This design comes from an exercise in tuning for small area on the open sky130 flow, not from production work.
Where RTL was checked, it was by simulation tests only, not by an equivalence proof against the original.
Some runs may be left out. An edit can pass the tests and still lose a function that they never use.
Only the layout flow was run in runs 3 to 5; the RTL was not checked for function there.
No activity file was given, so power comes from the tool's default toggle rates.

**flow/run.sh**
```bash
#!/bin/bash
# synth_recipe.tcl (not shown) runs the flow's synth.tcl, then flattens the netlist and writes it again
# the make line also repeats each setting of config.mk as NAME=value (left out here)
make -C /OpenROAD-flow-scripts/flow DESIGN_CONFIG=/design/flow/config.mk WORK_HOME=/design/flow/orfs CLKGATE_MAP_FILE= SYNTH_SCRIPT=/design/flow/synth_recipe.tcl finish
```
**flow/config.mk**
```make
export PLATFORM = sky130hd
export DESIGN_NAME = Astroids
export DESIGN_NICKNAME = Astroids
export VERILOG_FILES = /design/flow/design.v
export SDC_FILE = /design/flow/constraint.sdc
export NUM_CORES = 4
export LEC_CHECK = 0
export CAP_MARGIN = 20
export CORE_MARGIN = 2
export CORE_UTILIZATION = 40
export PLACE_DENSITY = 0.6
export SLEW_MARGIN = 20
```
**flow/constraint.sdc**
```tcl
create_clock -name core_clock -period 12.0 [get_ports {clk}]
set_input_delay 2.4000 -clock core_clock [delete_from_list [all_inputs] [get_ports {clk}]]
set_output_delay 2.4000 -clock core_clock [all_outputs]
set_load 0.01 [all_outputs]
```
**flow/design.v**
```verilog
module vga_sync(
   input iCLK,  
   input iRST,  
   input [9:0] iRed,
   input [9:0] iGreen,
   input [9:0] iBlue,
   output [9:0] px,
   output [9:0] py,
   output  [9:0] VGA_R,
   output  [9:0] VGA_G,
   output  [9:0] VGA_B,
   output reg VGA_H_SYNC,
   output reg VGA_V_SYNC,
   output VGA_BLANK
);
assign	VGA_BLANK	=	VGA_H_SYNC & VGA_V_SYNC;
reg [9:0] h_count, v_count;
assign px = h_count;
assign py = v_count;
parameter H_SYNC_TOTAL = 800;
parameter H_PIXELS =     640;
parameter H_SYNC_START = 659;
parameter H_SYNC_WIDTH =  96;
always@(posedge iCLK)
begin
   if(iRST)
   begin
      h_count <= 10'h000;
      VGA_H_SYNC <= 1'b0;
   end
   else
   begin
      if (h_count < H_SYNC_TOTAL-1) h_count <= h_count + 1'b1;
      else h_count <= 10'h0000;
      if (h_count >= H_SYNC_START && 
	h_count < H_SYNC_START+H_SYNC_WIDTH) VGA_H_SYNC <= 1'b0;
      else VGA_H_SYNC <= 1'b1;
   end
end
parameter V_SYNC_TOTAL = 525;
parameter V_PIXELS     = 480;
parameter V_SYNC_START = 493;
parameter V_SYNC_WIDTH =   2;
parameter H_START = 699;
always @(posedge iCLK)
begin
   if (iRST)
   begin
      v_count <= 10'h0000;
      VGA_V_SYNC <= 1'b0;
   end
   else if (h_count == H_START)
   begin
      if (v_count < V_SYNC_TOTAL-1) v_count <= v_count + 1'b1;
      else v_count <= 10'h0000;
      if (v_count >= V_SYNC_START && 
		v_count < V_SYNC_START+V_SYNC_WIDTH) VGA_V_SYNC <= 1'b0;
      else VGA_V_SYNC <= 1'b1;
   end
end
wire video_h_on = (h_count<H_PIXELS);
wire video_v_on = (v_count<V_PIXELS);
wire video_on = video_h_on & video_v_on;
assign VGA_R = (video_on? iRed: 10'h000);
assign VGA_G = (video_on? iGreen: 10'h000);
assign VGA_B = (video_on? iBlue: 10'h000);
endmodule
module Spaceship(
input clk,
input [9:0] px,
input [9:0] py,
input clk_60hz,  
input left, 
input right,
input reset,
input [3:0] bullets,
output reg pixel,
output [9:0]shipXOut);
reg [9:0] shipX;
wire [9:0] shipY = 10'd240;
assign shipXOut = shipX + 10'd16;
always @(posedge clk) begin
	if(reset)begin
		shipX <= 10'd320;
	end else if (clk_60hz) begin
		if(left && (shipX > 10'd30)) begin
			shipX <= shipX - 10'd3;
		end
		else if(right && (shipX < 10'd628)) begin
			shipX <= shipX + 10'd3;
		end
	end
end
always @(*) begin
	if( (py==shipY) && px>=(shipX+10) && px<=(shipX+22))
		pixel=1'b1;
	else if( (py == (shipY+1)) && px>=(shipX+6) && px<=(shipX+26) )
		pixel=1'b1;
	else if( (py == (shipY+2)) && px>=(shipX+4) && px<=(shipX+28))
		pixel=1'b1;
	else if( (py == (shipY+3)) && px>=(shipX+2) && px<=(shipX+30))
		pixel=1'b1;
	else if( (py == (shipY+4)) && px>=(shipX+2) && px<=(shipX+30))
		pixel=1'b1;
	else if( (py == (shipY+5)) && px>=(shipX+2) && px<=(shipX+30))
		pixel=1'b1;
	else if( (py == (shipY+6)) && px>=(shipX+2) && px<=(shipX+30))
		pixel=1'b1;
	else if( (py == (shipY+7)) && px>=(shipX+2) && px<=(shipX+30))
		pixel=1'b1;
	else if( (py == (shipY+8)) && px>=(shipX+2) && px<=(shipX+30))
		pixel=1'b1;
	else if( (py == (shipY+9)) && px>=(shipX+4) && px<=(shipX+28))
		pixel=1'b1;
	else if( (py == (shipY+10)) && px>=(shipX+6) && px<=(shipX+26))
		pixel=1'b1;
	else if( (py == (shipY+11)) && px>=(shipX+10) && px<=(shipX+22))
		pixel=1'b1;
	else
		pixel=1'b0;
	if( py>=(shipY+4) && py<=(shipY+8) && px>=(shipX+11) && px<=(shipX+12) )
		pixel = ~bullets[0];
	if( py>=(shipY+4) && py<=(shipY+8) && px>=(shipX+14) && px<=(shipX+15) )
		pixel = ~bullets[1];	
	if( py>=(shipY+4) && py<=(shipY+8) && px>=(shipX+17) && px<=(shipX+18) )
		pixel = ~bullets[2];
	if( py>=(shipY+4) && py<=(shipY+8) && px>=(shipX+20) && px<=(shipX+21) )
		pixel = ~bullets[3];
end
endmodule
module Bullet(
input clk,
input [9:0] px,
input [9:0] py,
input clk_60hz,  
input start_bullet,
input direction,  
input reset,
input [9:0]shipX,
output reg pixel,
output reg inUse
); 
reg [9:0] bulletX;
reg [9:0] bulletY;
reg bullet_direction;
always @(posedge clk) begin
	if (reset) begin
		inUse <= 1'b0;
	end else if (clk_60hz) begin
		if (~inUse && start_bullet) begin
			inUse <= 1'b1;
			bullet_direction <= direction;
			bulletX <= shipX;
			bulletY <= 10'd240;
		end else if (inUse) begin
			if(bullet_direction == 1'b1)
				bulletY <= bulletY - 10'd6;
			else if (bullet_direction == 1'b0)
				bulletY <= bulletY + 10'd6;
		end
	end	
end
always @(*) begin
	pixel = 1'b0;
	if (inUse) begin
		if((px-2)<bulletX && (px+2)>bulletX && (py-6)<bulletY && (py+6)>bulletY ) begin
				pixel = 1'b1;
		end
	end
end
endmodule
module Bullet_Man(
input clk,
input rst,
input [9:0] px,
input [9:0] py,
input clk_60hz,  
input [9:0]shipX,
input shootUp,
input shootDown,
input [3:0]reset,
output [3:0] inUse,
output [3:0]pixel
);
wire direction;
assign direction = shootUp;
wire shoot = (shootUp || shootDown);
reg [3:0] fire;
reg prvCycleShoot;
Bullet B0(
	.clk(clk),
	.px(px),
	.py(py),
	.clk_60hz(clk_60hz),
	.direction(direction),
	.start_bullet(fire[0]),
	.reset(reset[0]),
	.shipX(shipX),
	.pixel(pixel[0]),
	.inUse(inUse[0])
);
Bullet B1(
	.clk(clk),
	.px(px),
	.py(py),
	.clk_60hz(clk_60hz),
	.direction(direction),
	.start_bullet(fire[1]),
	.reset(reset[1]),
	.shipX(shipX),
	.pixel(pixel[1]),
	.inUse(inUse[1])
);
Bullet B2(
	.clk(clk),
	.px(px),
	.py(py),
	.clk_60hz(clk_60hz),
	.direction(direction),
	.start_bullet(fire[2]),
	.reset(reset[2]),
	.shipX(shipX),
	.pixel(pixel[2]),
	.inUse(inUse[2])
);
Bullet B3(
	.clk(clk),
	.px(px),
	.py(py),
	.clk_60hz(clk_60hz),
	.direction(direction),
	.start_bullet(fire[3]),
	.reset(reset[3]),
	.shipX(shipX),
	.pixel(pixel[3]),
	.inUse(inUse[3])
);
always @ (posedge clk) begin
	if (rst) begin
		fire <= 4'b0000;
		prvCycleShoot <= 1'b0;
	end else if (clk_60hz) begin
		fire <= 4'b0000;
		if (~prvCycleShoot) begin
			if (shoot) begin
				prvCycleShoot <= 1'b1;
				if (~inUse[0])
					fire[0] <= 1'b1;
				else if (~inUse[1])
					fire[1] <= 1'b1;
				else if (~inUse[2])
					fire[2] <= 1'b1;
				else if (~inUse[3])
					fire[3] <= 1'b1;
			end
		end else if (~shoot)
			prvCycleShoot <= 1'b0;
	end
end
endmodule
module Rocks(
input clk,
input [9:0] px,
input [9:0] py,
input [9:0] initialX,
input [9:0] initialY,
input [2:0] dirX,
input [2:0] dirY,
input start,
input reset,
input clk60hz,
output reg pixel,
output reg inUse);
reg [9:0] rockX, rockY;
reg [2:0] rockDirX, rockDirY;
always @ (posedge clk) begin
	if (reset) begin
		inUse <= 1'b0;
	end else if (clk60hz) begin
		if (~inUse) begin
			if (start) begin
				inUse <= 1'b1;
				rockX <= initialX;
				rockY <= initialY;
				rockDirX <= dirX;
				rockDirY <= dirY;
			end
		end else begin
			if (rockDirX[2] == 1'b0) begin
					rockX <= rockX + rockDirX[1:0];
			end else begin
					rockX <= rockX - rockDirX[1:0];
			end
			if (rockDirY[2] == 1'b0) begin
				rockY <= rockY + rockDirY[1:0];
			end else begin
				rockY <= rockY - rockDirY[1:0];
			end
		end
	end
end
always @(*) begin
	pixel = 1'b0;
	if (inUse) begin
		if((px-12)<rockX && (px+12)>rockX && (py-10)<rockY&& (py+10)>rockY )
			pixel=1'b1;
		else if((px-10)<rockX && (px+10)>rockX && (py-12)<rockY&& (py+12)>rockY )
			pixel=1'b1;
	end
end
endmodule
module fib_16bit (clk, rst, en, Q);
	 input clk, rst, en;
	 output [15:0] Q;
	 reg [15:0]SEED;
	 always @(posedge clk) begin
	  if (rst)
	   SEED <= 16'b0011010100101001;
	  else if (en)
	   SEED<={SEED[14:0],SEED[10]^ (SEED[12]^  (SEED[13]^SEED[15]))};
	 end
	 assign Q = SEED;
endmodule
module randomDir(in, out);
	input [15:0] in;
	output [2:0] out;
	assign out[0] = ~in[1] | in[0];
	assign out[1] = in[1];
	assign out[2] = in[2];
endmodule
module Clk2sec( input clk, input rst, input clk60hz, output reg q);
	reg [6:0] counter;
	always @ (posedge clk) begin
		if (rst) begin
			counter <= 7'b0000000;
			q <= 1'b0;
		end else if (clk60hz) begin
			counter <= counter + 1;
			if (counter == 120) begin
				q <= 1;
				counter <=0;
			end
			else q <= 0;
		end
	end
endmodule
module rand_coordinates(A, B, X, Y);
	input [15:0] A, B;
	output [9:0] X, Y;
	wire [9:0] Xedge, Yedge;
	assign Xedge = (A[10]? 10'd0 : 10'd640);
	assign Yedge = (A[10]? 10'd0 : 10'd480);
	assign X = (A[11]? A[9:0] : Xedge);
	assign Y = (A[11]? Yedge : B[9:0]);
endmodule
module Rocks_Man(
input clk,
input rst,
input [9:0] px,
input [9:0] py,
input clk60hz,  
input [3:0] reset,
output [3:0] pixel
);
	wire [3:0] rocks_in_use;
	wire [15:0] randomA, randomB;
	fib_16bit ra(clk, rst, clk60hz, randomA);
	fib_16bit rb(clk, rst, clk60hz, randomB);
	wire [9:0] randomX, randomY;
	rand_coordinates rc(randomA, randomB, randomX, randomY);
	wire [2:0] ranDirX;
	wire [2:0] ranDirY;
	randomDir rdx({6'd0, randomX}, ranDirX);
	randomDir rdy({6'd0, randomY}, ranDirY);
	wire spawn;
	reg spawn_d;
	reg [3:0] fire;
	Clk2sec c2s(clk, rst, clk60hz, spawn);
	always @ (posedge clk) begin
		if (rst) begin
			spawn_d <= 1'b0;
			fire <= 4'd0;
		end else begin
			spawn_d <= spawn;
			if (spawn & ~spawn_d) begin
				fire <= 4'd0;
				if (rocks_in_use[0] == 1'b0)
					fire[0] <= 1'b1;
				else if (rocks_in_use[1] == 1'b0)
					fire[1] <= 1'b1;
				else if (rocks_in_use[2] == 1'b0)
					fire[2] <= 1'b1;
				else if (rocks_in_use[3] == 1'b0)
					fire[3] <= 1'b1;
			end
		end
	end
	Rocks r0(
	.clk(clk),
	.px(px),
	.py(py),
	.initialX(randomX),
	.initialY(randomY),
	.dirX(ranDirX),
	.dirY(ranDirY),
	.start(fire[0]),
	.reset(reset[0]),
	.clk60hz(clk60hz),
	.pixel(pixel[0]),
	.inUse(rocks_in_use[0]));
	Rocks r1(
	.clk(clk),
	.px(px),
	.py(py),
	.initialX(randomX),
	.initialY(randomY),
	.dirX(ranDirX),
	.dirY(ranDirY),
	.start(fire[1]),
	.reset(reset[1]),
	.clk60hz(clk60hz),
	.pixel(pixel[1]),
	.inUse(rocks_in_use[1]));
	Rocks r2(
	.clk(clk),
	.px(px),
	.py(py),
	.initialX(randomX),
	.initialY(randomY),
	.dirX(ranDirX),
	.dirY(ranDirY),
	.start(fire[2]),
	.reset(reset[2]),
	.clk60hz(clk60hz),
	.pixel(pixel[2]),
	.inUse(rocks_in_use[2]));
	Rocks r3(
	.clk(clk),
	.px(px),
	.py(py),
	.initialX(randomX),
	.initialY(randomY),
	.dirX(ranDirX),
	.dirY(ranDirY),
	.start(fire[3]),
	.reset(reset[3]),
	.clk60hz(clk60hz),
	.pixel(pixel[3]),
	.inUse(rocks_in_use[3]));
endmodule
module collision_detector(
	input clk,
	input rst,
	input [9:0] px,
	input [9:0] py,
	input [8:0] pixels,  
	input reset_game,
	output reg [8:0]reset,  
	output reg game_over,  
	output reg [15:0] score,
	output reg [1:0] lives
	);
	wire space_ship = pixels[0];
	wire bullets = |pixels[4:1];
	wire rocks = |pixels[8:5];
	always @ (posedge clk) begin
		if (rst || reset_game) begin
			game_over <= 1'b0;
			reset <= 9'b111111111;  
			score <= 16'b0;
			lives <= 2'd3;
		end else if (px[0]) begin
			reset <= 9'b0; 
			if ((px > 10'd660) || (py > 10'd500)) begin
				reset <= pixels;
			end else begin
				if (bullets && rocks) begin
					score <= score + 16'b1;
					reset <= pixels;
				end else if (space_ship && rocks) begin
					lives <= lives - 2'b1;
					reset <= pixels;
					if (lives == 2'd0) begin
						game_over <= 1'b1;
						end
				end
			end
		end
	end
endmodule
module Astroids(
  input clk,             
  input rst,             
  input tick,            
  input [3:0] KEY,       
  input reset_game,      
  output VGA_HS,							 
  output VGA_VS,							 
  output VGA_BLANK,						 
  output [9:0] VGA_R,   						 
  output [9:0] VGA_G,	 						 
  output [9:0] VGA_B,   						 
  output [15:0] score,
  output reg [15:0] high_score,
  output [1:0] lives,
  output game_over
);
wire [9:0]	mVGA_R;
wire [9:0]	mVGA_G;
wire [9:0]	mVGA_B;
wire [9:0]	mCoord_X;
wire [9:0]	mCoord_Y;
wire [9:0]shipX;
wire [8:0]BW;
wire sample_clk = tick;
wire [8:0] reset;
wire [15:0] current_score;
wire [3:0] bullets;  
reg game_over_d;
assign score = current_score;
always @ (posedge clk) begin
	if (rst) begin
		high_score <= 16'd0;
		game_over_d <= 1'b0;
	end else begin
		game_over_d <= game_over;
		if (game_over && !game_over_d && (high_score < current_score))
			high_score <= current_score;
	end
end
Spaceship c1(
	.clk(clk),
	.px(mCoord_X),
	.py(mCoord_Y),
	.clk_60hz(sample_clk),
	.left(~KEY[3]),
	.right(~KEY[2]),
	.reset(reset[0]),
	.bullets(bullets),
	.pixel(BW[0]),
	.shipXOut(shipX)
);
Bullet_Man Bm1(
	.clk(clk),
	.rst(rst),
	.px(mCoord_X),
	.py(mCoord_Y),
	.clk_60hz(sample_clk),
	.shipX(shipX),
	.shootUp(~KEY[1]),
	.shootDown(~KEY[0]),
	.reset(reset[4:1]),
	.inUse(bullets),
	.pixel(BW[4:1])
);
Rocks_Man Rm1(
	.clk(clk),
	.rst(rst),
	.px(mCoord_X),
	.py(mCoord_Y),
	.clk60hz(sample_clk),
	.reset(reset[8:5]),
	.pixel(BW[8:5])
);
collision_detector cd1(
	.clk(clk),
	.rst(rst),
	.px(mCoord_X),
	.py(mCoord_Y),
	.pixels(BW),  
	.reset_game(reset_game),
	.reset(reset),  
	.game_over(game_over),  
	.score(current_score),
	.lives(lives)
);
wire pixel = |BW;
assign mVGA_R = (game_over?  10'h3ff :(pixel? 10'h3ff : 10'h000));
assign mVGA_G = (game_over?  10'h300 :(pixel? 10'h3ff : 10'h000));
assign mVGA_B = (game_over?  10'h300 :(pixel? 10'h3ff : 10'h000));
vga_sync u1(
   .iCLK(clk),
   .iRST(rst),	
   .iRed(mVGA_R),
   .iGreen(mVGA_G),
   .iBlue(mVGA_B),
   .px(mCoord_X),
   .py(mCoord_Y),
   .VGA_R(VGA_R),
   .VGA_G(VGA_G),
   .VGA_B(VGA_B),
   .VGA_H_SYNC(VGA_HS),
   .VGA_V_SYNC(VGA_VS),
   .VGA_BLANK(VGA_BLANK)
);
endmodule
```
==> run_1/congestion.png <==
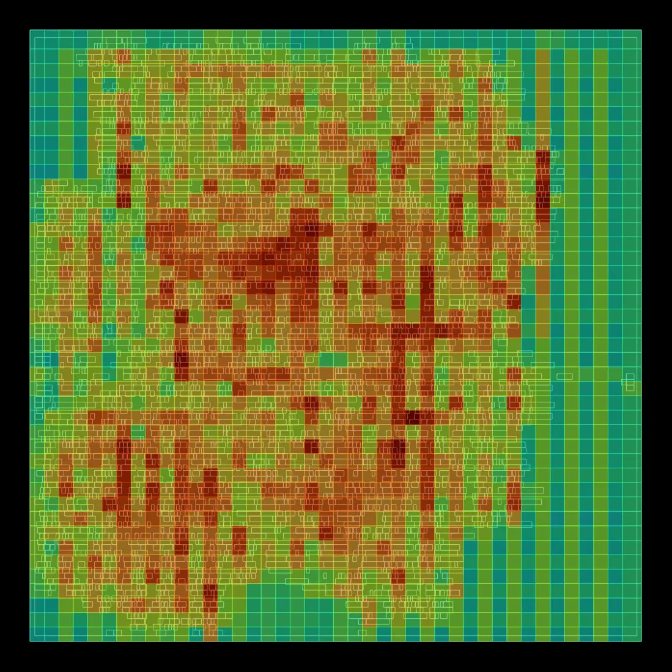
Routed WL per cell: 20.8 µm
final design utilization: 0.442
met2 Use GR: 0.381
met3 usage: 0.0354

==> run_1/metal_density.png <==
29 x 29 tiles, from dark blue (low) to red (high), scaled to the fullest tile. Values are wire area over tile area, all layers added.
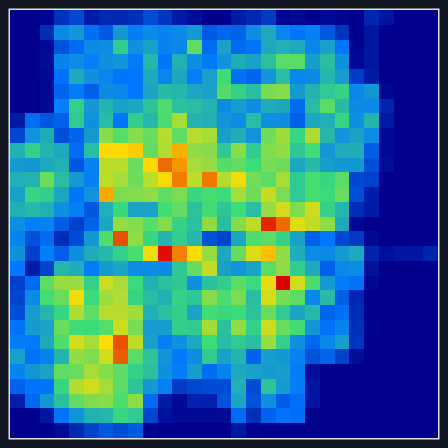
The emptiest ninth of the die: south-east. The densest ninth of the die: center. 21% of the tiles are over half the peak. The fullest tile reaches 0.64. The mean over all tiles is 0.19.
final wirelength: 102 mm
global router's overall resource usage: 0.235
vias post-DR: 27912

==> impl_results.html, run 1 <==
<table>
<tr><th>Metric</th><th>Value</th></tr>
<tr><th colspan="2">Drt</th></tr>
<tr><td>Detailed-routing wirelength on met1</td><td>46.5 mm</td></tr>
<tr><td>1st-pass router iterations</td><td>5</td></tr>
<tr><td>Top routing layer used</td><td>met4</td></tr>
<tr><td>Post-route ant nets</td><td>0</td></tr>
<tr><th colspan="2">Global route</th></tr>
<tr><td>Number of antenna violations at the first check in global routing</td><td>2</td></tr>
<tr><td>Pin count of the biggest net entering global routing</td><td>53</td></tr>
<tr><th colspan="2">Synth</th></tr>
<tr><td>Most instantiated library cell after synthesis</td><td>sky130_fd_sc_hd__ha_1</td></tr>
<tr><td>Share of synthesized cell area in and, or, nand and nor gates</td><td>0.157</td></tr>
<tr><td>Post-synthesis cell count</td><td>3777</td></tr>
<tr><td>Fraction of the mapped netlist area in adder cells</td><td>0.273</td></tr>
<tr><td>Most area-hungry cell type in the Yosys netlist</td><td>sky130_fd_sc_hd__ha_1</td></tr>
<tr><td>Number of distinct standard cells referenced by the synthesized netlist</td><td>92</td></tr>
<tr><td>Sequential element share of the synthesized area</td><td>0.248</td></tr>
<tr><td>Number of synthesized flops with an enable pin</td><td>184</td></tr>
<tr><td>Synthesized flop and latch total</td><td>319</td></tr>
<tr><th colspan="2">Power</th></tr>
<tr><td>Switching portion of total power</td><td>0.251</td></tr>
<tr><td>Clock network power share</td><td>0.472</td></tr>
<tr><td>Post-layout total power</td><td>2.72 mW</td></tr>
<tr><td>Leakage power summed over all cells</td><td>15.9 nW</td></tr>
<tr><td>Net switching component of the power</td><td>682 µW</td></tr>
<tr><td>Highest-power group</td><td>the clock network</td></tr>
<tr><td>P_clk</td><td>1.28 mW</td></tr>
<tr><td>Part of the power in combinational logic</td><td>0.092</td></tr>
<tr><th colspan="2">Final layout</th></tr>
<tr><td>Fill cell instance count of the final layout</td><td>8003</td></tr>
<tr><td>Commonest cells after routing, fill and taps aside</td><td>704 x sky130_fd_sc_hd__ha_1, 337 x sky130_fd_sc_hd__inv_1, 310 x sky130_fd_sc_hd__nor2_1</td></tr>
<tr><td>Most frequent standard cell in the layout excluding fill and tap cells</td><td>sky130_fd_sc_hd__ha_1</td></tr>
<tr><td>Number of nets in the layout</td><td>4528</td></tr>
<tr><td>Sequential fraction of total cell area</td><td>0.227</td></tr>
<tr><td>Post-synthesis to final-layout area growth</td><td>9.55%</td></tr>
<tr><td>Share of cell area taken by multi-input logic gates</td><td>0.634</td></tr>
<tr><td>Layout cells sized above 1</td><td>0.0428</td></tr>
<tr><td>Multi-input gate area in the final layout</td><td>23000 µm²</td></tr>
<tr><th colspan="2">Timing</th></tr>
<tr><td>Min setup slack post-route</td><td>2.50 ns</td></tr>
<tr><td>Post-route setup TNS</td><td>0 ns</td></tr>
<tr><td>Final hold violation count</td><td>0</td></tr>
<tr><td>RSZ-0062 raised after global routing</td><td>false</td></tr>
<tr><td>Crit path time final</td><td>9.50 ns</td></tr>
<tr><td>Fin. max-slew vios</td><td>0</td></tr>
<tr><th colspan="2">Flow run</th></tr>
<tr><td>Number of max-capacitance violations reported</td><td>0</td></tr>
<tr><th colspan="2">Min path</th></tr>
<tr><td>Source of the worst hold timing path</td><td>cd1.reset[3]</td></tr>
<tr><td>Min-Delay Path Class</td><td>reg2reg</td></tr>
<tr><td>Min-Delay Endpoint</td><td>Bm1.B2.inUse</td></tr>
<tr><th colspan="2">Worst setup path</th></tr>
<tr><td>FF-to-FF setup slack</td><td>5.80 ns</td></tr>
<tr><td>Origin of the worst setup path</td><td>u1.v_count[3]</td></tr>
<tr><td>Number of cells traversed by the worst register-to-register path</td><td>15</td></tr>
<tr><td>RR Endpoint</td><td>cd1.reset[0]</td></tr>
<tr><td>CP delay by family, top</td><td>compound AO/OA/AOI/OAI gates</td></tr>
<tr><td>Critical path arrival</td><td>7.10 ns</td></tr>
<tr><th colspan="2">Clocking</th></tr>
<tr><td>TritonCTS clock tree</td><td>built</td></tr>
<tr><td>Post_cts resized</td><td>0</td></tr>
<tr><td>Clock latency on the worst-skew pair</td><td>0.58 ns</td></tr>
<tr><td>Root buf cell</td><td>sky130_fd_sc_hd__clkbuf_16</td></tr>
<tr><td>Number of buffers added by the clock tree synthesis step</td><td>39</td></tr>
<tr><th colspan="2">Run status</th></tr>
<tr><td>Outcome</td><td>timing/DRC/antenna clean</td></tr>
<tr><th colspan="2">Die</th></tr>
<tr><td>Tap cell count</td><td>1070</td></tr>
</table>
==> run_1/io_fan.png <==
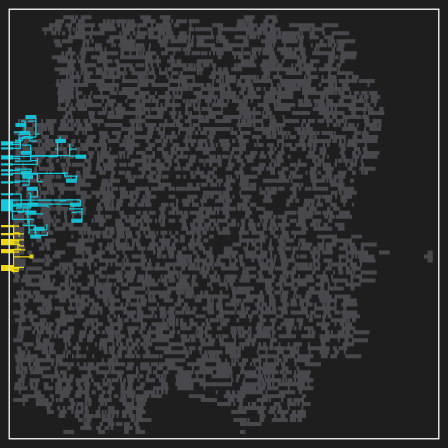
Key: high_score = cyan [direction output, edge west, end cells 16, buffers 16, wire 727 µm]; VGA_R = yellow [direction output, edge west, end cells 1, buffers 10, wire 143 µm]
number of I/O pins: 76
# port buffers: 75

==> run_1/cell_density.png <==
Scale bar: 100 µm. 29 x 29 tiles, from dark blue (low) to red (high), 0 to 100% covered.
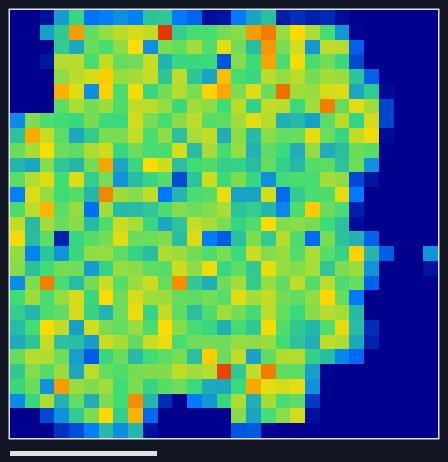

--- run 2 (changed files replaced; the others as in run 1) ---
==> flow/design.v <==
module vga_sync(
   input iCLK,  
   input iRST,  
   input iPix,   
   input iOver,  
   output [9:0] px,
   output [9:0] py,
   output  [9:0] VGA_R,
   output  [9:0] VGA_G,
   output  [9:0] VGA_B,
   output reg VGA_H_SYNC,
   output reg VGA_V_SYNC,
   output VGA_BLANK
);
assign	VGA_BLANK	=	VGA_H_SYNC & VGA_V_SYNC;
reg [9:0] h_count, v_count;
assign px = h_count;
assign py = v_count;
wire h_end = (h_count == 10'd799);
wire v_step = (h_count == 10'd699);
always @(posedge iCLK) begin
   if (iRST) begin
      h_count <= 10'd0;
      VGA_H_SYNC <= 1'b0;
   end else begin
      h_count <= h_end ? 10'd0 : h_count + 1'b1;
      VGA_H_SYNC <= ~(h_count >= 10'd659 && h_count <= 10'd754);
   end
end
always @(posedge iCLK) begin
   if (iRST) begin
      v_count <= 10'd0;
      VGA_V_SYNC <= 1'b0;
   end else if (v_step) begin
      v_count <= (v_count == 10'd524) ? 10'd0 : v_count + 1'b1;
      VGA_V_SYNC <= ~(v_count == 10'd493 || v_count == 10'd494);
   end
end
wire video_on = (h_count < 10'd640) & (v_count < 10'd480);
wire hi = video_on & (iOver | iPix);
wire lo = video_on & ~iOver & iPix;
assign VGA_R = {10{hi}};
assign VGA_G = {{2{hi}}, {8{lo}}};
assign VGA_B = {{2{hi}}, {8{lo}}};
endmodule
module Spaceship(
input clk,
input [9:0] px,
input [9:0] py,
input clk_60hz,  
input left,
input right,
input reset,
input [3:0] bullets,
output reg pixel,
output [9:0] shipXOut);
function [9:0] add10;
	input [9:0] a, b;
	input cin;
	integer i;
	reg c;
	begin
		c = cin;
		for (i = 0; i < 10; i = i + 1) begin
			add10[i] = a[i] ^ b[i] ^ c;
			c = (a[i] & b[i]) | (c & (a[i] ^ b[i]));
		end
	end
endfunction
reg [9:0] shipX;
assign shipXOut = shipX;
always @(posedge clk) begin
	if (reset)
		shipX <= 10'd320;
	else if (clk_60hz) begin
		if (left && (shipX != 10'd29))
			shipX <= add10(shipX, 10'h3fc, 1'b1);
		else if (right && (shipX != 10'd629))
			shipX <= add10(shipX, 10'd3, 1'b0);
	end
end
wire [9:0] dx = add10(px, ~shipX, 1'b1);
wire [4:0] x = dx[4:0];
wire in_x = (dx[9:5] == 5'd0);
wire in_y = (py[9:4] == 6'd15) && (py[3:0] <= 4'd11);
wire [3:0] y = py[3:0];
always @(*) begin
	case (y)
	4'd0, 4'd11: pixel = (x >= 5'd10) && (x <= 5'd22);
	4'd1, 4'd10: pixel = (x >= 5'd6) && (x <= 5'd26);
	4'd2, 4'd9:  pixel = (x >= 5'd4) && (x <= 5'd28);
	default:     pixel = (x >= 5'd2) && (x <= 5'd30);
	endcase
	if (y >= 4'd4 && y <= 4'd8) begin
		if (x == 5'd11 || x == 5'd12) pixel = ~bullets[0];
		if (x == 5'd14 || x == 5'd15) pixel = ~bullets[1];
		if (x == 5'd17 || x == 5'd18) pixel = ~bullets[2];
		if (x == 5'd20 || x == 5'd21) pixel = ~bullets[3];
	end
	pixel = pixel & in_x & in_y;
end
endmodule
module Bullet(
input clk,
input [9:0] pxb,  
input [9:0] pyb,  
input py_ge6,
input clk_60hz,  
input start_bullet,
input direction,  
input reset,
input [9:0] shipX,
output pixel,
output reg inUse
);
function [9:0] add10;
	input [9:0] a, b;
	input cin;
	integer i;
	reg c;
	begin
		c = cin;
		for (i = 0; i < 10; i = i + 1) begin
			add10[i] = a[i] ^ b[i] ^ c;
			c = (a[i] & b[i]) | (c & (a[i] ^ b[i]));
		end
	end
endfunction
reg [9:0] bx;
reg [8:0] by;
reg bullet_direction;
always @(posedge clk) begin
	if (reset)
		inUse <= 1'b0;
	else if (clk_60hz && ~inUse && start_bullet)
		inUse <= 1'b1;
end
always @(posedge clk) begin
	if (clk_60hz) begin
		if (inUse)
			by <= bnext;
		else begin
			bullet_direction <= direction;
			bx <= shipX;
			by <= 9'd120;
		end
	end
end
wire [9:0] ex = add10(pxb, ~bx, 1'b1);                
wire [9:0] ey = add10(pyb, ~{by, 1'b0}, 1'b1);
wire [9:0] bsum = add10({1'b0, by}, bullet_direction ? 10'h3fc : 10'd3, bullet_direction);
wire [8:0] bnext = bsum[8:0];        
assign pixel = inUse & py_ge6 & (ex <= 10'd2) & (ey <= 10'd10);
endmodule
module Bullet_Man(
input clk,
input rst,
input [9:0] px,
input [9:0] py,
input clk_60hz,  
input [9:0]shipX,
input shootUp,
input shootDown,
input [3:0]reset,
output [3:0] inUse,
output [3:0]pixel
);
wire direction = shootUp;
wire shoot = (shootUp || shootDown);
reg [3:0] fire;
reg prvCycleShoot;
wire [9:0] pxb = px - 10'd15;
wire [9:0] pyb = py + 10'd5;
wire py_ge6 = (py >= 10'd6);
Bullet B0(.clk(clk), .pxb(pxb), .pyb(pyb), .py_ge6(py_ge6), .clk_60hz(clk_60hz),
	.direction(direction), .start_bullet(fire[0]), .reset(reset[0]), .shipX(shipX),
	.pixel(pixel[0]), .inUse(inUse[0]));
Bullet B1(.clk(clk), .pxb(pxb), .pyb(pyb), .py_ge6(py_ge6), .clk_60hz(clk_60hz),
	.direction(direction), .start_bullet(fire[1]), .reset(reset[1]), .shipX(shipX),
	.pixel(pixel[1]), .inUse(inUse[1]));
Bullet B2(.clk(clk), .pxb(pxb), .pyb(pyb), .py_ge6(py_ge6), .clk_60hz(clk_60hz),
	.direction(direction), .start_bullet(fire[2]), .reset(reset[2]), .shipX(shipX),
	.pixel(pixel[2]), .inUse(inUse[2]));
Bullet B3(.clk(clk), .pxb(pxb), .pyb(pyb), .py_ge6(py_ge6), .clk_60hz(clk_60hz),
	.direction(direction), .start_bullet(fire[3]), .reset(reset[3]), .shipX(shipX),
	.pixel(pixel[3]), .inUse(inUse[3]));
always @ (posedge clk) begin
	if (rst) begin
		fire <= 4'b0000;
		prvCycleShoot <= 1'b0;
	end else if (clk_60hz) begin
		fire <= 4'b0000;
		if (~prvCycleShoot) begin
			if (shoot) begin
				prvCycleShoot <= 1'b1;
				if (~inUse[0])
					fire[0] <= 1'b1;
				else if (~inUse[1])
					fire[1] <= 1'b1;
				else if (~inUse[2])
					fire[2] <= 1'b1;
				else if (~inUse[3])
					fire[3] <= 1'b1;
			end
		end else if (~shoot)
			prvCycleShoot <= 1'b0;
	end
end
endmodule
module Rocks(
input clk,
input [9:0] pxr,  
input [9:0] pyr,  
input px_ge10, px_ge12, py_ge10, py_ge12,
input [9:0] initialX,
input [9:0] initialY,
input [2:0] dirX,
input [2:0] dirY,
input start,
input reset,
input clk60hz,
output pixel,
output reg inUse);
function [9:0] add10;
	input [9:0] a, b;
	input cin;
	integer i;
	reg c;
	begin
		c = cin;
		for (i = 0; i < 10; i = i + 1) begin
			add10[i] = a[i] ^ b[i] ^ c;
			c = (a[i] & b[i]) | (c & (a[i] ^ b[i]));
		end
	end
endfunction
reg [9:0] rockX, rockY;
reg [2:0] rockDirX, rockDirY;
always @(posedge clk) begin
	if (reset)
		inUse <= 1'b0;
	else if (clk60hz && start)
		inUse <= 1'b1;
end
always @(posedge clk) begin
	if (clk60hz) begin
		if (inUse) begin
			rockX <= add10(rockX, {{7{rockDirX[2]}}, rockDirX}, 1'b0);
			rockY <= add10(rockY, {{7{rockDirY[2]}}, rockDirY}, 1'b0);
		end else begin
			rockX <= initialX;
			rockY <= initialY;
			rockDirX <= dirX;
			rockDirY <= dirY;
		end
	end
end
wire [9:0] ex = add10(pxr, ~rockX, 1'b1);
wire [9:0] ey = add10(pyr, ~rockY, 1'b1);
wire ex_hi = (ex[9:5] == 5'd0);
wire ey_hi = (ey[9:5] == 5'd0);
wire box1 = px_ge12 & py_ge10 & ex_hi & ey_hi & (ex[4:0] <= 5'd22) & (ey[4:0] >= 5'd2) & (ey[4:0] <= 5'd20);
wire box2 = px_ge10 & py_ge12 & ex_hi & ey_hi & (ey[4:0] <= 5'd22) & (ex[4:0] >= 5'd2) & (ex[4:0] <= 5'd20);
assign pixel = inUse & (box1 | box2);
endmodule
module fib_16bit (clk, rst, en, Q);
	input clk, rst, en;
	output [15:0] Q;
	reg [15:0]SEED;
	always @(posedge clk) begin
		if (rst)
			SEED <= 16'b0011010100101001;
		else if (en)
			SEED<={SEED[14:0],SEED[10]^ (SEED[12]^  (SEED[13]^SEED[15]))};
	end
	assign Q = SEED;
endmodule
module randomDir(in, out);
	input [2:0] in;
	output [2:0] out;
	wire [1:0] mag = {in[1], ~in[1] | in[0]};
	assign out = in[2] ? (3'd0 - {1'b0, mag}) : {1'b0, mag};
endmodule
module Clk2sec( input clk, input rst, input clk60hz, output reg q);
	reg [6:0] counter;
	always @ (posedge clk) begin
		if (rst) begin
			counter <= 7'd0;
			q <= 1'b0;
		end else begin
			q <= clk60hz && (counter == 7'd120);
			if (clk60hz)
				counter <= (counter == 7'd120) ? 7'd0 : counter + 1'b1;
		end
	end
endmodule
module Rocks_Man(
input clk,
input rst,
input [9:0] px,
input [9:0] py,
input clk60hz,  
input [3:0] reset,
output [3:0] pixel
);
	wire [3:0] rocks_in_use;
	wire [15:0] randomA;
	fib_16bit ra(clk, rst, clk60hz, randomA);
	wire [9:0] randomX = randomA[11] ? randomA[9:0] : (randomA[10] ? 10'd0 : 10'd640);
	wire [9:0] randomY = randomA[11] ? (randomA[10] ? 10'd0 : 10'd480) : randomA[9:0];
	wire [2:0] ranDirX;
	wire [2:0] ranDirY;
	randomDir rdx(randomX[2:0], ranDirX);
	randomDir rdy(randomY[2:0], ranDirY);
	wire spawn;
	reg [3:0] fire;
	Clk2sec c2s(clk, rst, clk60hz, spawn);
	always @ (posedge clk) begin
		if (rst)
			fire <= 4'd0;
		else if (spawn) begin
			fire <= 4'd0;
			if (rocks_in_use[0] == 1'b0)
				fire[0] <= 1'b1;
			else if (rocks_in_use[1] == 1'b0)
				fire[1] <= 1'b1;
			else if (rocks_in_use[2] == 1'b0)
				fire[2] <= 1'b1;
			else if (rocks_in_use[3] == 1'b0)
				fire[3] <= 1'b1;
		end
	end
	wire [9:0] pxr = px + 10'd11;
	wire [9:0] pyr = py + 10'd11;
	wire px_ge10 = (px >= 10'd10);
	wire px_ge12 = (px >= 10'd12);
	wire py_ge10 = (py >= 10'd10);
	wire py_ge12 = (py >= 10'd12);
	Rocks r0(.clk(clk), .pxr(pxr), .pyr(pyr), .px_ge10(px_ge10), .px_ge12(px_ge12),
		.py_ge10(py_ge10), .py_ge12(py_ge12), .initialX(randomX), .initialY(randomY),
		.dirX(ranDirX), .dirY(ranDirY), .start(fire[0]), .reset(reset[0]),
		.clk60hz(clk60hz), .pixel(pixel[0]), .inUse(rocks_in_use[0]));
	Rocks r1(.clk(clk), .pxr(pxr), .pyr(pyr), .px_ge10(px_ge10), .px_ge12(px_ge12),
		.py_ge10(py_ge10), .py_ge12(py_ge12), .initialX(randomX), .initialY(randomY),
		.dirX(ranDirX), .dirY(ranDirY), .start(fire[1]), .reset(reset[1]),
		.clk60hz(clk60hz), .pixel(pixel[1]), .inUse(rocks_in_use[1]));
	Rocks r2(.clk(clk), .pxr(pxr), .pyr(pyr), .px_ge10(px_ge10), .px_ge12(px_ge12),
		.py_ge10(py_ge10), .py_ge12(py_ge12), .initialX(randomX), .initialY(randomY),
		.dirX(ranDirX), .dirY(ranDirY), .start(fire[2]), .reset(reset[2]),
		.clk60hz(clk60hz), .pixel(pixel[2]), .inUse(rocks_in_use[2]));
	Rocks r3(.clk(clk), .pxr(pxr), .pyr(pyr), .px_ge10(px_ge10), .px_ge12(px_ge12),
		.py_ge10(py_ge10), .py_ge12(py_ge12), .initialX(randomX), .initialY(randomY),
		.dirX(ranDirX), .dirY(ranDirY), .start(fire[3]), .reset(reset[3]),
		.clk60hz(clk60hz), .pixel(pixel[3]), .inUse(rocks_in_use[3]));
endmodule
module collision_detector(
	input clk,
	input rst,
	input [9:0] px,
	input [9:0] py,
	input [8:0] pixels,  
	input reset_game,
	output reg [8:0]reset,  
	output reg game_over,  
	output reg [15:0] score,
	output reg [1:0] lives
	);
	wire space_ship = pixels[0];
	wire bullets = |pixels[4:1];
	wire rocks = |pixels[8:5];
	always @ (posedge clk) begin
		if (rst || reset_game) begin
			game_over <= 1'b0;
			reset <= 9'b111111111;  
			score <= 16'b0;
			lives <= 2'd3;
		end else if (px[0]) begin
			reset <= 9'b0; 
			if ((px > 10'd660) || (py > 10'd500)) begin
				reset <= pixels;
			end else begin
				if (bullets && rocks) begin
					score <= score + 16'b1;
					reset <= pixels;
				end else if (space_ship && rocks) begin
					lives <= lives - 2'b1;
					reset <= pixels;
					if (lives == 2'd0) begin
						game_over <= 1'b1;
						end
				end
			end
		end
	end
endmodule
module Astroids(
  input clk,             
  input rst,             
  input tick,            
  input [3:0] KEY,       
  input reset_game,      
  output VGA_HS,							 
  output VGA_VS,							 
  output VGA_BLANK,						 
  output [9:0] VGA_R,   						 
  output [9:0] VGA_G,	 						 
  output [9:0] VGA_B,   						 
  output [15:0] score,
  output reg [15:0] high_score,
  output [1:0] lives,
  output game_over
);
wire [9:0]	mCoord_X;
wire [9:0]	mCoord_Y;
wire [9:0] shipX;
wire [8:0] BW;
wire [8:0] reset;
wire [15:0] current_score;
wire [3:0] bullets;
reg game_over_d;
assign score = current_score;
always @ (posedge clk) begin
	if (rst) begin
		high_score <= 16'd0;
		game_over_d <= 1'b0;
	end else begin
		game_over_d <= game_over;
		if (game_over && !game_over_d && (high_score < current_score))
			high_score <= current_score;
	end
end
Spaceship c1(
	.clk(clk),
	.px(mCoord_X),
	.py(mCoord_Y),
	.clk_60hz(tick),
	.left(~KEY[3]),
	.right(~KEY[2]),
	.reset(reset[0]),
	.bullets(bullets),
	.pixel(BW[0]),
	.shipXOut(shipX)
);
Bullet_Man Bm1(
	.clk(clk),
	.rst(rst),
	.px(mCoord_X),
	.py(mCoord_Y),
	.clk_60hz(tick),
	.shipX(shipX),
	.shootUp(~KEY[1]),
	.shootDown(~KEY[0]),
	.reset(reset[4:1]),
	.inUse(bullets),
	.pixel(BW[4:1])
);
Rocks_Man Rm1(
	.clk(clk),
	.rst(rst),
	.px(mCoord_X),
	.py(mCoord_Y),
	.clk60hz(tick),
	.reset(reset[8:5]),
	.pixel(BW[8:5])
);
collision_detector cd1(
	.clk(clk),
	.rst(rst),
	.px(mCoord_X),
	.py(mCoord_Y),
	.pixels(BW),
	.reset_game(reset_game),
	.reset(reset),
	.game_over(game_over),
	.score(current_score),
	.lives(lives)
);
vga_sync u1(
   .iCLK(clk),
   .iRST(rst),
   .iPix(|BW),
   .iOver(game_over),
   .px(mCoord_X),
   .py(mCoord_Y),
   .VGA_R(VGA_R),
   .VGA_G(VGA_G),
   .VGA_B(VGA_B),
   .VGA_H_SYNC(VGA_HS),
   .VGA_V_SYNC(VGA_VS),
   .VGA_BLANK(VGA_BLANK)
);
endmodule
==> run_2/cell_density.png <==
Scale bar: 50 µm. 23 x 23 tiles, from dark blue (low) to red (high), 0 to 100% covered.
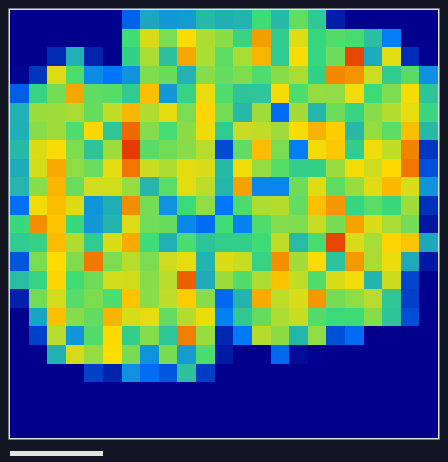
The emptiest ninth of the die: south-east. 10% of the tiles are over 75% full. 24% of the tiles are nearly empty.
final design utilization: 0.453
effective utilization at floorplan: 0.405
placeable core area: 50200 µm²

==> impl_results.html, run 2 <==
<table>
<tr><th>Metric</th><th>Value</th></tr>
<tr><th colspan="2">Run status</th></tr>
<tr><td>Outcome</td><td>timing/DRC/antenna clean</td></tr>
<tr><th colspan="2">Final layout</th></tr>
<tr><td>Commonest cells after routing, fill and taps aside</td><td>230 x sky130_fd_sc_hd__inv_1, 224 x sky130_fd_sc_hd__fa_1, 184 x sky130_fd_sc_hd__edfxtp_1</td></tr>
<tr><td>Multi-input gate area in the final layout</td><td>11100 µm²</td></tr>
<tr><td>Fill cell instance count of the final layout</td><td>4660</td></tr>
<tr><td>Share of cell area taken by multi-input logic gates</td><td>0.489</td></tr>
<tr><td>Layout cells sized above 1</td><td>0.0463</td></tr>
<tr><td>Post-synthesis to final-layout area growth</td><td>11.6%</td></tr>
<tr><td>Sequential fraction of total cell area</td><td>0.347</td></tr>
<tr><th colspan="2">Drt</th></tr>
<tr><td>Final wirelength</td><td>49.1 mm</td></tr>
<tr><td>Top routing layer used</td><td>met4</td></tr>
<tr><td>Routed WL per cell</td><td>18.9 µm</td></tr>
<tr><th colspan="2">Timing</th></tr>
<tr><td>Min setup slack post-route</td><td>1.15 ns</td></tr>
<tr><td>RSZ-0062 raised after global routing</td><td>false</td></tr>
<tr><td>Post-route setup TNS</td><td>0 ns</td></tr>
<tr><th colspan="2">Worst setup path</th></tr>
<tr><td>Critical path arrival</td><td>8.45 ns</td></tr>
<tr><td>Number of cells traversed by the worst register-to-register path</td><td>22</td></tr>
<tr><td>Origin of the worst setup path</td><td>u1.h_count[0]</td></tr>
<tr><th colspan="2">Power</th></tr>
<tr><td>Highest-power group</td><td>sequential cells</td></tr>
<tr><th colspan="2">Synth</th></tr>
<tr><td>Number of synthesized flops with an enable pin</td><td>184</td></tr>
<tr><td>Post-synthesis cell count</td><td>1874</td></tr>
<tr><td>Fraction of the mapped netlist area in adder cells</td><td>0.263</td></tr>
<tr><th colspan="2">Clocking</th></tr>
<tr><td>TritonCTS clock tree</td><td>built</td></tr>
<tr><th colspan="2">Die</th></tr>
<tr><td>Number of I/O pins</td><td>76</td></tr>
<tr><th colspan="2">Global route</th></tr>
<tr><td>Pin count of the biggest net entering global routing</td><td>68</td></tr>
<tr><th colspan="2">Min path</th></tr>
<tr><td>Source of the worst hold timing path</td><td>cd1.reset[2]</td></tr>
</table>
==> run_2/io_fan.png <==
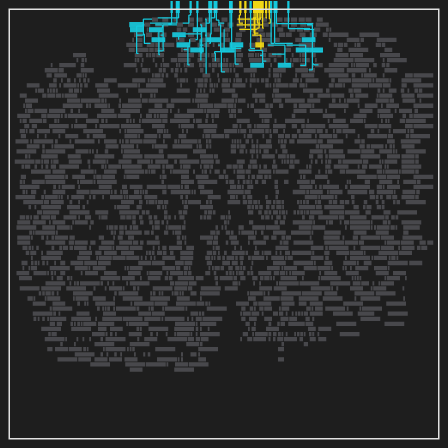
Key: high_score = cyan [direction output, edge north, end cells 16, buffers 16, wire 649 µm]; VGA_R = yellow [direction output, edge north, end cells 1, buffers 10, wire 143 µm]

==> run_2/layer_met1.png <==
Supply wires on this layer in gray.
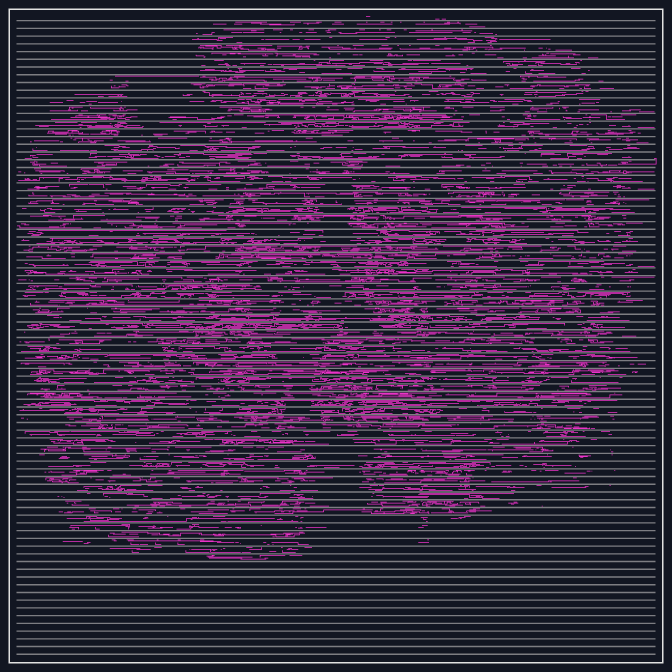

--- run 3 (changed files replaced; the others as in run 2) ---
==> flow/design.v <==
module vga_sync(
   input iCLK,  
   input iRST,  
   input iPix,   
   input iOver,  
   output [9:0] px,
   output [9:0] py,
   output [9:0] px_next,  
   output [9:0] py_next,
   output h_end, v_step, v_wrap,
   output reg [8:0] cx,  
   output reg [1:0] rx,
   output  [9:0] VGA_R,
   output  [9:0] VGA_G,
   output  [9:0] VGA_B,
   output reg VGA_H_SYNC,
   output reg VGA_V_SYNC,
   output VGA_BLANK
);
assign	VGA_BLANK	=	VGA_H_SYNC & VGA_V_SYNC;
reg [9:0] h_count, v_count;
assign px = h_count;
assign py = v_count;
assign h_end = (h_count >= 10'd799);
assign v_step = (h_count == 10'd699);
assign v_wrap = v_step & (v_count >= 10'd524);
assign px_next = h_end ? 10'd0 : add10(h_count, 10'd1, 1'b0);
assign py_next = v_step ? (v_wrap ? 10'd0 : add10(v_count, 10'd1, 1'b0)) : v_count;
always @(posedge iCLK) begin
   if (iRST) begin
      h_count <= 10'd0;
      VGA_H_SYNC <= 1'b0;
   end else begin
      h_count <= px_next;
      VGA_H_SYNC <= ~(h_count >= 10'd659 && h_count <= 10'd754);
   end
end
always @(posedge iCLK) begin
   if (iRST || h_end) begin
      cx <= 9'd0;
      rx <= 2'd1;
   end else if (rx == 2'd2) begin
      cx <= cx_inc[8:0];
      rx <= 2'd0;
   end else
      rx <= {rx[0], ~rx[0]};
end
wire [9:0] cx_inc = add10({1'b0, cx}, 10'd1, 1'b0);
always @(posedge iCLK) begin
   if (iRST) begin
      v_count <= 10'd0;
      VGA_V_SYNC <= 1'b0;
   end else if (v_step) begin
      v_count <= py_next;
      VGA_V_SYNC <= ~(v_count == 10'd493 || v_count == 10'd494);
   end
end
function [9:0] add10;
	input [9:0] a, b;
	input cin;
	integer i;
	reg c;
	begin
		c = cin;
		for (i = 0; i < 10; i = i + 1) begin
			add10[i] = a[i] ^ b[i] ^ c;
			c = (a[i] & b[i]) | (c & (a[i] ^ b[i]));
		end
	end
endfunction
wire video_on = (h_count < 10'd640) & (v_count < 10'd480);
wire hi = video_on & (iOver | iPix);
wire lo = video_on & ~iOver & iPix;
assign VGA_R = {10{hi}};
assign VGA_G = {{2{hi}}, {8{lo}}};
assign VGA_B = {{2{hi}}, {8{lo}}};
endmodule
module Spaceship(
input clk,
input [8:0] cx,  
input [1:0] rx,
input [9:0] py,
input clk_60hz,  
input left,
input right,
input reset,
input [3:0] bullets,
output reg pixel,
output reg [7:0] shipK);
function [8:0] add9;
	input [8:0] a, b;
	input cin;
	integer i;
	reg c;
	begin
		c = cin;
		for (i = 0; i < 9; i = i + 1) begin
			add9[i] = a[i] ^ b[i] ^ c;
			c = (a[i] & b[i]) | (c & (a[i] ^ b[i]));
		end
	end
endfunction
function [7:0] updn8;
	input [7:0] a;
	input dn;
	integer i;
	reg c;
	begin
		c = 1'b1;
		for (i = 0; i < 8; i = i + 1) begin
			updn8[i] = a[i] ^ c;
			c = c & (a[i] ^ dn);
		end
	end
endfunction
wire go_left = left && (shipK != 8'd15);
wire go_right = right && (shipK != 8'd215);
always @(posedge clk) begin
	if (reset)
		shipK <= 8'd112;
	else if (clk_60hz && (go_left || go_right))
		shipK <= updn8(shipK, go_left);
end
wire [8:0] d = add9(cx, ~{1'b0, shipK}, 1'b1);
wire in_x = ((d[8:3] == 6'd0) && (d[2:0] <= 3'd5)) || ((d[8:3] == 6'h3f) && (d[2:0] >= 3'd3));
wire [5:0] idx = {d[3:0], rx};
wire [63:0] T0 = 64'h7600000000000377;
wire [63:0] T1 = 64'h7770000000007777;
wire [63:0] T2 = 64'h7776000000037777;
wire [63:0] T3 = 64'h7777400000177777;
wire [63:0] H0 = 64'h1400000000000000;
wire [63:0] H1 = 64'h4000000000000001;
wire [63:0] H2 = 64'h0000000000000014;
wire [63:0] H3 = 64'h0000000000000140;
wire in_y = (py[9:4] == 6'd15) && (py[3:0] <= 4'd11);
wire [3:0] y = py[3:0];
always @(*) begin
	case (y)
	4'd0, 4'd11: pixel = T0[idx];
	4'd1, 4'd10: pixel = T1[idx];
	4'd2, 4'd9:  pixel = T2[idx];
	default:     pixel = T3[idx];
	endcase
	if (y >= 4'd4 && y <= 4'd8) begin
		if (H0[idx]) pixel = ~bullets[0];
		if (H1[idx]) pixel = ~bullets[1];
		if (H2[idx]) pixel = ~bullets[2];
		if (H3[idx]) pixel = ~bullets[3];
	end
	pixel = pixel & in_x & in_y;
end
endmodule
module Bullet(
input clk,
input [8:0] cx,  
input [9:0] pyb,  
input py_ge6,
input clk_60hz,  
input start_bullet,
input direction,  
input reset,
input [7:0] shipK,
output pixel,
output reg inUse
);
function [9:0] add10;
	input [9:0] a, b;
	input cin;
	integer i;
	reg c;
	begin
		c = cin;
		for (i = 0; i < 10; i = i + 1) begin
			add10[i] = a[i] ^ b[i] ^ c;
			c = (a[i] & b[i]) | (c & (a[i] ^ b[i]));
		end
	end
endfunction
reg [7:0] bk;
reg [8:0] by;
reg bullet_direction;
always @(posedge clk) begin
	if (reset)
		inUse <= 1'b0;
	else if (clk_60hz && ~inUse && start_bullet)
		inUse <= 1'b1;
end
wire [9:0] bsum = add10({1'b0, by}, bullet_direction ? 10'h3fc : 10'd3, bullet_direction);
always @(posedge clk) begin
	if (clk_60hz) begin
		if (inUse)
			by <= bsum[8:0];
		else begin
			bullet_direction <= direction;
			bk <= shipK;
			by <= 9'd120;
		end
	end
end
wire [9:0] ey = add10(pyb, ~{by, 1'b0}, 1'b1);
assign pixel = inUse & py_ge6 & (cx == {1'b0, bk}) & (ey <= 10'd10);
endmodule
module Bullet_Man(
input clk,
input rst,
input [8:0] cx,  
input [9:0] py,
input clk_60hz,  
input [7:0] shipK,
input shootUp,
input shootDown,
input [3:0]reset,
output [3:0] inUse,
output [3:0]pixel
);
wire direction = shootUp;
wire shoot = (shootUp || shootDown);
reg [3:0] fire;
reg prvCycleShoot;
wire [9:0] pyb = py + 10'd5;
wire py_ge6 = (py >= 10'd6);
Bullet B0(.clk(clk), .cx(cx), .pyb(pyb), .py_ge6(py_ge6), .clk_60hz(clk_60hz),
	.direction(direction), .start_bullet(fire[0]), .reset(reset[0]), .shipK(shipK),
	.pixel(pixel[0]), .inUse(inUse[0]));
Bullet B1(.clk(clk), .cx(cx), .pyb(pyb), .py_ge6(py_ge6), .clk_60hz(clk_60hz),
	.direction(direction), .start_bullet(fire[1]), .reset(reset[1]), .shipK(shipK),
	.pixel(pixel[1]), .inUse(inUse[1]));
Bullet B2(.clk(clk), .cx(cx), .pyb(pyb), .py_ge6(py_ge6), .clk_60hz(clk_60hz),
	.direction(direction), .start_bullet(fire[2]), .reset(reset[2]), .shipK(shipK),
	.pixel(pixel[2]), .inUse(inUse[2]));
Bullet B3(.clk(clk), .cx(cx), .pyb(pyb), .py_ge6(py_ge6), .clk_60hz(clk_60hz),
	.direction(direction), .start_bullet(fire[3]), .reset(reset[3]), .shipK(shipK),
	.pixel(pixel[3]), .inUse(inUse[3]));
always @ (posedge clk) begin
	if (rst) begin
		fire <= 4'b0000;
		prvCycleShoot <= 1'b0;
	end else if (clk_60hz) begin
		fire <= 4'b0000;
		if (~prvCycleShoot) begin
			if (shoot) begin
				prvCycleShoot <= 1'b1;
				if (~inUse[0])
					fire[0] <= 1'b1;
				else if (~inUse[1])
					fire[1] <= 1'b1;
				else if (~inUse[2])
					fire[2] <= 1'b1;
				else if (~inUse[3])
					fire[3] <= 1'b1;
			end
		end else if (~shoot)
			prvCycleShoot <= 1'b0;
	end
end
endmodule
module Rocks(
input clk,
input [9:0] initialX,
input [9:0] initialY,
input [2:0] dirX,
input [2:0] dirY,
input start,
input reset,
input clk60hz,
input hwrap, vstep, vwrap,
input px_ge10, px_ge12, py_ge10, py_ge12,
output pixel,
output reg inUse);
function [9:0] add10;
	input [9:0] a, b;
	integer i;
	reg c;
	begin
		c = 1'b0;
		for (i = 0; i < 10; i = i + 1) begin
			add10[i] = a[i] ^ b[i] ^ c;
			c = (a[i] & b[i]) | (c & (a[i] ^ b[i]));
		end
	end
endfunction
reg [9:0] relX, relY;
reg [2:0] stepX, stepY;
always @(posedge clk) begin
	if (reset)
		inUse <= 1'b0;
	else if (clk60hz && start)
		inUse <= 1'b1;
end
wire [2:0] kx = clk60hz ? stepX : 3'b111;
wire [9:0] bx = {hwrap ? {4'b1100, ~kx[2]} : {5{kx[2]}}, {2{kx[2]}}, kx};
wire [2:0] sy = clk60hz ? stepY : 3'b000;
wire [2:0] sym = sy - 3'd1;
wire [3:0] syw = {sy[2], sy} + 4'd12;
wire [9:0] by = vwrap ? {6'b100000, syw} :
                vstep ? {{7{sym[2]}}, sym} : {{7{sy[2]}}, sy};
always @(posedge clk) begin
	if (inUse) begin
		relX <= add10(relX, bx);
		relY <= add10(relY, by);
	end else begin
		relX <= initialX;
		relY <= initialY;
	end
	if (clk60hz && !inUse) begin
		stepX <= dirX;
		stepY <= dirY;
	end
end
wire x_hi = (relX[9:5] == 5'd0);
wire y_hi = (relY[9:5] == 5'd0);
wire x_a = x_hi & (relX[4:0] <= 5'd22);
wire x_b = x_hi & (relX[4:0] >= 5'd2) & (relX[4:0] <= 5'd20);
wire y_a = y_hi & (relY[4:0] <= 5'd22);
wire y_b = y_hi & (relY[4:0] >= 5'd2) & (relY[4:0] <= 5'd20);
assign pixel = inUse & ((px_ge12 & py_ge10 & x_a & y_b) | (px_ge10 & py_ge12 & x_b & y_a));
endmodule
module fib_16bit (clk, rst, en, Q);
	input clk, rst, en;
	output [15:0] Q;
	reg [15:0]SEED;
	always @(posedge clk) begin
		if (rst)
			SEED <= 16'b0011010100101001;
		else if (en)
			SEED<={SEED[14:0],SEED[10]^ (SEED[12]^  (SEED[13]^SEED[15]))};
	end
	assign Q = SEED;
endmodule
module randomDir(in, out);
	input [2:0] in;
	output [2:0] out;
	wire [1:0] mag = {in[1], ~in[1] | in[0]};
	assign out = in[2] ? (3'd0 - {1'b0, mag}) : {1'b0, mag};
endmodule
module Clk2sec( input clk, input rst, input clk60hz, output reg q);
	reg [6:0] counter;
	always @ (posedge clk) begin
		if (rst) begin
			counter <= 7'd0;
			q <= 1'b0;
		end else begin
			q <= clk60hz && (counter == 7'd120);
			if (clk60hz)
				counter <= (counter == 7'd120) ? 7'd0 : counter + 1'b1;
		end
	end
endmodule
module Rocks_Man(
input clk,
input rst,
input [9:0] px,
input [9:0] py,
input [9:0] px_next,  
input [9:0] py_next,
input hwrap, vstep, vwrap,
input clk60hz,  
input [3:0] reset,
output [3:0] pixel
);
function [9:0] add10;
	input [9:0] a, b;
	input cin;
	integer i;
	reg c;
	begin
		c = cin;
		for (i = 0; i < 10; i = i + 1) begin
			add10[i] = a[i] ^ b[i] ^ c;
			c = (a[i] & b[i]) | (c & (a[i] ^ b[i]));
		end
	end
endfunction
	wire [3:0] rocks_in_use;
	wire [15:0] randomA;
	fib_16bit ra(clk, rst, clk60hz, randomA);
	wire [9:0] randomX = randomA[11] ? randomA[9:0] : (randomA[10] ? 10'd0 : 10'd640);
	wire [9:0] randomY = randomA[11] ? (randomA[10] ? 10'd0 : 10'd480) : randomA[9:0];
	wire [2:0] ranDirX;
	wire [2:0] ranDirY;
	randomDir rdx(randomX[2:0], ranDirX);
	randomDir rdy(randomY[2:0], ranDirY);
	wire [2:0] ranDirXm = ranDirX - 3'd1;
	wire [9:0] relX0 = add10(add10(randomX, 10'd12, 1'b0), ~px_next, 1'b0);
	wire [9:0] relY0 = add10(add10(randomY, 10'd12, 1'b0), ~py_next, 1'b0);
	wire spawn;
	reg [3:0] fire;
	Clk2sec c2s(clk, rst, clk60hz, spawn);
	always @ (posedge clk) begin
		if (rst)
			fire <= 4'd0;
		else if (spawn) begin
			fire <= 4'd0;
			if (rocks_in_use[0] == 1'b0)
				fire[0] <= 1'b1;
			else if (rocks_in_use[1] == 1'b0)
				fire[1] <= 1'b1;
			else if (rocks_in_use[2] == 1'b0)
				fire[2] <= 1'b1;
			else if (rocks_in_use[3] == 1'b0)
				fire[3] <= 1'b1;
		end
	end
	wire px_ge10 = (px >= 10'd10);
	wire px_ge12 = (px >= 10'd12);
	wire py_ge10 = (py >= 10'd10);
	wire py_ge12 = (py >= 10'd12);
	genvar gi;
	generate
		for (gi = 0; gi < 4; gi = gi + 1) begin : rk
			Rocks r(.clk(clk), .initialX(relX0), .initialY(relY0),
				.dirX(ranDirXm), .dirY(ranDirY), .start(fire[gi]), .reset(reset[gi]),
				.clk60hz(clk60hz), .hwrap(hwrap), .vstep(vstep), .vwrap(vwrap),
				.px_ge10(px_ge10), .px_ge12(px_ge12), .py_ge10(py_ge10), .py_ge12(py_ge12),
				.pixel(pixel[gi]), .inUse(rocks_in_use[gi]));
		end
	endgenerate
endmodule
module collision_detector(
	input clk,
	input rst,
	input [9:0] px,
	input [9:0] py,
	input [8:0] pixels,  
	input reset_game,
	output reg [8:0]reset,  
	output reg game_over,  
	output reg [15:0] score,
	output reg [1:0] lives
	);
	wire space_ship = pixels[0];
	wire bullets = |pixels[4:1];
	wire rocks = |pixels[8:5];
	always @ (posedge clk) begin
		if (rst || reset_game) begin
			game_over <= 1'b0;
			reset <= 9'b111111111;  
			score <= 16'b0;
			lives <= 2'd3;
		end else if (px[0]) begin
			reset <= 9'b0; 
			if ((px > 10'd660) || (py > 10'd500)) begin
				reset <= pixels;
			end else begin
				if (bullets && rocks) begin
					score <= score + 16'b1;
					reset <= pixels;
				end else if (space_ship && rocks) begin
					lives <= lives - 2'b1;
					reset <= pixels;
					if (lives == 2'd0) begin
						game_over <= 1'b1;
						end
				end
			end
		end
	end
endmodule
module Astroids(
  input clk,             
  input rst,             
  input tick,            
  input [3:0] KEY,       
  input reset_game,      
  output VGA_HS,							 
  output VGA_VS,							 
  output VGA_BLANK,						 
  output [9:0] VGA_R,   						 
  output [9:0] VGA_G,	 						 
  output [9:0] VGA_B,   						 
  output [15:0] score,
  output reg [15:0] high_score,
  output [1:0] lives,
  output game_over
);
wire [9:0]	mCoord_X;
wire [9:0]	mCoord_Y;
wire [7:0] shipK;
wire [8:0] cx;
wire [1:0] rx;
wire [9:0] px_next, py_next;
wire hwrap, vstep, vwrap;
wire [8:0] BW;
wire [8:0] reset;
wire [15:0] current_score;
wire [3:0] bullets;
reg game_over_d;
assign score = current_score;
always @ (posedge clk) begin
	if (rst) begin
		high_score <= 16'd0;
		game_over_d <= 1'b0;
	end else begin
		game_over_d <= game_over;
		if (game_over && !game_over_d && (high_score < current_score))
			high_score <= current_score;
	end
end
Spaceship c1(
	.clk(clk),
	.cx(cx),
	.rx(rx),
	.py(mCoord_Y),
	.clk_60hz(tick),
	.left(~KEY[3]),
	.right(~KEY[2]),
	.reset(reset[0]),
	.bullets(bullets),
	.pixel(BW[0]),
	.shipK(shipK)
);
Bullet_Man Bm1(
	.clk(clk),
	.rst(rst),
	.cx(cx),
	.py(mCoord_Y),
	.clk_60hz(tick),
	.shipK(shipK),
	.shootUp(~KEY[1]),
	.shootDown(~KEY[0]),
	.reset(reset[4:1]),
	.inUse(bullets),
	.pixel(BW[4:1])
);
Rocks_Man Rm1(
	.clk(clk),
	.rst(rst),
	.px(mCoord_X),
	.py(mCoord_Y),
	.px_next(px_next),
	.py_next(py_next),
	.hwrap(hwrap),
	.vstep(vstep),
	.vwrap(vwrap),
	.clk60hz(tick),
	.reset(reset[8:5]),
	.pixel(BW[8:5])
);
collision_detector cd1(
	.clk(clk),
	.rst(rst),
	.px(mCoord_X),
	.py(mCoord_Y),
	.pixels(BW),
	.reset_game(reset_game),
	.reset(reset),
	.game_over(game_over),
	.score(current_score),
	.lives(lives)
);
vga_sync u1(
   .iCLK(clk),
   .iRST(rst),
   .iPix(|BW),
   .iOver(game_over),
   .px(mCoord_X),
   .py(mCoord_Y),
   .px_next(px_next),
   .py_next(py_next),
   .h_end(hwrap),
   .v_step(vstep),
   .v_wrap(vwrap),
   .cx(cx),
   .rx(rx),
   .VGA_R(VGA_R),
   .VGA_G(VGA_G),
   .VGA_B(VGA_B),
   .VGA_H_SYNC(VGA_HS),
   .VGA_V_SYNC(VGA_VS),
   .VGA_BLANK(VGA_BLANK)
);
endmodule
==> flow/config.mk <==
export PLATFORM = sky130hd
export DESIGN_NAME = Astroids
export DESIGN_NICKNAME = Astroids
export VERILOG_FILES = /design/flow/design.v
export SDC_FILE = /design/flow/constraint.sdc
export NUM_CORES = 4
export LEC_CHECK = 0
export CAP_MARGIN = 20
export CORE_MARGIN = 2
export CORE_UTILIZATION = 65
export CTS_BUF_LIST = sky130_fd_sc_hd__clkbuf_4
export CTS_CLUSTER_SIZE = 30
export PLACE_DENSITY = 0.8
export SLEW_MARGIN = 20
==> run_3/layer_met1.png <==
Supply wires on this layer in gray.
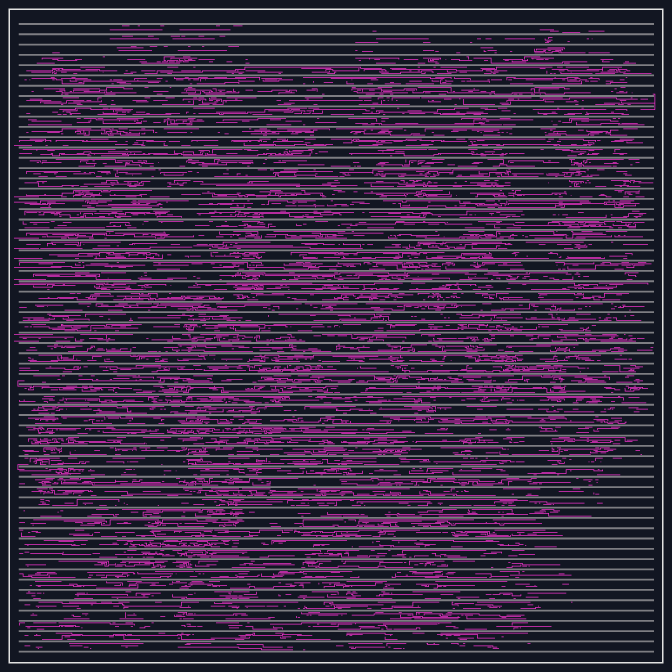
The layer holds 43% of the routed length. The longest straight run is 54.3 µm.
vias post-DR: 13112
final wirelength: 40.8 mm
met1 Use GR: 0.382

==> impl_results.html, run 3 <==
<table>
<tr><th>Metric</th><th>Value</th></tr>
<tr><th colspan="2">Power</th></tr>
<tr><td>Net switching component of the power</td><td>724 µW</td></tr>
<tr><td>Clock network power share</td><td>0.369</td></tr>
<tr><td>Part of the power in combinational logic</td><td>0.157</td></tr>
<tr><td>P_clk</td><td>923 µW</td></tr>
<tr><td>Switching portion of total power</td><td>0.289</td></tr>
<tr><td>Highest-power group</td><td>sequential cells</td></tr>
<tr><td>Post-layout total power</td><td>2.50 mW</td></tr>
<tr><th colspan="2">Timing</th></tr>
<tr><td>Final hold violation count</td><td>0</td></tr>
<tr><td>Crit path time final</td><td>9.72 ns</td></tr>
<tr><td>Post-route setup TNS</td><td>0 ns</td></tr>
<tr><td>RSZ-0062 raised after global routing</td><td>false</td></tr>
<tr><td>Fin. max-slew vios</td><td>0</td></tr>
<tr><td>Min setup slack post-route</td><td>2.28 ns</td></tr>
<tr><th colspan="2">Drt</th></tr>
<tr><td>Post-route ant nets</td><td>0</td></tr>
<tr><td>Met2 routed WL</td><td>19.5 mm</td></tr>
<tr><td>Detailed-routing wirelength on met1</td><td>17.7 mm</td></tr>
<tr><td>1st-pass router iterations</td><td>5</td></tr>
<tr><td>Top routing layer used</td><td>met4</td></tr>
<tr><th colspan="2">Placed design</th></tr>
<tr><td>Detailed Place HPWL</td><td>30.4 mm</td></tr>
<tr><td># port buffers</td><td>75</td></tr>
<tr><th colspan="2">Synth</th></tr>
<tr><td>Fraction of the mapped netlist area in adder cells</td><td>0.217</td></tr>
<tr><td>Post-synthesis cell count</td><td>1799</td></tr>
<tr><td>Most area-hungry cell type in the Yosys netlist</td><td>sky130_fd_sc_hd__dfxtp_1</td></tr>
<tr><td>Number of synthesized flops with an enable pin</td><td>96</td></tr>
<tr><td>Sequential element share of the synthesized area</td><td>0.381</td></tr>
<tr><td>Most instantiated library cell after synthesis</td><td>sky130_fd_sc_hd__dfxtp_1</td></tr>
<tr><th colspan="2">Min path</th></tr>
<tr><td>Source of the worst hold timing path</td><td>cd1.reset[8]</td></tr>
<tr><td>Min-Delay Path Class</td><td>reg2reg</td></tr>
<tr><td>Min-Delay Endpoint</td><td>Rm1.rk[3].r.inUse</td></tr>
<tr><th colspan="2">Final layout</th></tr>
<tr><td>Share of cell area taken by multi-input logic gates</td><td>0.504</td></tr>
<tr><td>Post-synthesis to final-layout area growth</td><td>9.68%</td></tr>
<tr><td>Final design utilization</td><td>0.725</td></tr>
<tr><td>Multi-input gate area in the final layout</td><td>10200 µm²</td></tr>
<tr><td>Fill cell instance count of the final layout</td><td>2032</td></tr>
<tr><td>Sequential fraction of total cell area</td><td>0.348</td></tr>
<tr><td>Layout cells sized above 1</td><td>0.102</td></tr>
<tr><td>Most frequent standard cell in the layout excluding fill and tap cells</td><td>sky130_fd_sc_hd__dfxtp_1</td></tr>
<tr><th colspan="2">Worst setup path</th></tr>
<tr><td>Critical path arrival</td><td>7.32 ns</td></tr>
<tr><td>RR Endpoint</td><td>Rm1.rk[3].r.relY[9]</td></tr>
<tr><td>FF-to-FF setup slack</td><td>4.92 ns</td></tr>
<tr><td>Origin of the worst setup path</td><td>u1.v_count[0]</td></tr>
<tr><td>CP delay by family, top</td><td>adder cells</td></tr>
<tr><th colspan="2">Clocking</th></tr>
<tr><td>Post_cts resized</td><td>0</td></tr>
<tr><td>Root buf cell</td><td>sky130_fd_sc_hd__clkbuf_4</td></tr>
<tr><td>TritonCTS clock tree</td><td>built</td></tr>
<tr><td>Clock latency on the worst-skew pair</td><td>0.73 ns</td></tr>
<tr><td>Number of buffers added by the clock tree synthesis step</td><td>81</td></tr>
<tr><th colspan="2">Flow run</th></tr>
<tr><td>Number of max-capacitance violations reported</td><td>0</td></tr>
<tr><th colspan="2">Die</th></tr>
<tr><td>Effective utilization at floorplan</td><td>0.661</td></tr>
<tr><td>Number of I/O pins</td><td>76</td></tr>
<tr><td>Tap cell count</td><td>378</td></tr>
<tr><th colspan="2">Run status</th></tr>
<tr><td>Outcome</td><td>timing/DRC/antenna clean</td></tr>
</table>
==> run_3/congestion.png <==
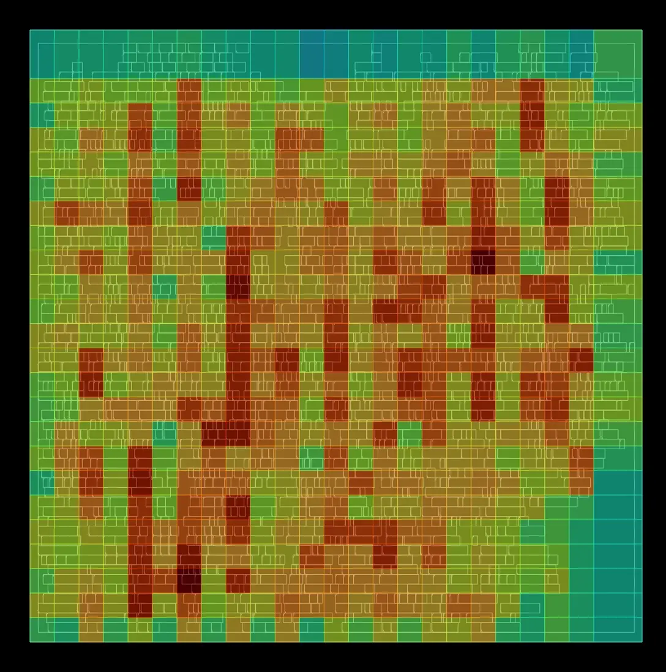
met3 usage: 0.0545
Routed WL per cell: 17.8 µm
met2 Use GR: 0.470
global router's overall resource usage: 0.287
most used routing layer: met2

==> run_3/cell_density.png <==
Scale bar: 50 µm. 17 x 17 tiles, from dark blue (low) to red (high), 0 to 100% covered.
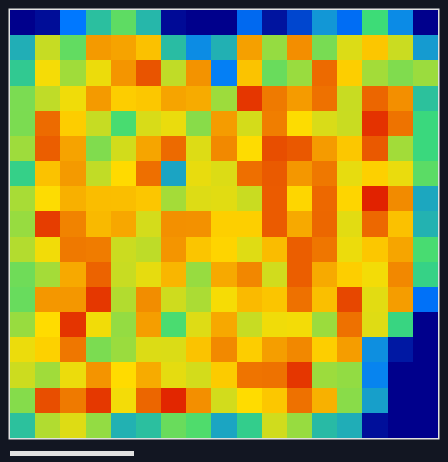

==> run 4, diff against run 3 <==
--- a/flow/config.mk
+++ b/flow/config.mk
@@ -10,3 +10,4 @@
 export CORE_UTILIZATION = 65
-export CTS_BUF_LIST = sky130_fd_sc_hd__clkbuf_4
+export CTS_BUF_LIST = sky130_fd_sc_hd__clkbuf_16
+export CTS_CLUSTER_DIAMETER = 100
 export CTS_CLUSTER_SIZE = 30
==> run_4/cell_density.png <==
Scale bar: 50 µm. 17 x 17 tiles, from dark blue (low) to red (high), 0 to 100% covered.
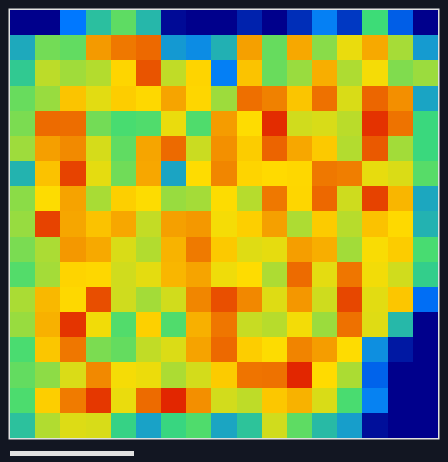
The mean over all tiles is 64%. 40% of the tiles are over 75% full. The emptiest ninth of the die: south-east.
effective utilization at floorplan: 0.661
final design utilization: 0.704
placeable core area: 27900 µm²

==> run_4/congestion.png <==
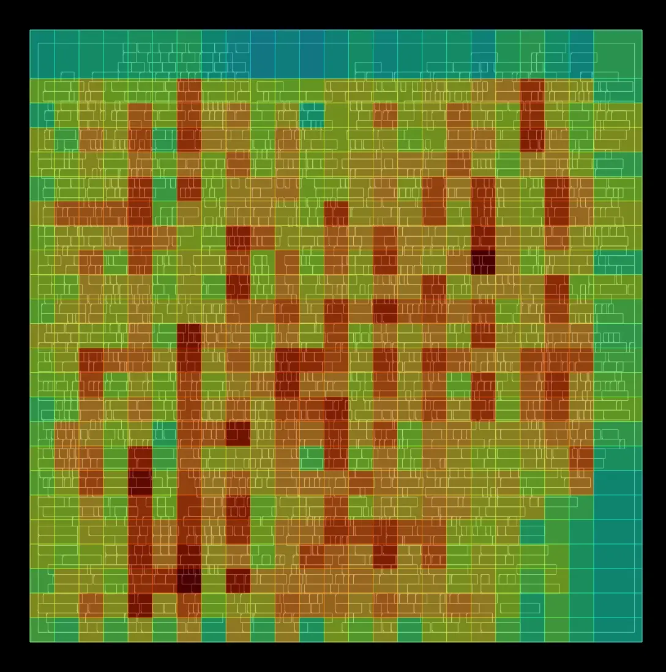
met3 usage: 0.0309
met1 Use GR: 0.388
global router's overall resource usage: 0.276
met2 Use GR: 0.456
Routed WL per cell: 18.4 µm

==> impl_results.html, run 4 <==
<table>
<tr><th>Metric</th><th>Value</th></tr>
<tr><th colspan="2">Run status</th></tr>
<tr><td>Outcome</td><td>timing/DRC/antenna clean</td></tr>
<tr><th colspan="2">Timing</th></tr>
<tr><td>Min setup slack post-route</td><td>2.39 ns</td></tr>
<tr><td>RSZ-0062 raised after global routing</td><td>false</td></tr>
<tr><td>Final hold violation count</td><td>0</td></tr>
<tr><td>Fin. max-slew vios</td><td>0</td></tr>
<tr><th colspan="2">Synth</th></tr>
<tr><td>Share of synthesized cell area in and, or, nand and nor gates</td><td>0.146</td></tr>
<tr><td>Fraction of the mapped netlist area in adder cells</td><td>0.217</td></tr>
<tr><td>Most instantiated library cell after synthesis</td><td>sky130_fd_sc_hd__dfxtp_1</td></tr>
<tr><th colspan="2">Global route</th></tr>
<tr><td>Most used routing layer</td><td>met2</td></tr>
<tr><td>Pin count of the biggest net entering global routing</td><td>65</td></tr>
<tr><th colspan="2">Clocking</th></tr>
<tr><td>Number of buffers added by the clock tree synthesis step</td><td>14</td></tr>
<tr><td>Root buf cell</td><td>sky130_fd_sc_hd__clkbuf_16</td></tr>
<tr><th colspan="2">Final layout</th></tr>
<tr><td>Post-synthesis to final-layout area growth</td><td>6.44%</td></tr>
<tr><td>Fill cell instance count of the final layout</td><td>2079</td></tr>
<tr><td>Number of nets in the layout</td><td>2027</td></tr>
<tr><td>Layout cells sized above 1</td><td>0.0474</td></tr>
<tr><td>Multi-input gate area in the final layout</td><td>10200 µm²</td></tr>
<tr><th colspan="2">Worst setup path</th></tr>
<tr><td>CP delay by family, top</td><td>adder cells</td></tr>
<tr><th colspan="2">Placed design</th></tr>
<tr><td>Detailed Place HPWL</td><td>30.4 mm</td></tr>
<tr><th colspan="2">Drt</th></tr>
<tr><td>Final wirelength</td><td>40.0 mm</td></tr>
<tr><td>Top routing layer used</td><td>met4</td></tr>
<tr><td>Met2 routed WL</td><td>19.1 mm</td></tr>
<tr><th colspan="2">Power</th></tr>
<tr><td>Net switching component of the power</td><td>621 µW</td></tr>
<tr><td>Part of the power in combinational logic</td><td>0.180</td></tr>
<tr><th colspan="2">Die</th></tr>
<tr><td>Tap cell count</td><td>378</td></tr>
<tr><td>Number of I/O pins</td><td>76</td></tr>
</table>
==> run_4/io_fan.png <==
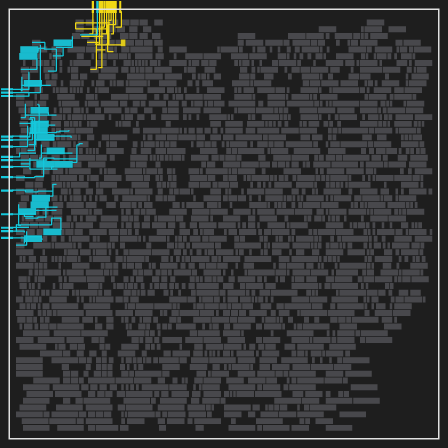

==> run 5, diff against run 4 <==
--- a/flow/config.mk
+++ b/flow/config.mk
@@ -10,5 +10,5 @@
 export CORE_UTILIZATION = 65
-export CTS_BUF_LIST = sky130_fd_sc_hd__clkbuf_16
-export CTS_CLUSTER_DIAMETER = 100
-export CTS_CLUSTER_SIZE = 30
+export CTS_BUF_LIST = sky130_fd_sc_hd__clkbuf_8
+export CTS_CLUSTER_DIAMETER = 60
+export CTS_CLUSTER_SIZE = 20
 export PLACE_DENSITY = 0.8
==> run_5/io_fan.png <==
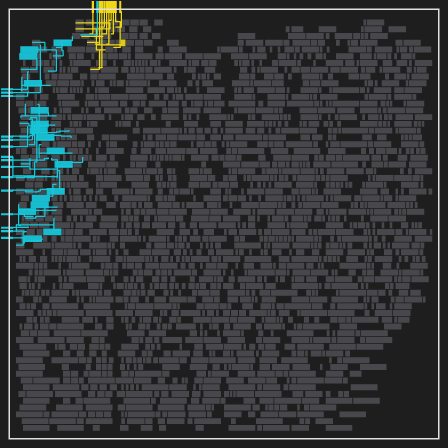
Key: VGA_R = yellow [direction output, edge north, end cells 1, buffers 10, wire 205 µm]; high_score = cyan [direction output, edge 15 west, 1 north, end cells 16, buffers 16, wire 592 µm]

==> run_5/metal_density.png <==
34 x 34 tiles, from dark blue (low) to red (high), scaled to the fullest tile. Values are wire area over tile area, all layers added.
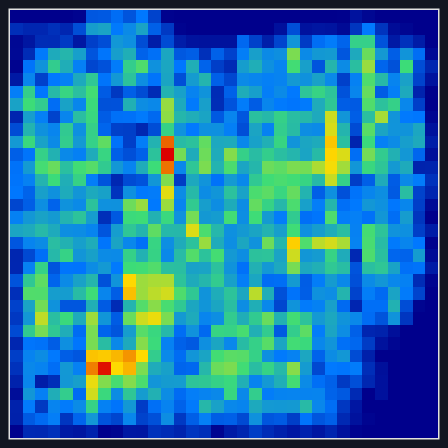
8.9% of the tiles are nearly empty. The mean over all tiles is 0.22. The densest ninth of the die: center. The fullest tile reaches 0.74. 12% of the tiles are over half the peak.
global router's overall resource usage: 0.280
final wirelength: 40.4 mm

==> impl_results.html, run 5 <==
<table>
<tr><th>Metric</th><th>Value</th></tr>
<tr><th colspan="2">Run status</th></tr>
<tr><td>Outcome</td><td>timing/DRC/antenna clean</td></tr>
<tr><th colspan="2">Final layout</th></tr>
<tr><td>Number of nets in the layout</td><td>2044</td></tr>
<tr><td>Layout cells sized above 1</td><td>0.0684</td></tr>
<tr><td>Share of cell area taken by multi-input logic gates</td><td>0.511</td></tr>
<tr><td>Multi-input gate area in the final layout</td><td>10200 µm²</td></tr>
<tr><th colspan="2">Global route</th></tr>
<tr><td>Met1 Use GR</td><td>0.385</td></tr>
<tr><td>Pin count of the biggest net entering global routing</td><td>65</td></tr>
<tr><th colspan="2">Power</th></tr>
<tr><td>P_clk</td><td>792 µW</td></tr>
<tr><td>Switching portion of total power</td><td>0.321</td></tr>
<tr><td>Highest-power group</td><td>sequential cells</td></tr>
<tr><th colspan="2">Timing</th></tr>
<tr><td>Final hold violation count</td><td>0</td></tr>
<tr><td>Fin. max-slew vios</td><td>0</td></tr>
<tr><th colspan="2">Clocking</th></tr>
<tr><td>Number of buffers added by the clock tree synthesis step</td><td>31</td></tr>
<tr><td>Post_cts resized</td><td>0</td></tr>
<tr><th colspan="2">Worst setup path</th></tr>
<tr><td>FF-to-FF setup slack</td><td>4.92 ns</td></tr>
<tr><td>Critical path arrival</td><td>7.33 ns</td></tr>
<tr><th colspan="2">Drt</th></tr>
<tr><td>Met2 routed WL</td><td>19.3 mm</td></tr>
<tr><td>Vias post-DR</td><td>12746</td></tr>
<tr><th colspan="2">Placed design</th></tr>
<tr><td>Detailed Place HPWL</td><td>30.4 mm</td></tr>
<tr><th colspan="2">Synth</th></tr>
<tr><td>Most area-hungry cell type in the Yosys netlist</td><td>sky130_fd_sc_hd__dfxtp_1</td></tr>
<tr><td>Post-synthesis cell count</td><td>1799</td></tr>
<tr><td>Number of synthesized flops with an enable pin</td><td>96</td></tr>
<tr><td>Number of distinct standard cells referenced by the synthesized netlist</td><td>82</td></tr>
<tr><td>Share of synthesized cell area in and, or, nand and nor gates</td><td>0.146</td></tr>
<tr><th colspan="2">Die</th></tr>
<tr><td>Number of I/O pins</td><td>76</td></tr>
<tr><td>Placeable core area</td><td>27900 µm²</td></tr>
<tr><th colspan="2">Flow run</th></tr>
<tr><td>Number of max-capacitance violations reported</td><td>0</td></tr>
<tr><th colspan="2">Min path</th></tr>
<tr><td>Min-Delay Endpoint</td><td>Bm1.B2.inUse</td></tr>
</table>
==> run_5/cell_density.png <==
Scale bar: 50 µm. 17 x 17 tiles, from dark blue (low) to red (high), 0 to 100% covered.
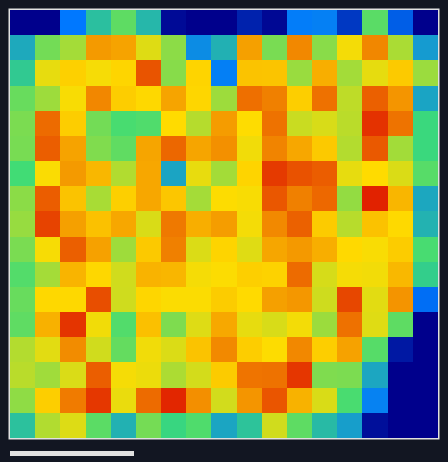

==> run 6, diff against run 5 <==
--- a/flow/design.v
+++ b/flow/design.v
@@ -179,3 +179,3 @@
 reg [7:0] bk;
-reg [8:0] by;
+reg [8:0] nby;
 reg bullet_direction;
@@ -187,3 +187,3 @@
 end
-wire [9:0] bsum = add10({1'b0, by}, bullet_direction ? 10'h3fc : 10'd3, bullet_direction);
+wire [9:0] bsum = add10({1'b0, nby}, bullet_direction ? 10'd3 : 10'h3fc, ~bullet_direction);
 always @(posedge clk) begin
@@ -191,3 +191,3 @@
 		if (inUse)
-			by <= bsum[8:0];
+			nby <= bsum[8:0];
 		else begin
@@ -195,3 +195,3 @@
 			bk <= shipK;
-			by <= 9'd120;
+			nby <= ~9'd120;
 		end
@@ -199,3 +199,3 @@
 end
-wire [9:0] ey = add10(pyb, ~{by, 1'b0}, 1'b1);
+wire [9:0] ey = add10(pyb, {nby, 1'b1}, 1'b1);
 assign pixel = inUse & py_ge6 & (cx == {1'b0, bk}) & (ey <= 10'd10);
@@ -337,10 +337,11 @@
 	reg [6:0] counter;
+	wire last = (counter == 7'h7f);
 	always @ (posedge clk) begin
 		if (rst) begin
-			counter <= 7'd0;
+			counter <= 7'h01;
 			q <= 1'b0;
 		end else begin
-			q <= clk60hz && (counter == 7'd120);
+			q <= clk60hz && last;
 			if (clk60hz)
-				counter <= (counter == 7'd120) ? 7'd0 : counter + 1'b1;
+				counter <= last ? 7'h01 : {counter[5:0], counter[6] ^ counter[5]};
 		end
==> flow/flow/run.sh (new file) <==
#!/bin/bash
# The standard layout (standard.sh: standard synthesis, floorplan, place,
# CTS, route), with two changes:
#  - port buffers are sky130_fd_sc_hd__buf_1 instead of the larger cell that
#    buffer_ports picks by default (every port still gets its own buffer);
#  - the clock tree uses clkbuf_8 leaf buffers on clusters of up to 16 flops
#    and inserts no dummy loads.
# standard.sh's full output goes to standard.log; ORFS's per-step logs are in
# orfs/logs/.
set -euo pipefail
export BUFFER_PORTS_ARGS="-buffer_cell sky130_fd_sc_hd__buf_1"
export CTS_ARGS="-sink_clustering_enable -repair_clock_nets -dont_use_dummy_load -sink_clustering_size 16 -sink_clustering_max_diameter 50 -buf_list sky130_fd_sc_hd__clkbuf_8"
bash standard.sh > standard.log 2>&1
==> flow/standard.sh (new file) <==
#!/bin/bash
# synth_recipe.tcl (not shown) runs the flow's synth.tcl, then flattens the netlist and writes it again
# the make line also repeats each setting of config.mk as NAME=value (left out here)
make -C /OpenROAD-flow-scripts/flow DESIGN_CONFIG=/design/flow/config.mk WORK_HOME=/design/flow/orfs CLKGATE_MAP_FILE= SYNTH_SCRIPT=/design/flow/synth_recipe.tcl "${@:-finish}"
--- a/flow/config.mk
+++ b/flow/config.mk
@@ -10,5 +10,2 @@
 export CORE_UTILIZATION = 65
-export CTS_BUF_LIST = sky130_fd_sc_hd__clkbuf_8
-export CTS_CLUSTER_DIAMETER = 60
-export CTS_CLUSTER_SIZE = 20
 export PLACE_DENSITY = 0.8
removed: flow/run.sh
==> run_6/cell_density.png <==
Scale bar: 50 µm. 17 x 17 tiles, from dark blue (low) to red (high), 0 to 100% covered.
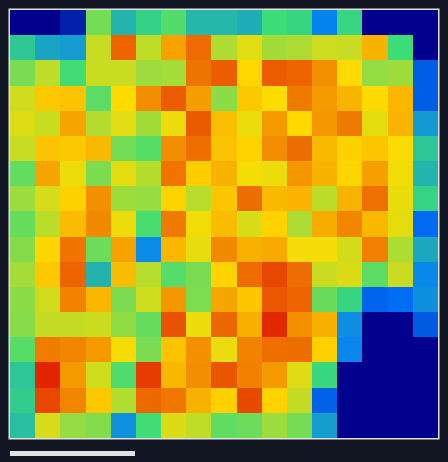
8.0% of the tiles are nearly empty. The fullest tile reaches 96%. The mean over all tiles is 63%. 42% of the tiles are over 75% full. The emptiest ninth of the die: south-east.
placeable core area: 27700 µm²
effective utilization at floorplan: 0.657

==> run_6/metal_density.png <==
34 x 34 tiles, from dark blue (low) to red (high), scaled to the fullest tile. Values are wire area over tile area, all layers added.
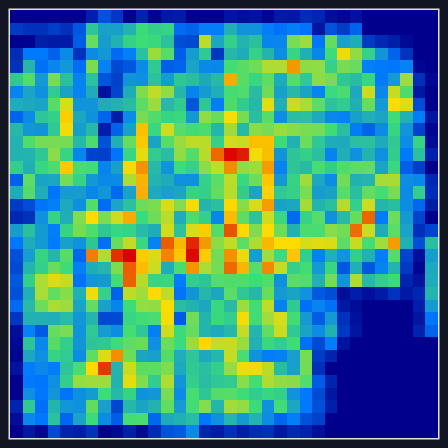
The fullest tile reaches 0.58. The emptiest ninth of the die: south-east. The mean over all tiles is 0.22. The densest ninth of the die: center. 11% of the tiles are nearly empty. 30% of the tiles are over half the peak.
global router's overall resource usage: 0.278
final wirelength: 39.1 mm
vias post-DR: 12777

==> impl_results.html, run 6 <==
<table>
<tr><th>Metric</th><th>Value</th></tr>
<tr><th colspan="2">Final layout</th></tr>
<tr><td>Multi-input gate area in the final layout</td><td>9940 µm²</td></tr>
<tr><td>Number of nets in the layout</td><td>2064</td></tr>
<tr><td>Most frequent standard cell in the layout excluding fill and tap cells</td><td>sky130_fd_sc_hd__dfxtp_1</td></tr>
<tr><td>Layout cells sized above 1</td><td>0.0510</td></tr>
<tr><td>Post-synthesis to final-layout area growth</td><td>4.36%</td></tr>
<tr><td>Fill cell instance count of the final layout</td><td>2090</td></tr>
<tr><td>Final design utilization</td><td>0.686</td></tr>
<tr><td>Commonest cells after routing, fill and taps aside</td><td>207 x sky130_fd_sc_hd__dfxtp_1, 194 x sky130_fd_sc_hd__inv_1, 158 x sky130_fd_sc_hd__nor2_1</td></tr>
<tr><th colspan="2">Synth</th></tr>
<tr><td>Sequential element share of the synthesized area</td><td>0.386</td></tr>
<tr><td>Share of synthesized cell area in and, or, nand and nor gates</td><td>0.148</td></tr>
<tr><td>Most instantiated library cell after synthesis</td><td>sky130_fd_sc_hd__dfxtp_1</td></tr>
<tr><td>Fraction of the mapped netlist area in adder cells</td><td>0.218</td></tr>
<tr><td>Most area-hungry cell type in the Yosys netlist</td><td>sky130_fd_sc_hd__dfxtp_1</td></tr>
<tr><td>Synthesized flop and latch total</td><td>303</td></tr>
<tr><td>Number of synthesized flops with an enable pin</td><td>96</td></tr>
<tr><td>Post-synthesis cell count</td><td>1806</td></tr>
<tr><td>Number of distinct standard cells referenced by the synthesized netlist</td><td>70</td></tr>
<tr><th colspan="2">Placed design</th></tr>
<tr><td>Detailed Place HPWL</td><td>29.7 mm</td></tr>
<tr><td># port buffers</td><td>75</td></tr>
<tr><th colspan="2">Min path</th></tr>
<tr><td>Min-Delay Path Class</td><td>reg2reg</td></tr>
<tr><td>Min-Delay Endpoint</td><td>Bm1.B3.inUse</td></tr>
<tr><td>Source of the worst hold timing path</td><td>cd1.reset[4]</td></tr>
<tr><th colspan="2">Clocking</th></tr>
<tr><td>Clock latency on the worst-skew pair</td><td>0.56 ns</td></tr>
<tr><td>Post_cts resized</td><td>0</td></tr>
<tr><td>Root buf cell</td><td>sky130_fd_sc_hd__clkbuf_8</td></tr>
<tr><td>TritonCTS clock tree</td><td>built</td></tr>
<tr><td>Number of buffers added by the clock tree synthesis step</td><td>34</td></tr>
<tr><th colspan="2">Power</th></tr>
<tr><td>Highest-power group</td><td>sequential cells</td></tr>
<tr><td>P_clk</td><td>600 µW</td></tr>
<tr><td>Clock network power share</td><td>0.278</td></tr>
<tr><td>Leakage power summed over all cells</td><td>7.50 nW</td></tr>
<tr><td>Part of the power in combinational logic</td><td>0.177</td></tr>
<tr><td>Switching portion of total power</td><td>0.288</td></tr>
<tr><td>Net switching component of the power</td><td>623 µW</td></tr>
<tr><th colspan="2">Timing</th></tr>
<tr><td>Post-route setup TNS</td><td>0 ns</td></tr>
<tr><td>Min setup slack post-route</td><td>2.60 ns</td></tr>
<tr><td>Crit path time final</td><td>9.40 ns</td></tr>
<tr><td>RSZ-0062 raised after global routing</td><td>false</td></tr>
<tr><td>Final hold violation count</td><td>0</td></tr>
<tr><th colspan="2">Global route</th></tr>
<tr><td>Pin count of the biggest net entering global routing</td><td>74</td></tr>
<tr><td>Met3 usage</td><td>0.0416</td></tr>
<tr><td>Met2 Use GR</td><td>0.460</td></tr>
<tr><td>Met1 Use GR</td><td>0.374</td></tr>
<tr><td>Number of antenna violations at the first check in global routing</td><td>0</td></tr>
<tr><th colspan="2">Drt</th></tr>
<tr><td>Top routing layer used</td><td>met4</td></tr>
<tr><td>Met2 routed WL</td><td>18.6 mm</td></tr>
<tr><td>1st-pass router iterations</td><td>6</td></tr>
<tr><td>Post-route ant nets</td><td>0</td></tr>
<tr><th colspan="2">Worst setup path</th></tr>
<tr><td>RR Endpoint</td><td>cd1.score[9]</td></tr>
<tr><td>Number of cells traversed by the worst register-to-register path</td><td>19</td></tr>
<tr><td>FF-to-FF setup slack</td><td>5.40 ns</td></tr>
<tr><td>CP delay by family, top</td><td>adder cells</td></tr>
<tr><td>Critical path arrival</td><td>7.00 ns</td></tr>
<tr><th colspan="2">Die</th></tr>
<tr><td>Number of I/O pins</td><td>76</td></tr>
<tr><td>Tap cell count</td><td>378</td></tr>
<tr><th colspan="2">Run status</th></tr>
<tr><td>Outcome</td><td>timing/DRC/antenna clean</td></tr>
<tr><th colspan="2">Flow run</th></tr>
<tr><td>Number of max-capacitance violations reported</td><td>0</td></tr>
</table>
==> run_6/io_fan.png <==
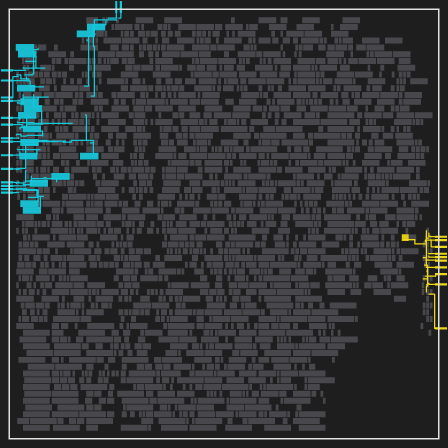

==> run 7, diff against run 6 <==
--- a/flow/design.v
+++ b/flow/design.v
@@ -260,4 +260,4 @@
 input [9:0] initialY,
-input [2:0] dirX,
-input [2:0] dirY,
+input dirSelX,
+input [2:0] dir,
 input start,
@@ -282,3 +282,6 @@
 reg [9:0] relX, relY;
-reg [2:0] stepX, stepY;
+reg stepSelX;
+reg [2:0] step;
+wire [2:0] stepX = stepSelX ? step : 3'd1;
+wire [2:0] stepY = stepSelX ? 3'd1 : step;
 always @(posedge clk) begin
@@ -289,3 +292,3 @@
 end
-wire [2:0] kx = clk60hz ? stepX : 3'b111;
+wire [2:0] kx = clk60hz ? stepX - 3'd1 : 3'b111;
 wire [9:0] bx = {hwrap ? {4'b1100, ~kx[2]} : {5{kx[2]}}, {2{kx[2]}}, kx};
@@ -305,4 +308,4 @@
 	if (clk60hz && !inUse) begin
-		stepX <= dirX;
-		stepY <= dirY;
+		stepSelX <= dirSelX;
+		step <= dir;
 	end
@@ -379,7 +382,4 @@
 	wire [9:0] randomY = randomA[11] ? (randomA[10] ? 10'd0 : 10'd480) : randomA[9:0];
-	wire [2:0] ranDirX;
-	wire [2:0] ranDirY;
-	randomDir rdx(randomX[2:0], ranDirX);
-	randomDir rdy(randomY[2:0], ranDirY);
-	wire [2:0] ranDirXm = ranDirX - 3'd1;
+	wire [2:0] ranDir;
+	randomDir rd(randomA[2:0], ranDir);
 	wire [9:0] relX0 = add10(add10(randomX, 10'd12, 1'b0), ~px_next, 1'b0);
@@ -412,3 +412,3 @@
 			Rocks r(.clk(clk), .initialX(relX0), .initialY(relY0),
-				.dirX(ranDirXm), .dirY(ranDirY), .start(fire[gi]), .reset(reset[gi]),
+				.dirSelX(randomA[11]), .dir(ranDir), .start(fire[gi]), .reset(reset[gi]),
 				.clk60hz(clk60hz), .hwrap(hwrap), .vstep(vstep), .vwrap(vwrap),
==> flow/flow/run.sh (replaced) <==
#!/bin/bash
# The standard layout (standard.sh: standard synthesis, floorplan, place,
# CTS, route), with two changes:
#  - port buffers are sky130_fd_sc_hd__buf_1 instead of the larger cell that
#    buffer_ports picks by default (every port still gets its own buffer);
#  - the clock tree uses clkbuf_4 buffers on clusters of up to 8 flops
#    and inserts no dummy loads.
# standard.sh's full output goes to standard.log; ORFS's per-step logs are in
# orfs/logs/.
set -euo pipefail
export BUFFER_PORTS_ARGS="-buffer_cell sky130_fd_sc_hd__buf_1"
export CTS_ARGS="-sink_clustering_enable -repair_clock_nets -dont_use_dummy_load -sink_clustering_size 8 -sink_clustering_max_diameter 35 -buf_list sky130_fd_sc_hd__clkbuf_4"
export RECOVER_POWER=100
bash standard.sh > standard.log 2>&1
--- a/flow/config.mk
+++ b/flow/config.mk
@@ -9,4 +9,4 @@
 export CORE_MARGIN = 2
-export CORE_UTILIZATION = 65
-export PLACE_DENSITY = 0.8
+export CORE_UTILIZATION = 75
+export PLACE_DENSITY = 0.88
 export SLEW_MARGIN = 20
==> run_7/io_fan.png <==
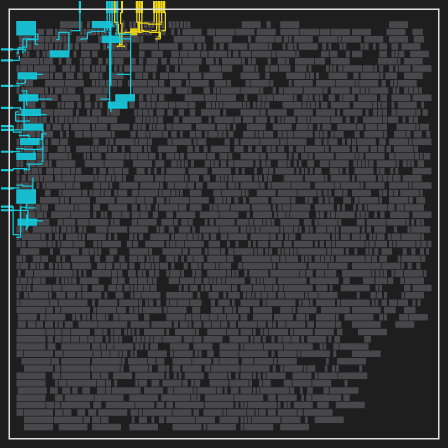
Key: VGA_R = yellow [direction output, edge north, end cells 1, buffers 10, wire 126 µm]; high_score = cyan [direction output, edge 11 west, 5 north, end cells 16, buffers 16, wire 440 µm]

==> impl_results.html, run 7 <==
<table>
<tr><th>Metric</th><th>Value</th></tr>
<tr><th colspan="2">Synth</th></tr>
<tr><td>Most instantiated library cell after synthesis</td><td>sky130_fd_sc_hd__dfxtp_1</td></tr>
<tr><td>Most area-hungry cell type in the Yosys netlist</td><td>sky130_fd_sc_hd__dfxtp_1</td></tr>
<tr><td>Number of synthesized flops with an enable pin</td><td>88</td></tr>
<tr><td>Number of distinct standard cells referenced by the synthesized netlist</td><td>74</td></tr>
<tr><th colspan="2">Run status</th></tr>
<tr><td>Outcome</td><td>complete, but fails checks</td></tr>
<tr><td>Checks that blocked a clean result</td><td>capacitance limit, slew limit</td></tr>
<tr><th colspan="2">Die</th></tr>
<tr><td>Effective utilization at floorplan</td><td>0.767</td></tr>
<tr><td>Number of I/O pins</td><td>76</td></tr>
<tr><td>Placeable core area</td><td>23500 µm²</td></tr>
<tr><th colspan="2">Final layout</th></tr>
<tr><td>Fill cell instance count of the final layout</td><td>1523</td></tr>
<tr><td>Commonest cells after routing, fill and taps aside</td><td>207 x sky130_fd_sc_hd__dfxtp_1, 185 x sky130_fd_sc_hd__inv_1, 166 x sky130_fd_sc_hd__nor2_1</td></tr>
<tr><td>Multi-input gate area in the final layout</td><td>9980 µm²</td></tr>
<tr><td>Post-synthesis to final-layout area growth</td><td>3.04%</td></tr>
<tr><th colspan="2">Timing</th></tr>
<tr><td>Final hold violation count</td><td>0</td></tr>
<tr><td>Min setup slack post-route</td><td>1.90 ns</td></tr>
<tr><td>Fin. max-slew vios</td><td>185</td></tr>
<tr><th colspan="2">Placed design</th></tr>
<tr><td># port buffers</td><td>75</td></tr>
<tr><th colspan="2">Power</th></tr>
<tr><td>Net switching component of the power</td><td>618 µW</td></tr>
<tr><td>Part of the power in combinational logic</td><td>0.185</td></tr>
<tr><td>Leakage power summed over all cells</td><td>7.42 nW</td></tr>
<tr><td>Clock network power share</td><td>0.256</td></tr>
<tr><td>Post-layout total power</td><td>2.06 mW</td></tr>
<tr><th colspan="2">Worst setup path</th></tr>
<tr><td>Origin of the worst setup path</td><td>tick</td></tr>
<tr><td>FF-to-FF setup slack</td><td>5.55 ns</td></tr>
<tr><td>RR Endpoint</td><td>cd1.reset[8]</td></tr>
<tr><th colspan="2">Drt</th></tr>
<tr><td>Top routing layer used</td><td>met4</td></tr>
<tr><td>Post-route ant nets</td><td>0</td></tr>
<tr><td>Detailed-routing wirelength on met1</td><td>15.7 mm</td></tr>
<tr><th colspan="2">Flow run</th></tr>
<tr><td>Number of max-capacitance violations reported</td><td>4</td></tr>
<tr><th colspan="2">Clocking</th></tr>
<tr><td>Number of buffers added by the clock tree synthesis step</td><td>51</td></tr>
</table>
==> run_7/layer_met1.png <==
Supply wires on this layer in gray.
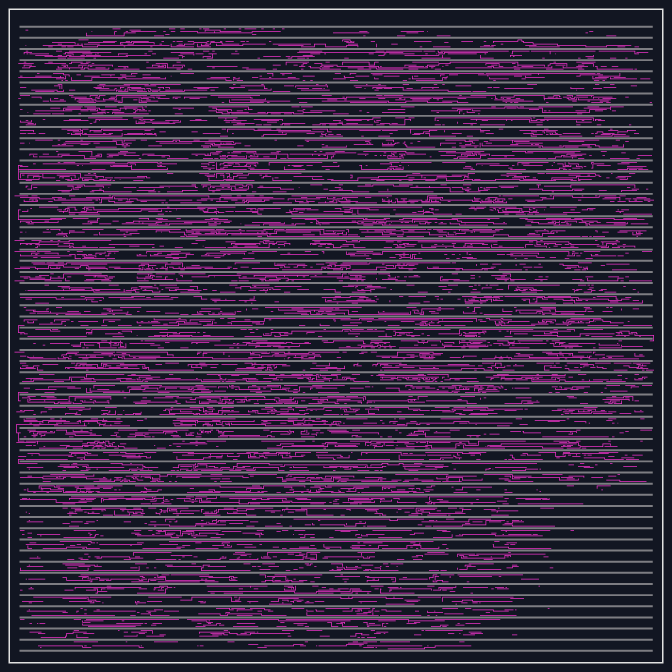
The longest straight run is 64.4 µm. The layer carries 15700 µm of wire. 1971 nets have wire on it. The wires run mostly horizontal. The layer holds 40% of the routed length.
met1 Use GR: 0.416
vias post-DR: 12976
final wirelength: 39.5 mm

==> run_7/metal_density.png <==
32 x 32 tiles, from dark blue (low) to red (high), scaled to the fullest tile. Values are wire area over tile area, all layers added.
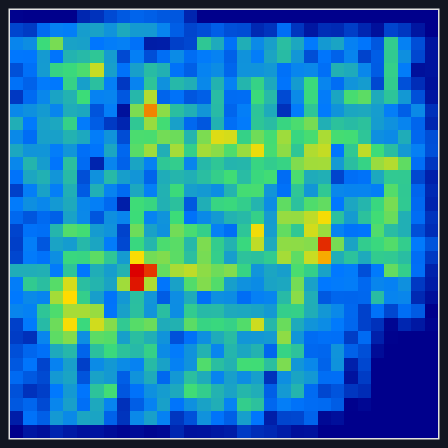

==> run 8, diff against run 7 <==
--- a/flow/flow/run.sh
+++ b/flow/flow/run.sh
@@ -12,3 +12,2 @@
 export CTS_ARGS="-sink_clustering_enable -repair_clock_nets -dont_use_dummy_load -sink_clustering_size 8 -sink_clustering_max_diameter 35 -buf_list sky130_fd_sc_hd__clkbuf_4"
-export RECOVER_POWER=100
 bash standard.sh > standard.log 2>&1
==> run_8/metal_density.png <==
32 x 32 tiles, from dark blue (low) to red (high), scaled to the fullest tile. Values are wire area over tile area, all layers added.
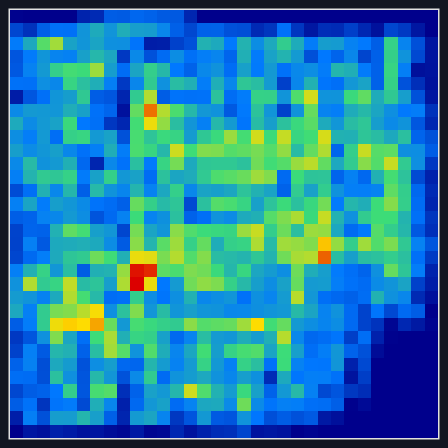
15% of the tiles are over half the peak. 7.6% of the tiles are nearly empty. The mean over all tiles is 0.26.
final wirelength: 39.5 mm
global router's overall resource usage: 0.321

==> impl_results.html, run 8 <==
<table>
<tr><th>Metric</th><th>Value</th></tr>
<tr><th colspan="2">Power</th></tr>
<tr><td>Net switching component of the power</td><td>617 µW</td></tr>
<tr><td>P_clk</td><td>528 µW</td></tr>
<tr><td>Leakage power summed over all cells</td><td>7.47 nW</td></tr>
<tr><td>Clock network power share</td><td>0.256</td></tr>
<tr><td>Switching portion of total power</td><td>0.299</td></tr>
<tr><th colspan="2">Drt</th></tr>
<tr><td>Top routing layer used</td><td>met4</td></tr>
<tr><td>Detailed-routing wirelength on met1</td><td>15.7 mm</td></tr>
<tr><td>Met2 routed WL</td><td>19.2 mm</td></tr>
<tr><td>Post-route ant nets</td><td>0</td></tr>
<tr><th colspan="2">Synth</th></tr>
<tr><td>Number of distinct standard cells referenced by the synthesized netlist</td><td>74</td></tr>
<tr><td>Synthesized flop and latch total</td><td>295</td></tr>
<tr><td>Sequential element share of the synthesized area</td><td>0.376</td></tr>
<tr><td>Number of synthesized flops with an enable pin</td><td>88</td></tr>
<tr><td>Most instantiated library cell after synthesis</td><td>sky130_fd_sc_hd__dfxtp_1</td></tr>
<tr><th colspan="2">Final layout</th></tr>
<tr><td>Final design utilization</td><td>0.793</td></tr>
<tr><td>Sequential fraction of total cell area</td><td>0.363</td></tr>
<tr><td>Commonest cells after routing, fill and taps aside</td><td>207 x sky130_fd_sc_hd__dfxtp_1, 185 x sky130_fd_sc_hd__inv_1, 166 x sky130_fd_sc_hd__nor2_1</td></tr>
<tr><td>Number of nets in the layout</td><td>2082</td></tr>
<tr><td>Post-synthesis to final-layout area growth</td><td>3.49%</td></tr>
<tr><td>Layout cells sized above 1</td><td>0.0593</td></tr>
<tr><td>Share of cell area taken by multi-input logic gates</td><td>0.537</td></tr>
<tr><td>Multi-input gate area in the final layout</td><td>10000 µm²</td></tr>
<tr><th colspan="2">Clocking</th></tr>
<tr><td>TritonCTS clock tree</td><td>built</td></tr>
<tr><th colspan="2">Min path</th></tr>
<tr><td>Min-Delay Path Class</td><td>reg2reg</td></tr>
<tr><th colspan="2">Timing</th></tr>
<tr><td>Fin. max-slew vios</td><td>0</td></tr>
<tr><td>Min setup slack post-route</td><td>3.00 ns</td></tr>
<tr><td>RSZ-0062 raised after global routing</td><td>false</td></tr>
<tr><td>Crit path time final</td><td>9.00 ns</td></tr>
<tr><th colspan="2">Worst setup path</th></tr>
<tr><td>FF-to-FF setup slack</td><td>5.63 ns</td></tr>
<tr><th colspan="2">Placed design</th></tr>
<tr><td>Detailed Place HPWL</td><td>29.6 mm</td></tr>
<tr><th colspan="2">Run status</th></tr>
<tr><td>Outcome</td><td>timing/DRC/antenna clean</td></tr>
</table>
==> run_8/layer_met1.png <==
Supply wires on this layer in gray.
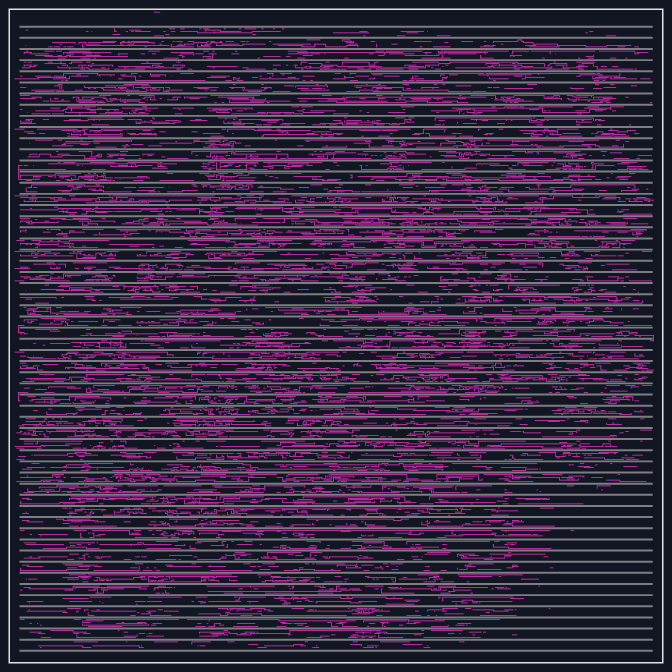
The wires run mostly horizontal. The layer carries 15700 µm of wire. The layer holds 40% of the routed length.
vias post-DR: 13025

==> run_8/cell_density.png <==
Scale bar: 50 µm. 16 x 16 tiles, from dark blue (low) to red (high), 0 to 100% covered.
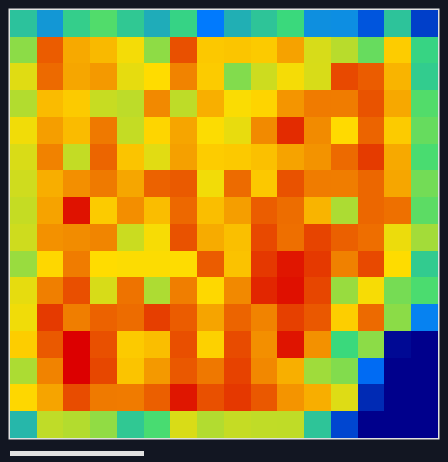

==> run 9, diff against run 8 <==
--- a/flow/flow/run.sh
+++ b/flow/flow/run.sh
@@ -11,3 +11,3 @@
 export BUFFER_PORTS_ARGS="-buffer_cell sky130_fd_sc_hd__buf_1"
-export CTS_ARGS="-sink_clustering_enable -repair_clock_nets -dont_use_dummy_load -sink_clustering_size 8 -sink_clustering_max_diameter 35 -buf_list sky130_fd_sc_hd__clkbuf_4"
+export CTS_ARGS="-sink_clustering_enable -repair_clock_nets -dont_use_dummy_load -sink_clustering_size 5 -sink_clustering_max_diameter 25 -buf_list sky130_fd_sc_hd__clkbuf_2"
 bash standard.sh > standard.log 2>&1
==> run_9/cell_density.png <==
Scale bar: 50 µm. 16 x 16 tiles, from dark blue (low) to red (high), 0 to 100% covered.
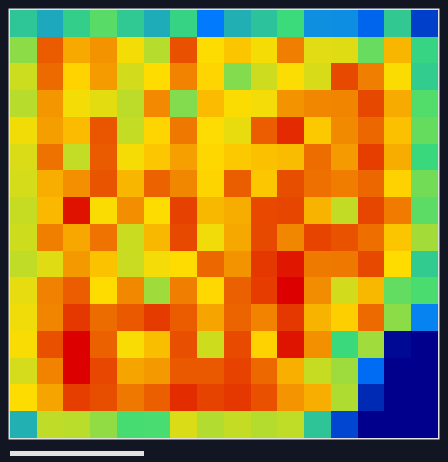
The emptiest ninth of the die: south-east. The fullest tile reaches 100%. 57% of the tiles are over 75% full.
effective utilization at floorplan: 0.767
final design utilization: 0.794
placeable core area: 23500 µm²

==> run_9/layer_met1.png <==
Supply wires on this layer in gray.
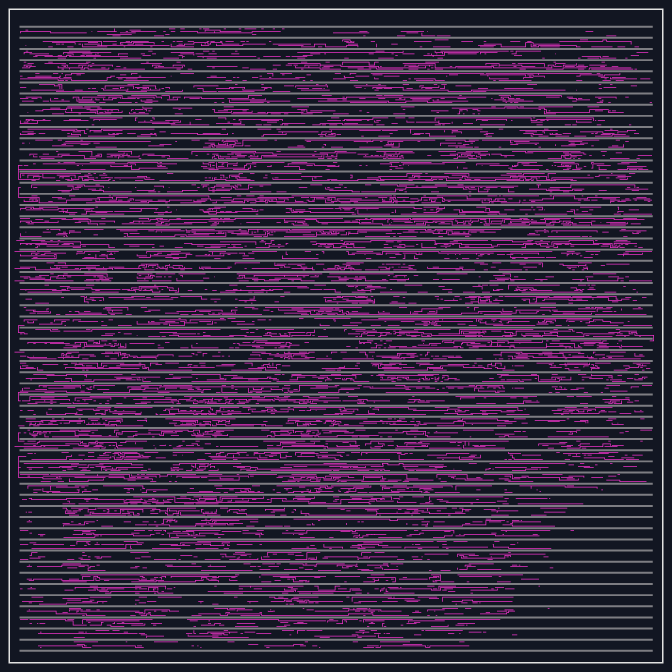
1995 nets have wire on it. The layer carries 15500 µm of wire. The layer holds 39% of the routed length. The longest straight run is 57.5 µm. The wires run mostly horizontal.
final wirelength: 39.6 mm
met1 Use GR: 0.409
vias post-DR: 13132

==> impl_results.html, run 9 <==
<table>
<tr><th>Metric</th><th>Value</th></tr>
<tr><th colspan="2">Worst setup path</th></tr>
<tr><td>Origin of the worst setup path</td><td>u1.v_count[0]</td></tr>
<tr><td>FF-to-FF setup slack</td><td>5.57 ns</td></tr>
<tr><td>RR Endpoint</td><td>Rm1.rk[1].r.relY[9]</td></tr>
<tr><td>Number of cells traversed by the worst register-to-register path</td><td>25</td></tr>
<tr><td>CP delay by family, top</td><td>adder cells</td></tr>
<tr><th colspan="2">Die</th></tr>
<tr><td>Tap cell count</td><td>319</td></tr>
<tr><td>Number of I/O pins</td><td>76</td></tr>
<tr><th colspan="2">Placed design</th></tr>
<tr><td>Post-detailed-placement cell area</td><td>18300 µm²</td></tr>
<tr><td># port buffers</td><td>75</td></tr>
<tr><td>Detailed Place HPWL</td><td>29.6 mm</td></tr>
<tr><th colspan="2">Timing</th></tr>
<tr><td>Post-route setup TNS</td><td>0 ns</td></tr>
<tr><td>Final hold violation count</td><td>0</td></tr>
<tr><td>Min setup slack post-route</td><td>2.89 ns</td></tr>
<tr><td>Crit path time final</td><td>9.11 ns</td></tr>
<tr><td>RSZ-0062 raised after global routing</td><td>false</td></tr>
<tr><td>Fin. max-slew vios</td><td>0</td></tr>
<tr><th colspan="2">Drt</th></tr>
<tr><td>1st-pass router iterations</td><td>6</td></tr>
<tr><td>Routed WL per cell</td><td>18.1 µm</td></tr>
<tr><td>Top routing layer used</td><td>met4</td></tr>
<tr><th colspan="2">Clocking</th></tr>
<tr><td>Clock latency on the worst-skew pair</td><td>0.91 ns</td></tr>
<tr><td>Number of buffers added by the clock tree synthesis step</td><td>81</td></tr>
<tr><td>Post_cts resized</td><td>0</td></tr>
<tr><td>Root buf cell</td><td>sky130_fd_sc_hd__clkbuf_2</td></tr>
<tr><th colspan="2">Synth</th></tr>
<tr><td>Sequential element share of the synthesized area</td><td>0.376</td></tr>
<tr><td>Number of distinct standard cells referenced by the synthesized netlist</td><td>74</td></tr>
<tr><td>Share of synthesized cell area in and, or, nand and nor gates</td><td>0.154</td></tr>
<tr><td>Synthesized flop and latch total</td><td>295</td></tr>
<tr><td>Most instantiated library cell after synthesis</td><td>sky130_fd_sc_hd__dfxtp_1</td></tr>
<tr><td>Post-synthesis cell count</td><td>1810</td></tr>
<tr><td>Number of synthesized flops with an enable pin</td><td>88</td></tr>
<tr><th colspan="2">Final layout</th></tr>
<tr><td>Commonest cells after routing, fill and taps aside</td><td>207 x sky130_fd_sc_hd__dfxtp_1, 185 x sky130_fd_sc_hd__inv_1, 166 x sky130_fd_sc_hd__nor2_1</td></tr>
<tr><td>Sequential fraction of total cell area</td><td>0.363</td></tr>
<tr><td>Multi-input gate area in the final layout</td><td>10000 µm²</td></tr>
<tr><td>Layout cells sized above 1</td><td>0.0745</td></tr>
<tr><td>Share of cell area taken by multi-input logic gates</td><td>0.537</td></tr>
<tr><td>Most frequent standard cell in the layout excluding fill and tap cells</td><td>sky130_fd_sc_hd__dfxtp_1</td></tr>
<tr><td>Number of nets in the layout</td><td>2112</td></tr>
<tr><th colspan="2">Min path</th></tr>
<tr><td>Min-Delay Path Class</td><td>reg2reg</td></tr>
<tr><td>Min-Delay Endpoint</td><td>Bm1.B3.inUse</td></tr>
<tr><td>Source of the worst hold timing path</td><td>cd1.reset[4]</td></tr>
<tr><th colspan="2">Global route</th></tr>
<tr><td>Number of antenna violations at the first check in global routing</td><td>1</td></tr>
<tr><td>Met3 usage</td><td>0.0578</td></tr>
<tr><td>Most used routing layer</td><td>met2</td></tr>
<tr><td>Met2 Use GR</td><td>0.528</td></tr>
<tr><td>Global router's overall resource usage</td><td>0.322</td></tr>
<tr><th colspan="2">Power</th></tr>
<tr><td>Leakage power summed over all cells</td><td>7.57 nW</td></tr>
<tr><td>Net switching component of the power</td><td>650 µW</td></tr>
<tr><td>P_clk</td><td>542 µW</td></tr>
<tr><td>Highest-power group</td><td>sequential cells</td></tr>
<tr><td>Part of the power in combinational logic</td><td>0.184</td></tr>
<tr><th colspan="2">Run status</th></tr>
<tr><td>Outcome</td><td>timing/DRC/antenna clean</td></tr>
<tr><th colspan="2">Flow run</th></tr>
<tr><td>Number of max-capacitance violations reported</td><td>0</td></tr>
</table>
==> run_9/congestion.png <==
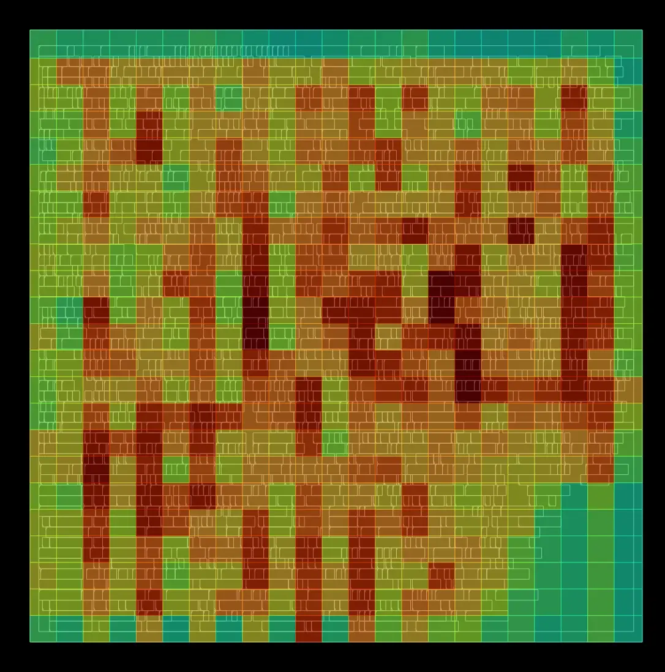

==> run 10, diff against run 9 <==
--- a/flow/flow/run.sh
+++ b/flow/flow/run.sh
@@ -11,3 +11,3 @@
 export BUFFER_PORTS_ARGS="-buffer_cell sky130_fd_sc_hd__buf_1"
-export CTS_ARGS="-sink_clustering_enable -repair_clock_nets -dont_use_dummy_load -sink_clustering_size 5 -sink_clustering_max_diameter 25 -buf_list sky130_fd_sc_hd__clkbuf_2"
+export CTS_ARGS="-sink_clustering_enable -repair_clock_nets -dont_use_dummy_load -sink_clustering_size 10 -sink_clustering_max_diameter 30 -buf_list sky130_fd_sc_hd__clkbuf_4"
 bash standard.sh > standard.log 2>&1
==> run_10/congestion.png <==
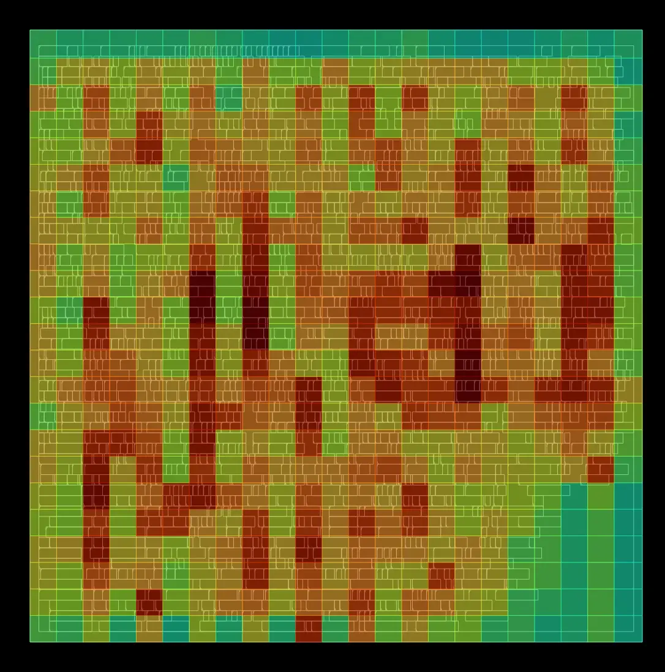
Routed WL per cell: 18.4 µm
met3 usage: 0.0477

==> run_10/layer_met1.png <==
Supply wires on this layer in gray.
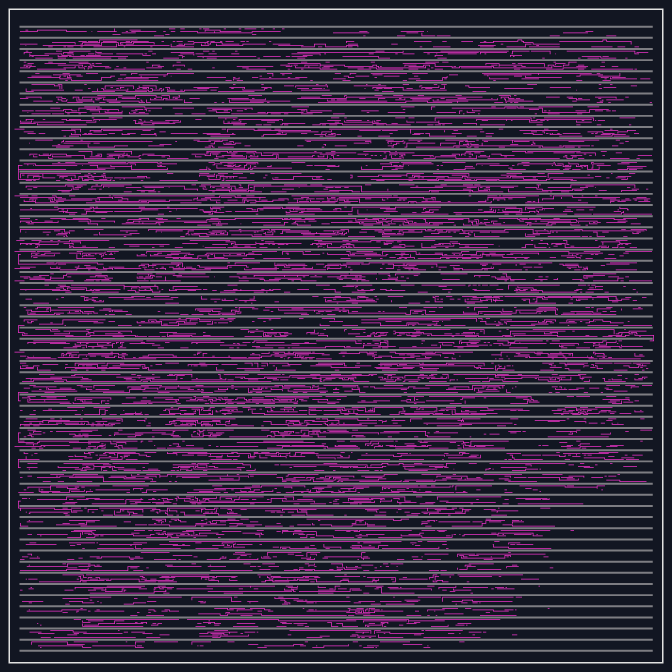
The layer carries 16000 µm of wire. The wires run mostly horizontal.
final wirelength: 39.7 mm
vias post-DR: 13040
met1 Use GR: 0.416

==> impl_results.html, run 10 <==
<table>
<tr><th>Metric</th><th>Value</th></tr>
<tr><th colspan="2">Global route</th></tr>
<tr><td>Met2 Use GR</td><td>0.532</td></tr>
<tr><td>Global router's overall resource usage</td><td>0.321</td></tr>
<tr><td>Number of antenna violations at the first check in global routing</td><td>1</td></tr>
<tr><th colspan="2">Synth</th></tr>
<tr><td>Number of distinct standard cells referenced by the synthesized netlist</td><td>74</td></tr>
<tr><td>Fraction of the mapped netlist area in adder cells</td><td>0.222</td></tr>
<tr><td>Synthesized flop and latch total</td><td>295</td></tr>
<tr><td>Most instantiated library cell after synthesis</td><td>sky130_fd_sc_hd__dfxtp_1</td></tr>
<tr><td>Sequential element share of the synthesized area</td><td>0.376</td></tr>
<tr><td>Number of synthesized flops with an enable pin</td><td>88</td></tr>
<tr><td>Post-synthesis cell count</td><td>1810</td></tr>
<tr><th colspan="2">Final layout</th></tr>
<tr><td>Post-synthesis to final-layout area growth</td><td>3.74%</td></tr>
<tr><td>Commonest cells after routing, fill and taps aside</td><td>207 x sky130_fd_sc_hd__dfxtp_1, 185 x sky130_fd_sc_hd__inv_1, 166 x sky130_fd_sc_hd__nor2_1</td></tr>
<tr><td>Number of nets in the layout</td><td>2088</td></tr>
<tr><td>Layout cells sized above 1</td><td>0.0624</td></tr>
<tr><td>Most frequent standard cell in the layout excluding fill and tap cells</td><td>sky130_fd_sc_hd__dfxtp_1</td></tr>
<tr><th colspan="2">Clocking</th></tr>
<tr><td>Root buf cell</td><td>sky130_fd_sc_hd__clkbuf_4</td></tr>
<tr><td>Clock latency on the worst-skew pair</td><td>0.74 ns</td></tr>
<tr><td>TritonCTS clock tree</td><td>built</td></tr>
<tr><td>Number of buffers added by the clock tree synthesis step</td><td>57</td></tr>
<tr><td>Post_cts resized</td><td>0</td></tr>
<tr><th colspan="2">Drt</th></tr>
<tr><td>1st-pass router iterations</td><td>6</td></tr>
<tr><td>Met2 routed WL</td><td>19.1 mm</td></tr>
<tr><th colspan="2">Power</th></tr>
<tr><td>Net switching component of the power</td><td>626 µW</td></tr>
<tr><td>P_clk</td><td>558 µW</td></tr>
<tr><td>Highest-power group</td><td>sequential cells</td></tr>
<tr><td>Leakage power summed over all cells</td><td>7.49 nW</td></tr>
<tr><td>Part of the power in combinational logic</td><td>0.183</td></tr>
<tr><th colspan="2">Timing</th></tr>
<tr><td>Crit path time final</td><td>8.98 ns</td></tr>
<tr><td>RSZ-0062 raised after global routing</td><td>false</td></tr>
<tr><td>Min setup slack post-route</td><td>3.02 ns</td></tr>
<tr><th colspan="2">Worst setup path</th></tr>
<tr><td>CP delay by family, top</td><td>adder cells</td></tr>
<tr><td>Critical path arrival</td><td>6.58 ns</td></tr>
<tr><td>Number of cells traversed by the worst register-to-register path</td><td>25</td></tr>
<tr><td>RR Endpoint</td><td>Rm1.rk[3].r.relY[9]</td></tr>
<tr><th colspan="2">Run status</th></tr>
<tr><td>Outcome</td><td>timing/DRC/antenna clean</td></tr>
<tr><th colspan="2">Placed design</th></tr>
<tr><td>Detailed Place HPWL</td><td>29.6 mm</td></tr>
<tr><th colspan="2">Min path</th></tr>
<tr><td>Min-Delay Path Class</td><td>reg2reg</td></tr>
<tr><td>Min-Delay Endpoint</td><td>Bm1.B3.inUse</td></tr>
<tr><th colspan="2">Flow run</th></tr>
<tr><td>Number of max-capacitance violations reported</td><td>0</td></tr>
<tr><th colspan="2">Die</th></tr>
<tr><td>Placeable core area</td><td>23500 µm²</td></tr>
</table>

## Gallery

M1 wires.
Supply wires on this layer in gray.
image #1
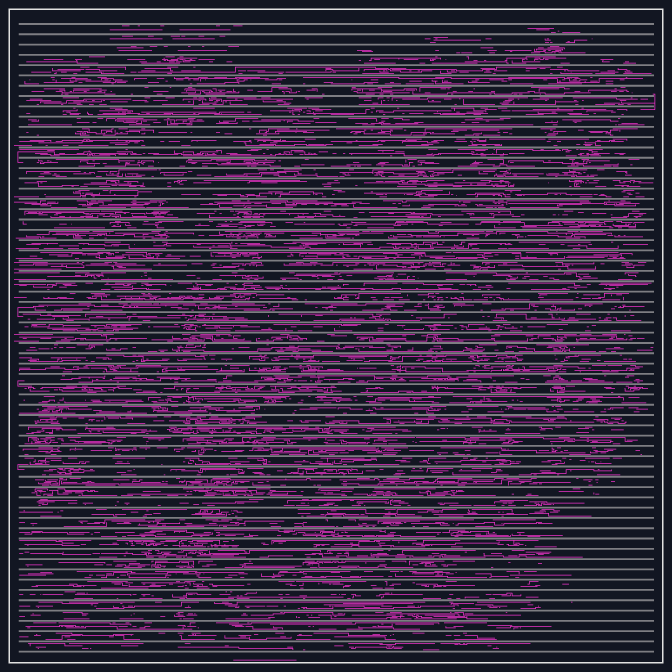
image #2
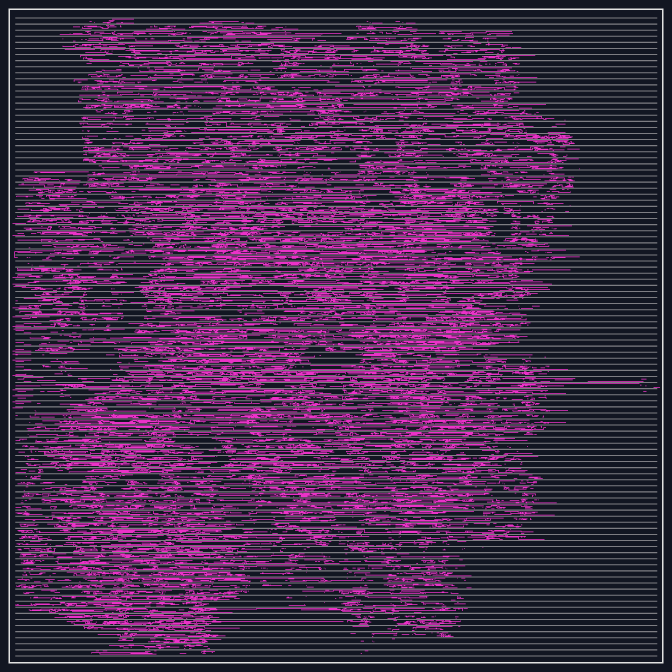
image #3
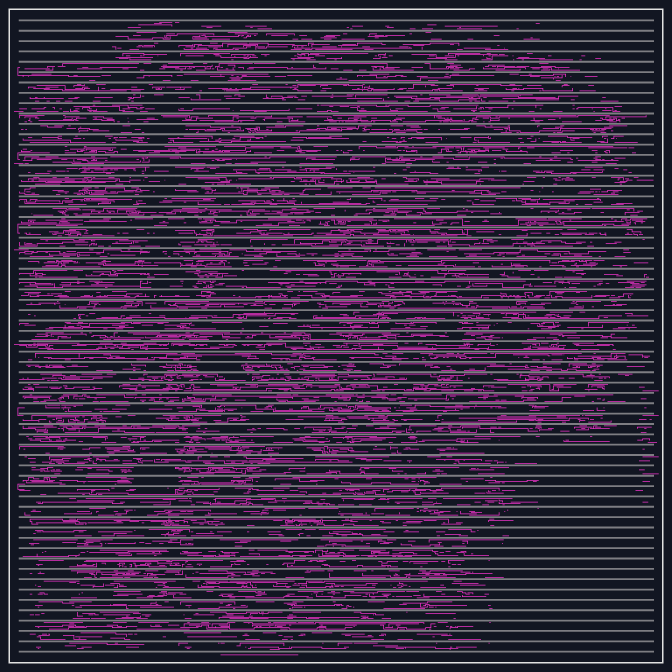
For run 6, see image #3.
For run 5, see image #1.
For run 1, see image #2.

Key to image #3:
The layer holds 43% of the routed length. 1924 nets have wire on it.


==> notes/layouts.md <==
Pictures saved along the way, in no particular order.

Routing congestion.
shot_01.png
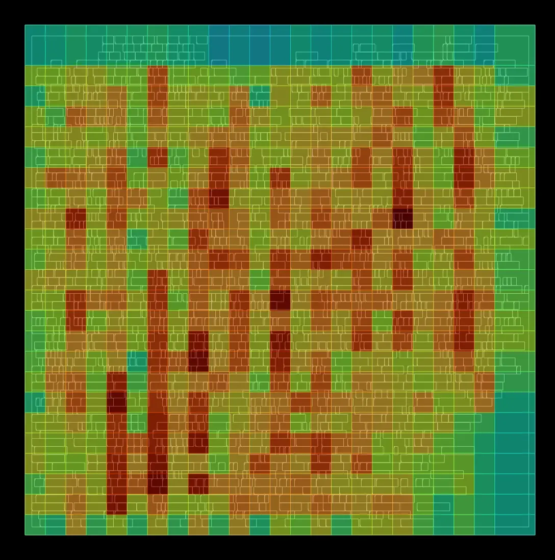
shot_02.png
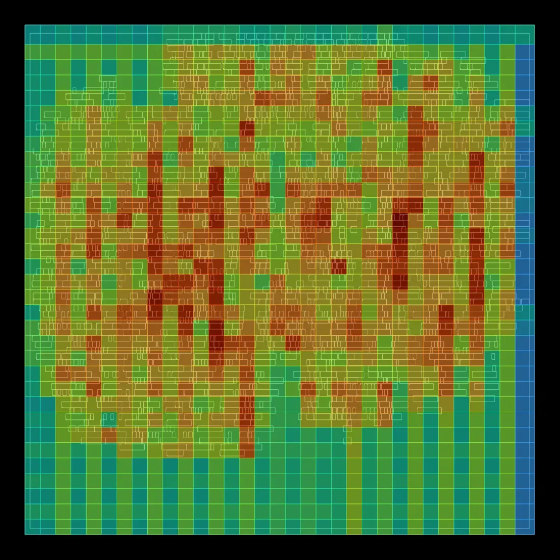
shot_01.png -> run 5
shot_02.png -> run 2
Of these, highest track usage: shot_01.png
Of these, highest utilization: shot_01.png

## what the ideal ports hide
The flow's constraints put no driver on any port. The routed layouts listed below were extracted and timed again, unchanged, in two steps. Step 1: set_driving_cell puts a clkbuf_16 on clk and a buf_2 on each other input, an assumption about the parent block. Step 2, shift: input delay + t, output delay - t, t = (earliest + latest rising clock arrival at the registers) / 2. This alone moves slack from input paths to output paths. Slacks: ideal ports / drivers / drivers and shift; pairs: ideal ports / drivers.
run	shift t [ns]	setup slack, ns	worst setup path at the end
run 1	0.639	2.500 / 2.430 / 3.069	register to output
run 2	0.584	1.146 / 1.091 / 1.675	register to output
run 3	0.746	2.285 / 2.236 / 2.982	register to output
run 4	0.556	2.389 / 2.339 / 2.895	register to output
run 5	0.669	2.267 / 2.220 / 2.890	register to output
run 6	0.571	2.604 / 2.556 / 3.126	register to output
run 7	0.717	1.903 / 1.897 / 1.180	input to register
run 8	0.714	2.999 / 2.953 / 3.667	register to output
run 9	0.877	2.885 / 2.838 / 3.709	input to register
run 10	0.728	3.020 / 2.968 / 3.695	register to output
The setup slack of run 7, which loses most, moves by -0.006 ns with the drivers and by -0.723 ns with both steps.
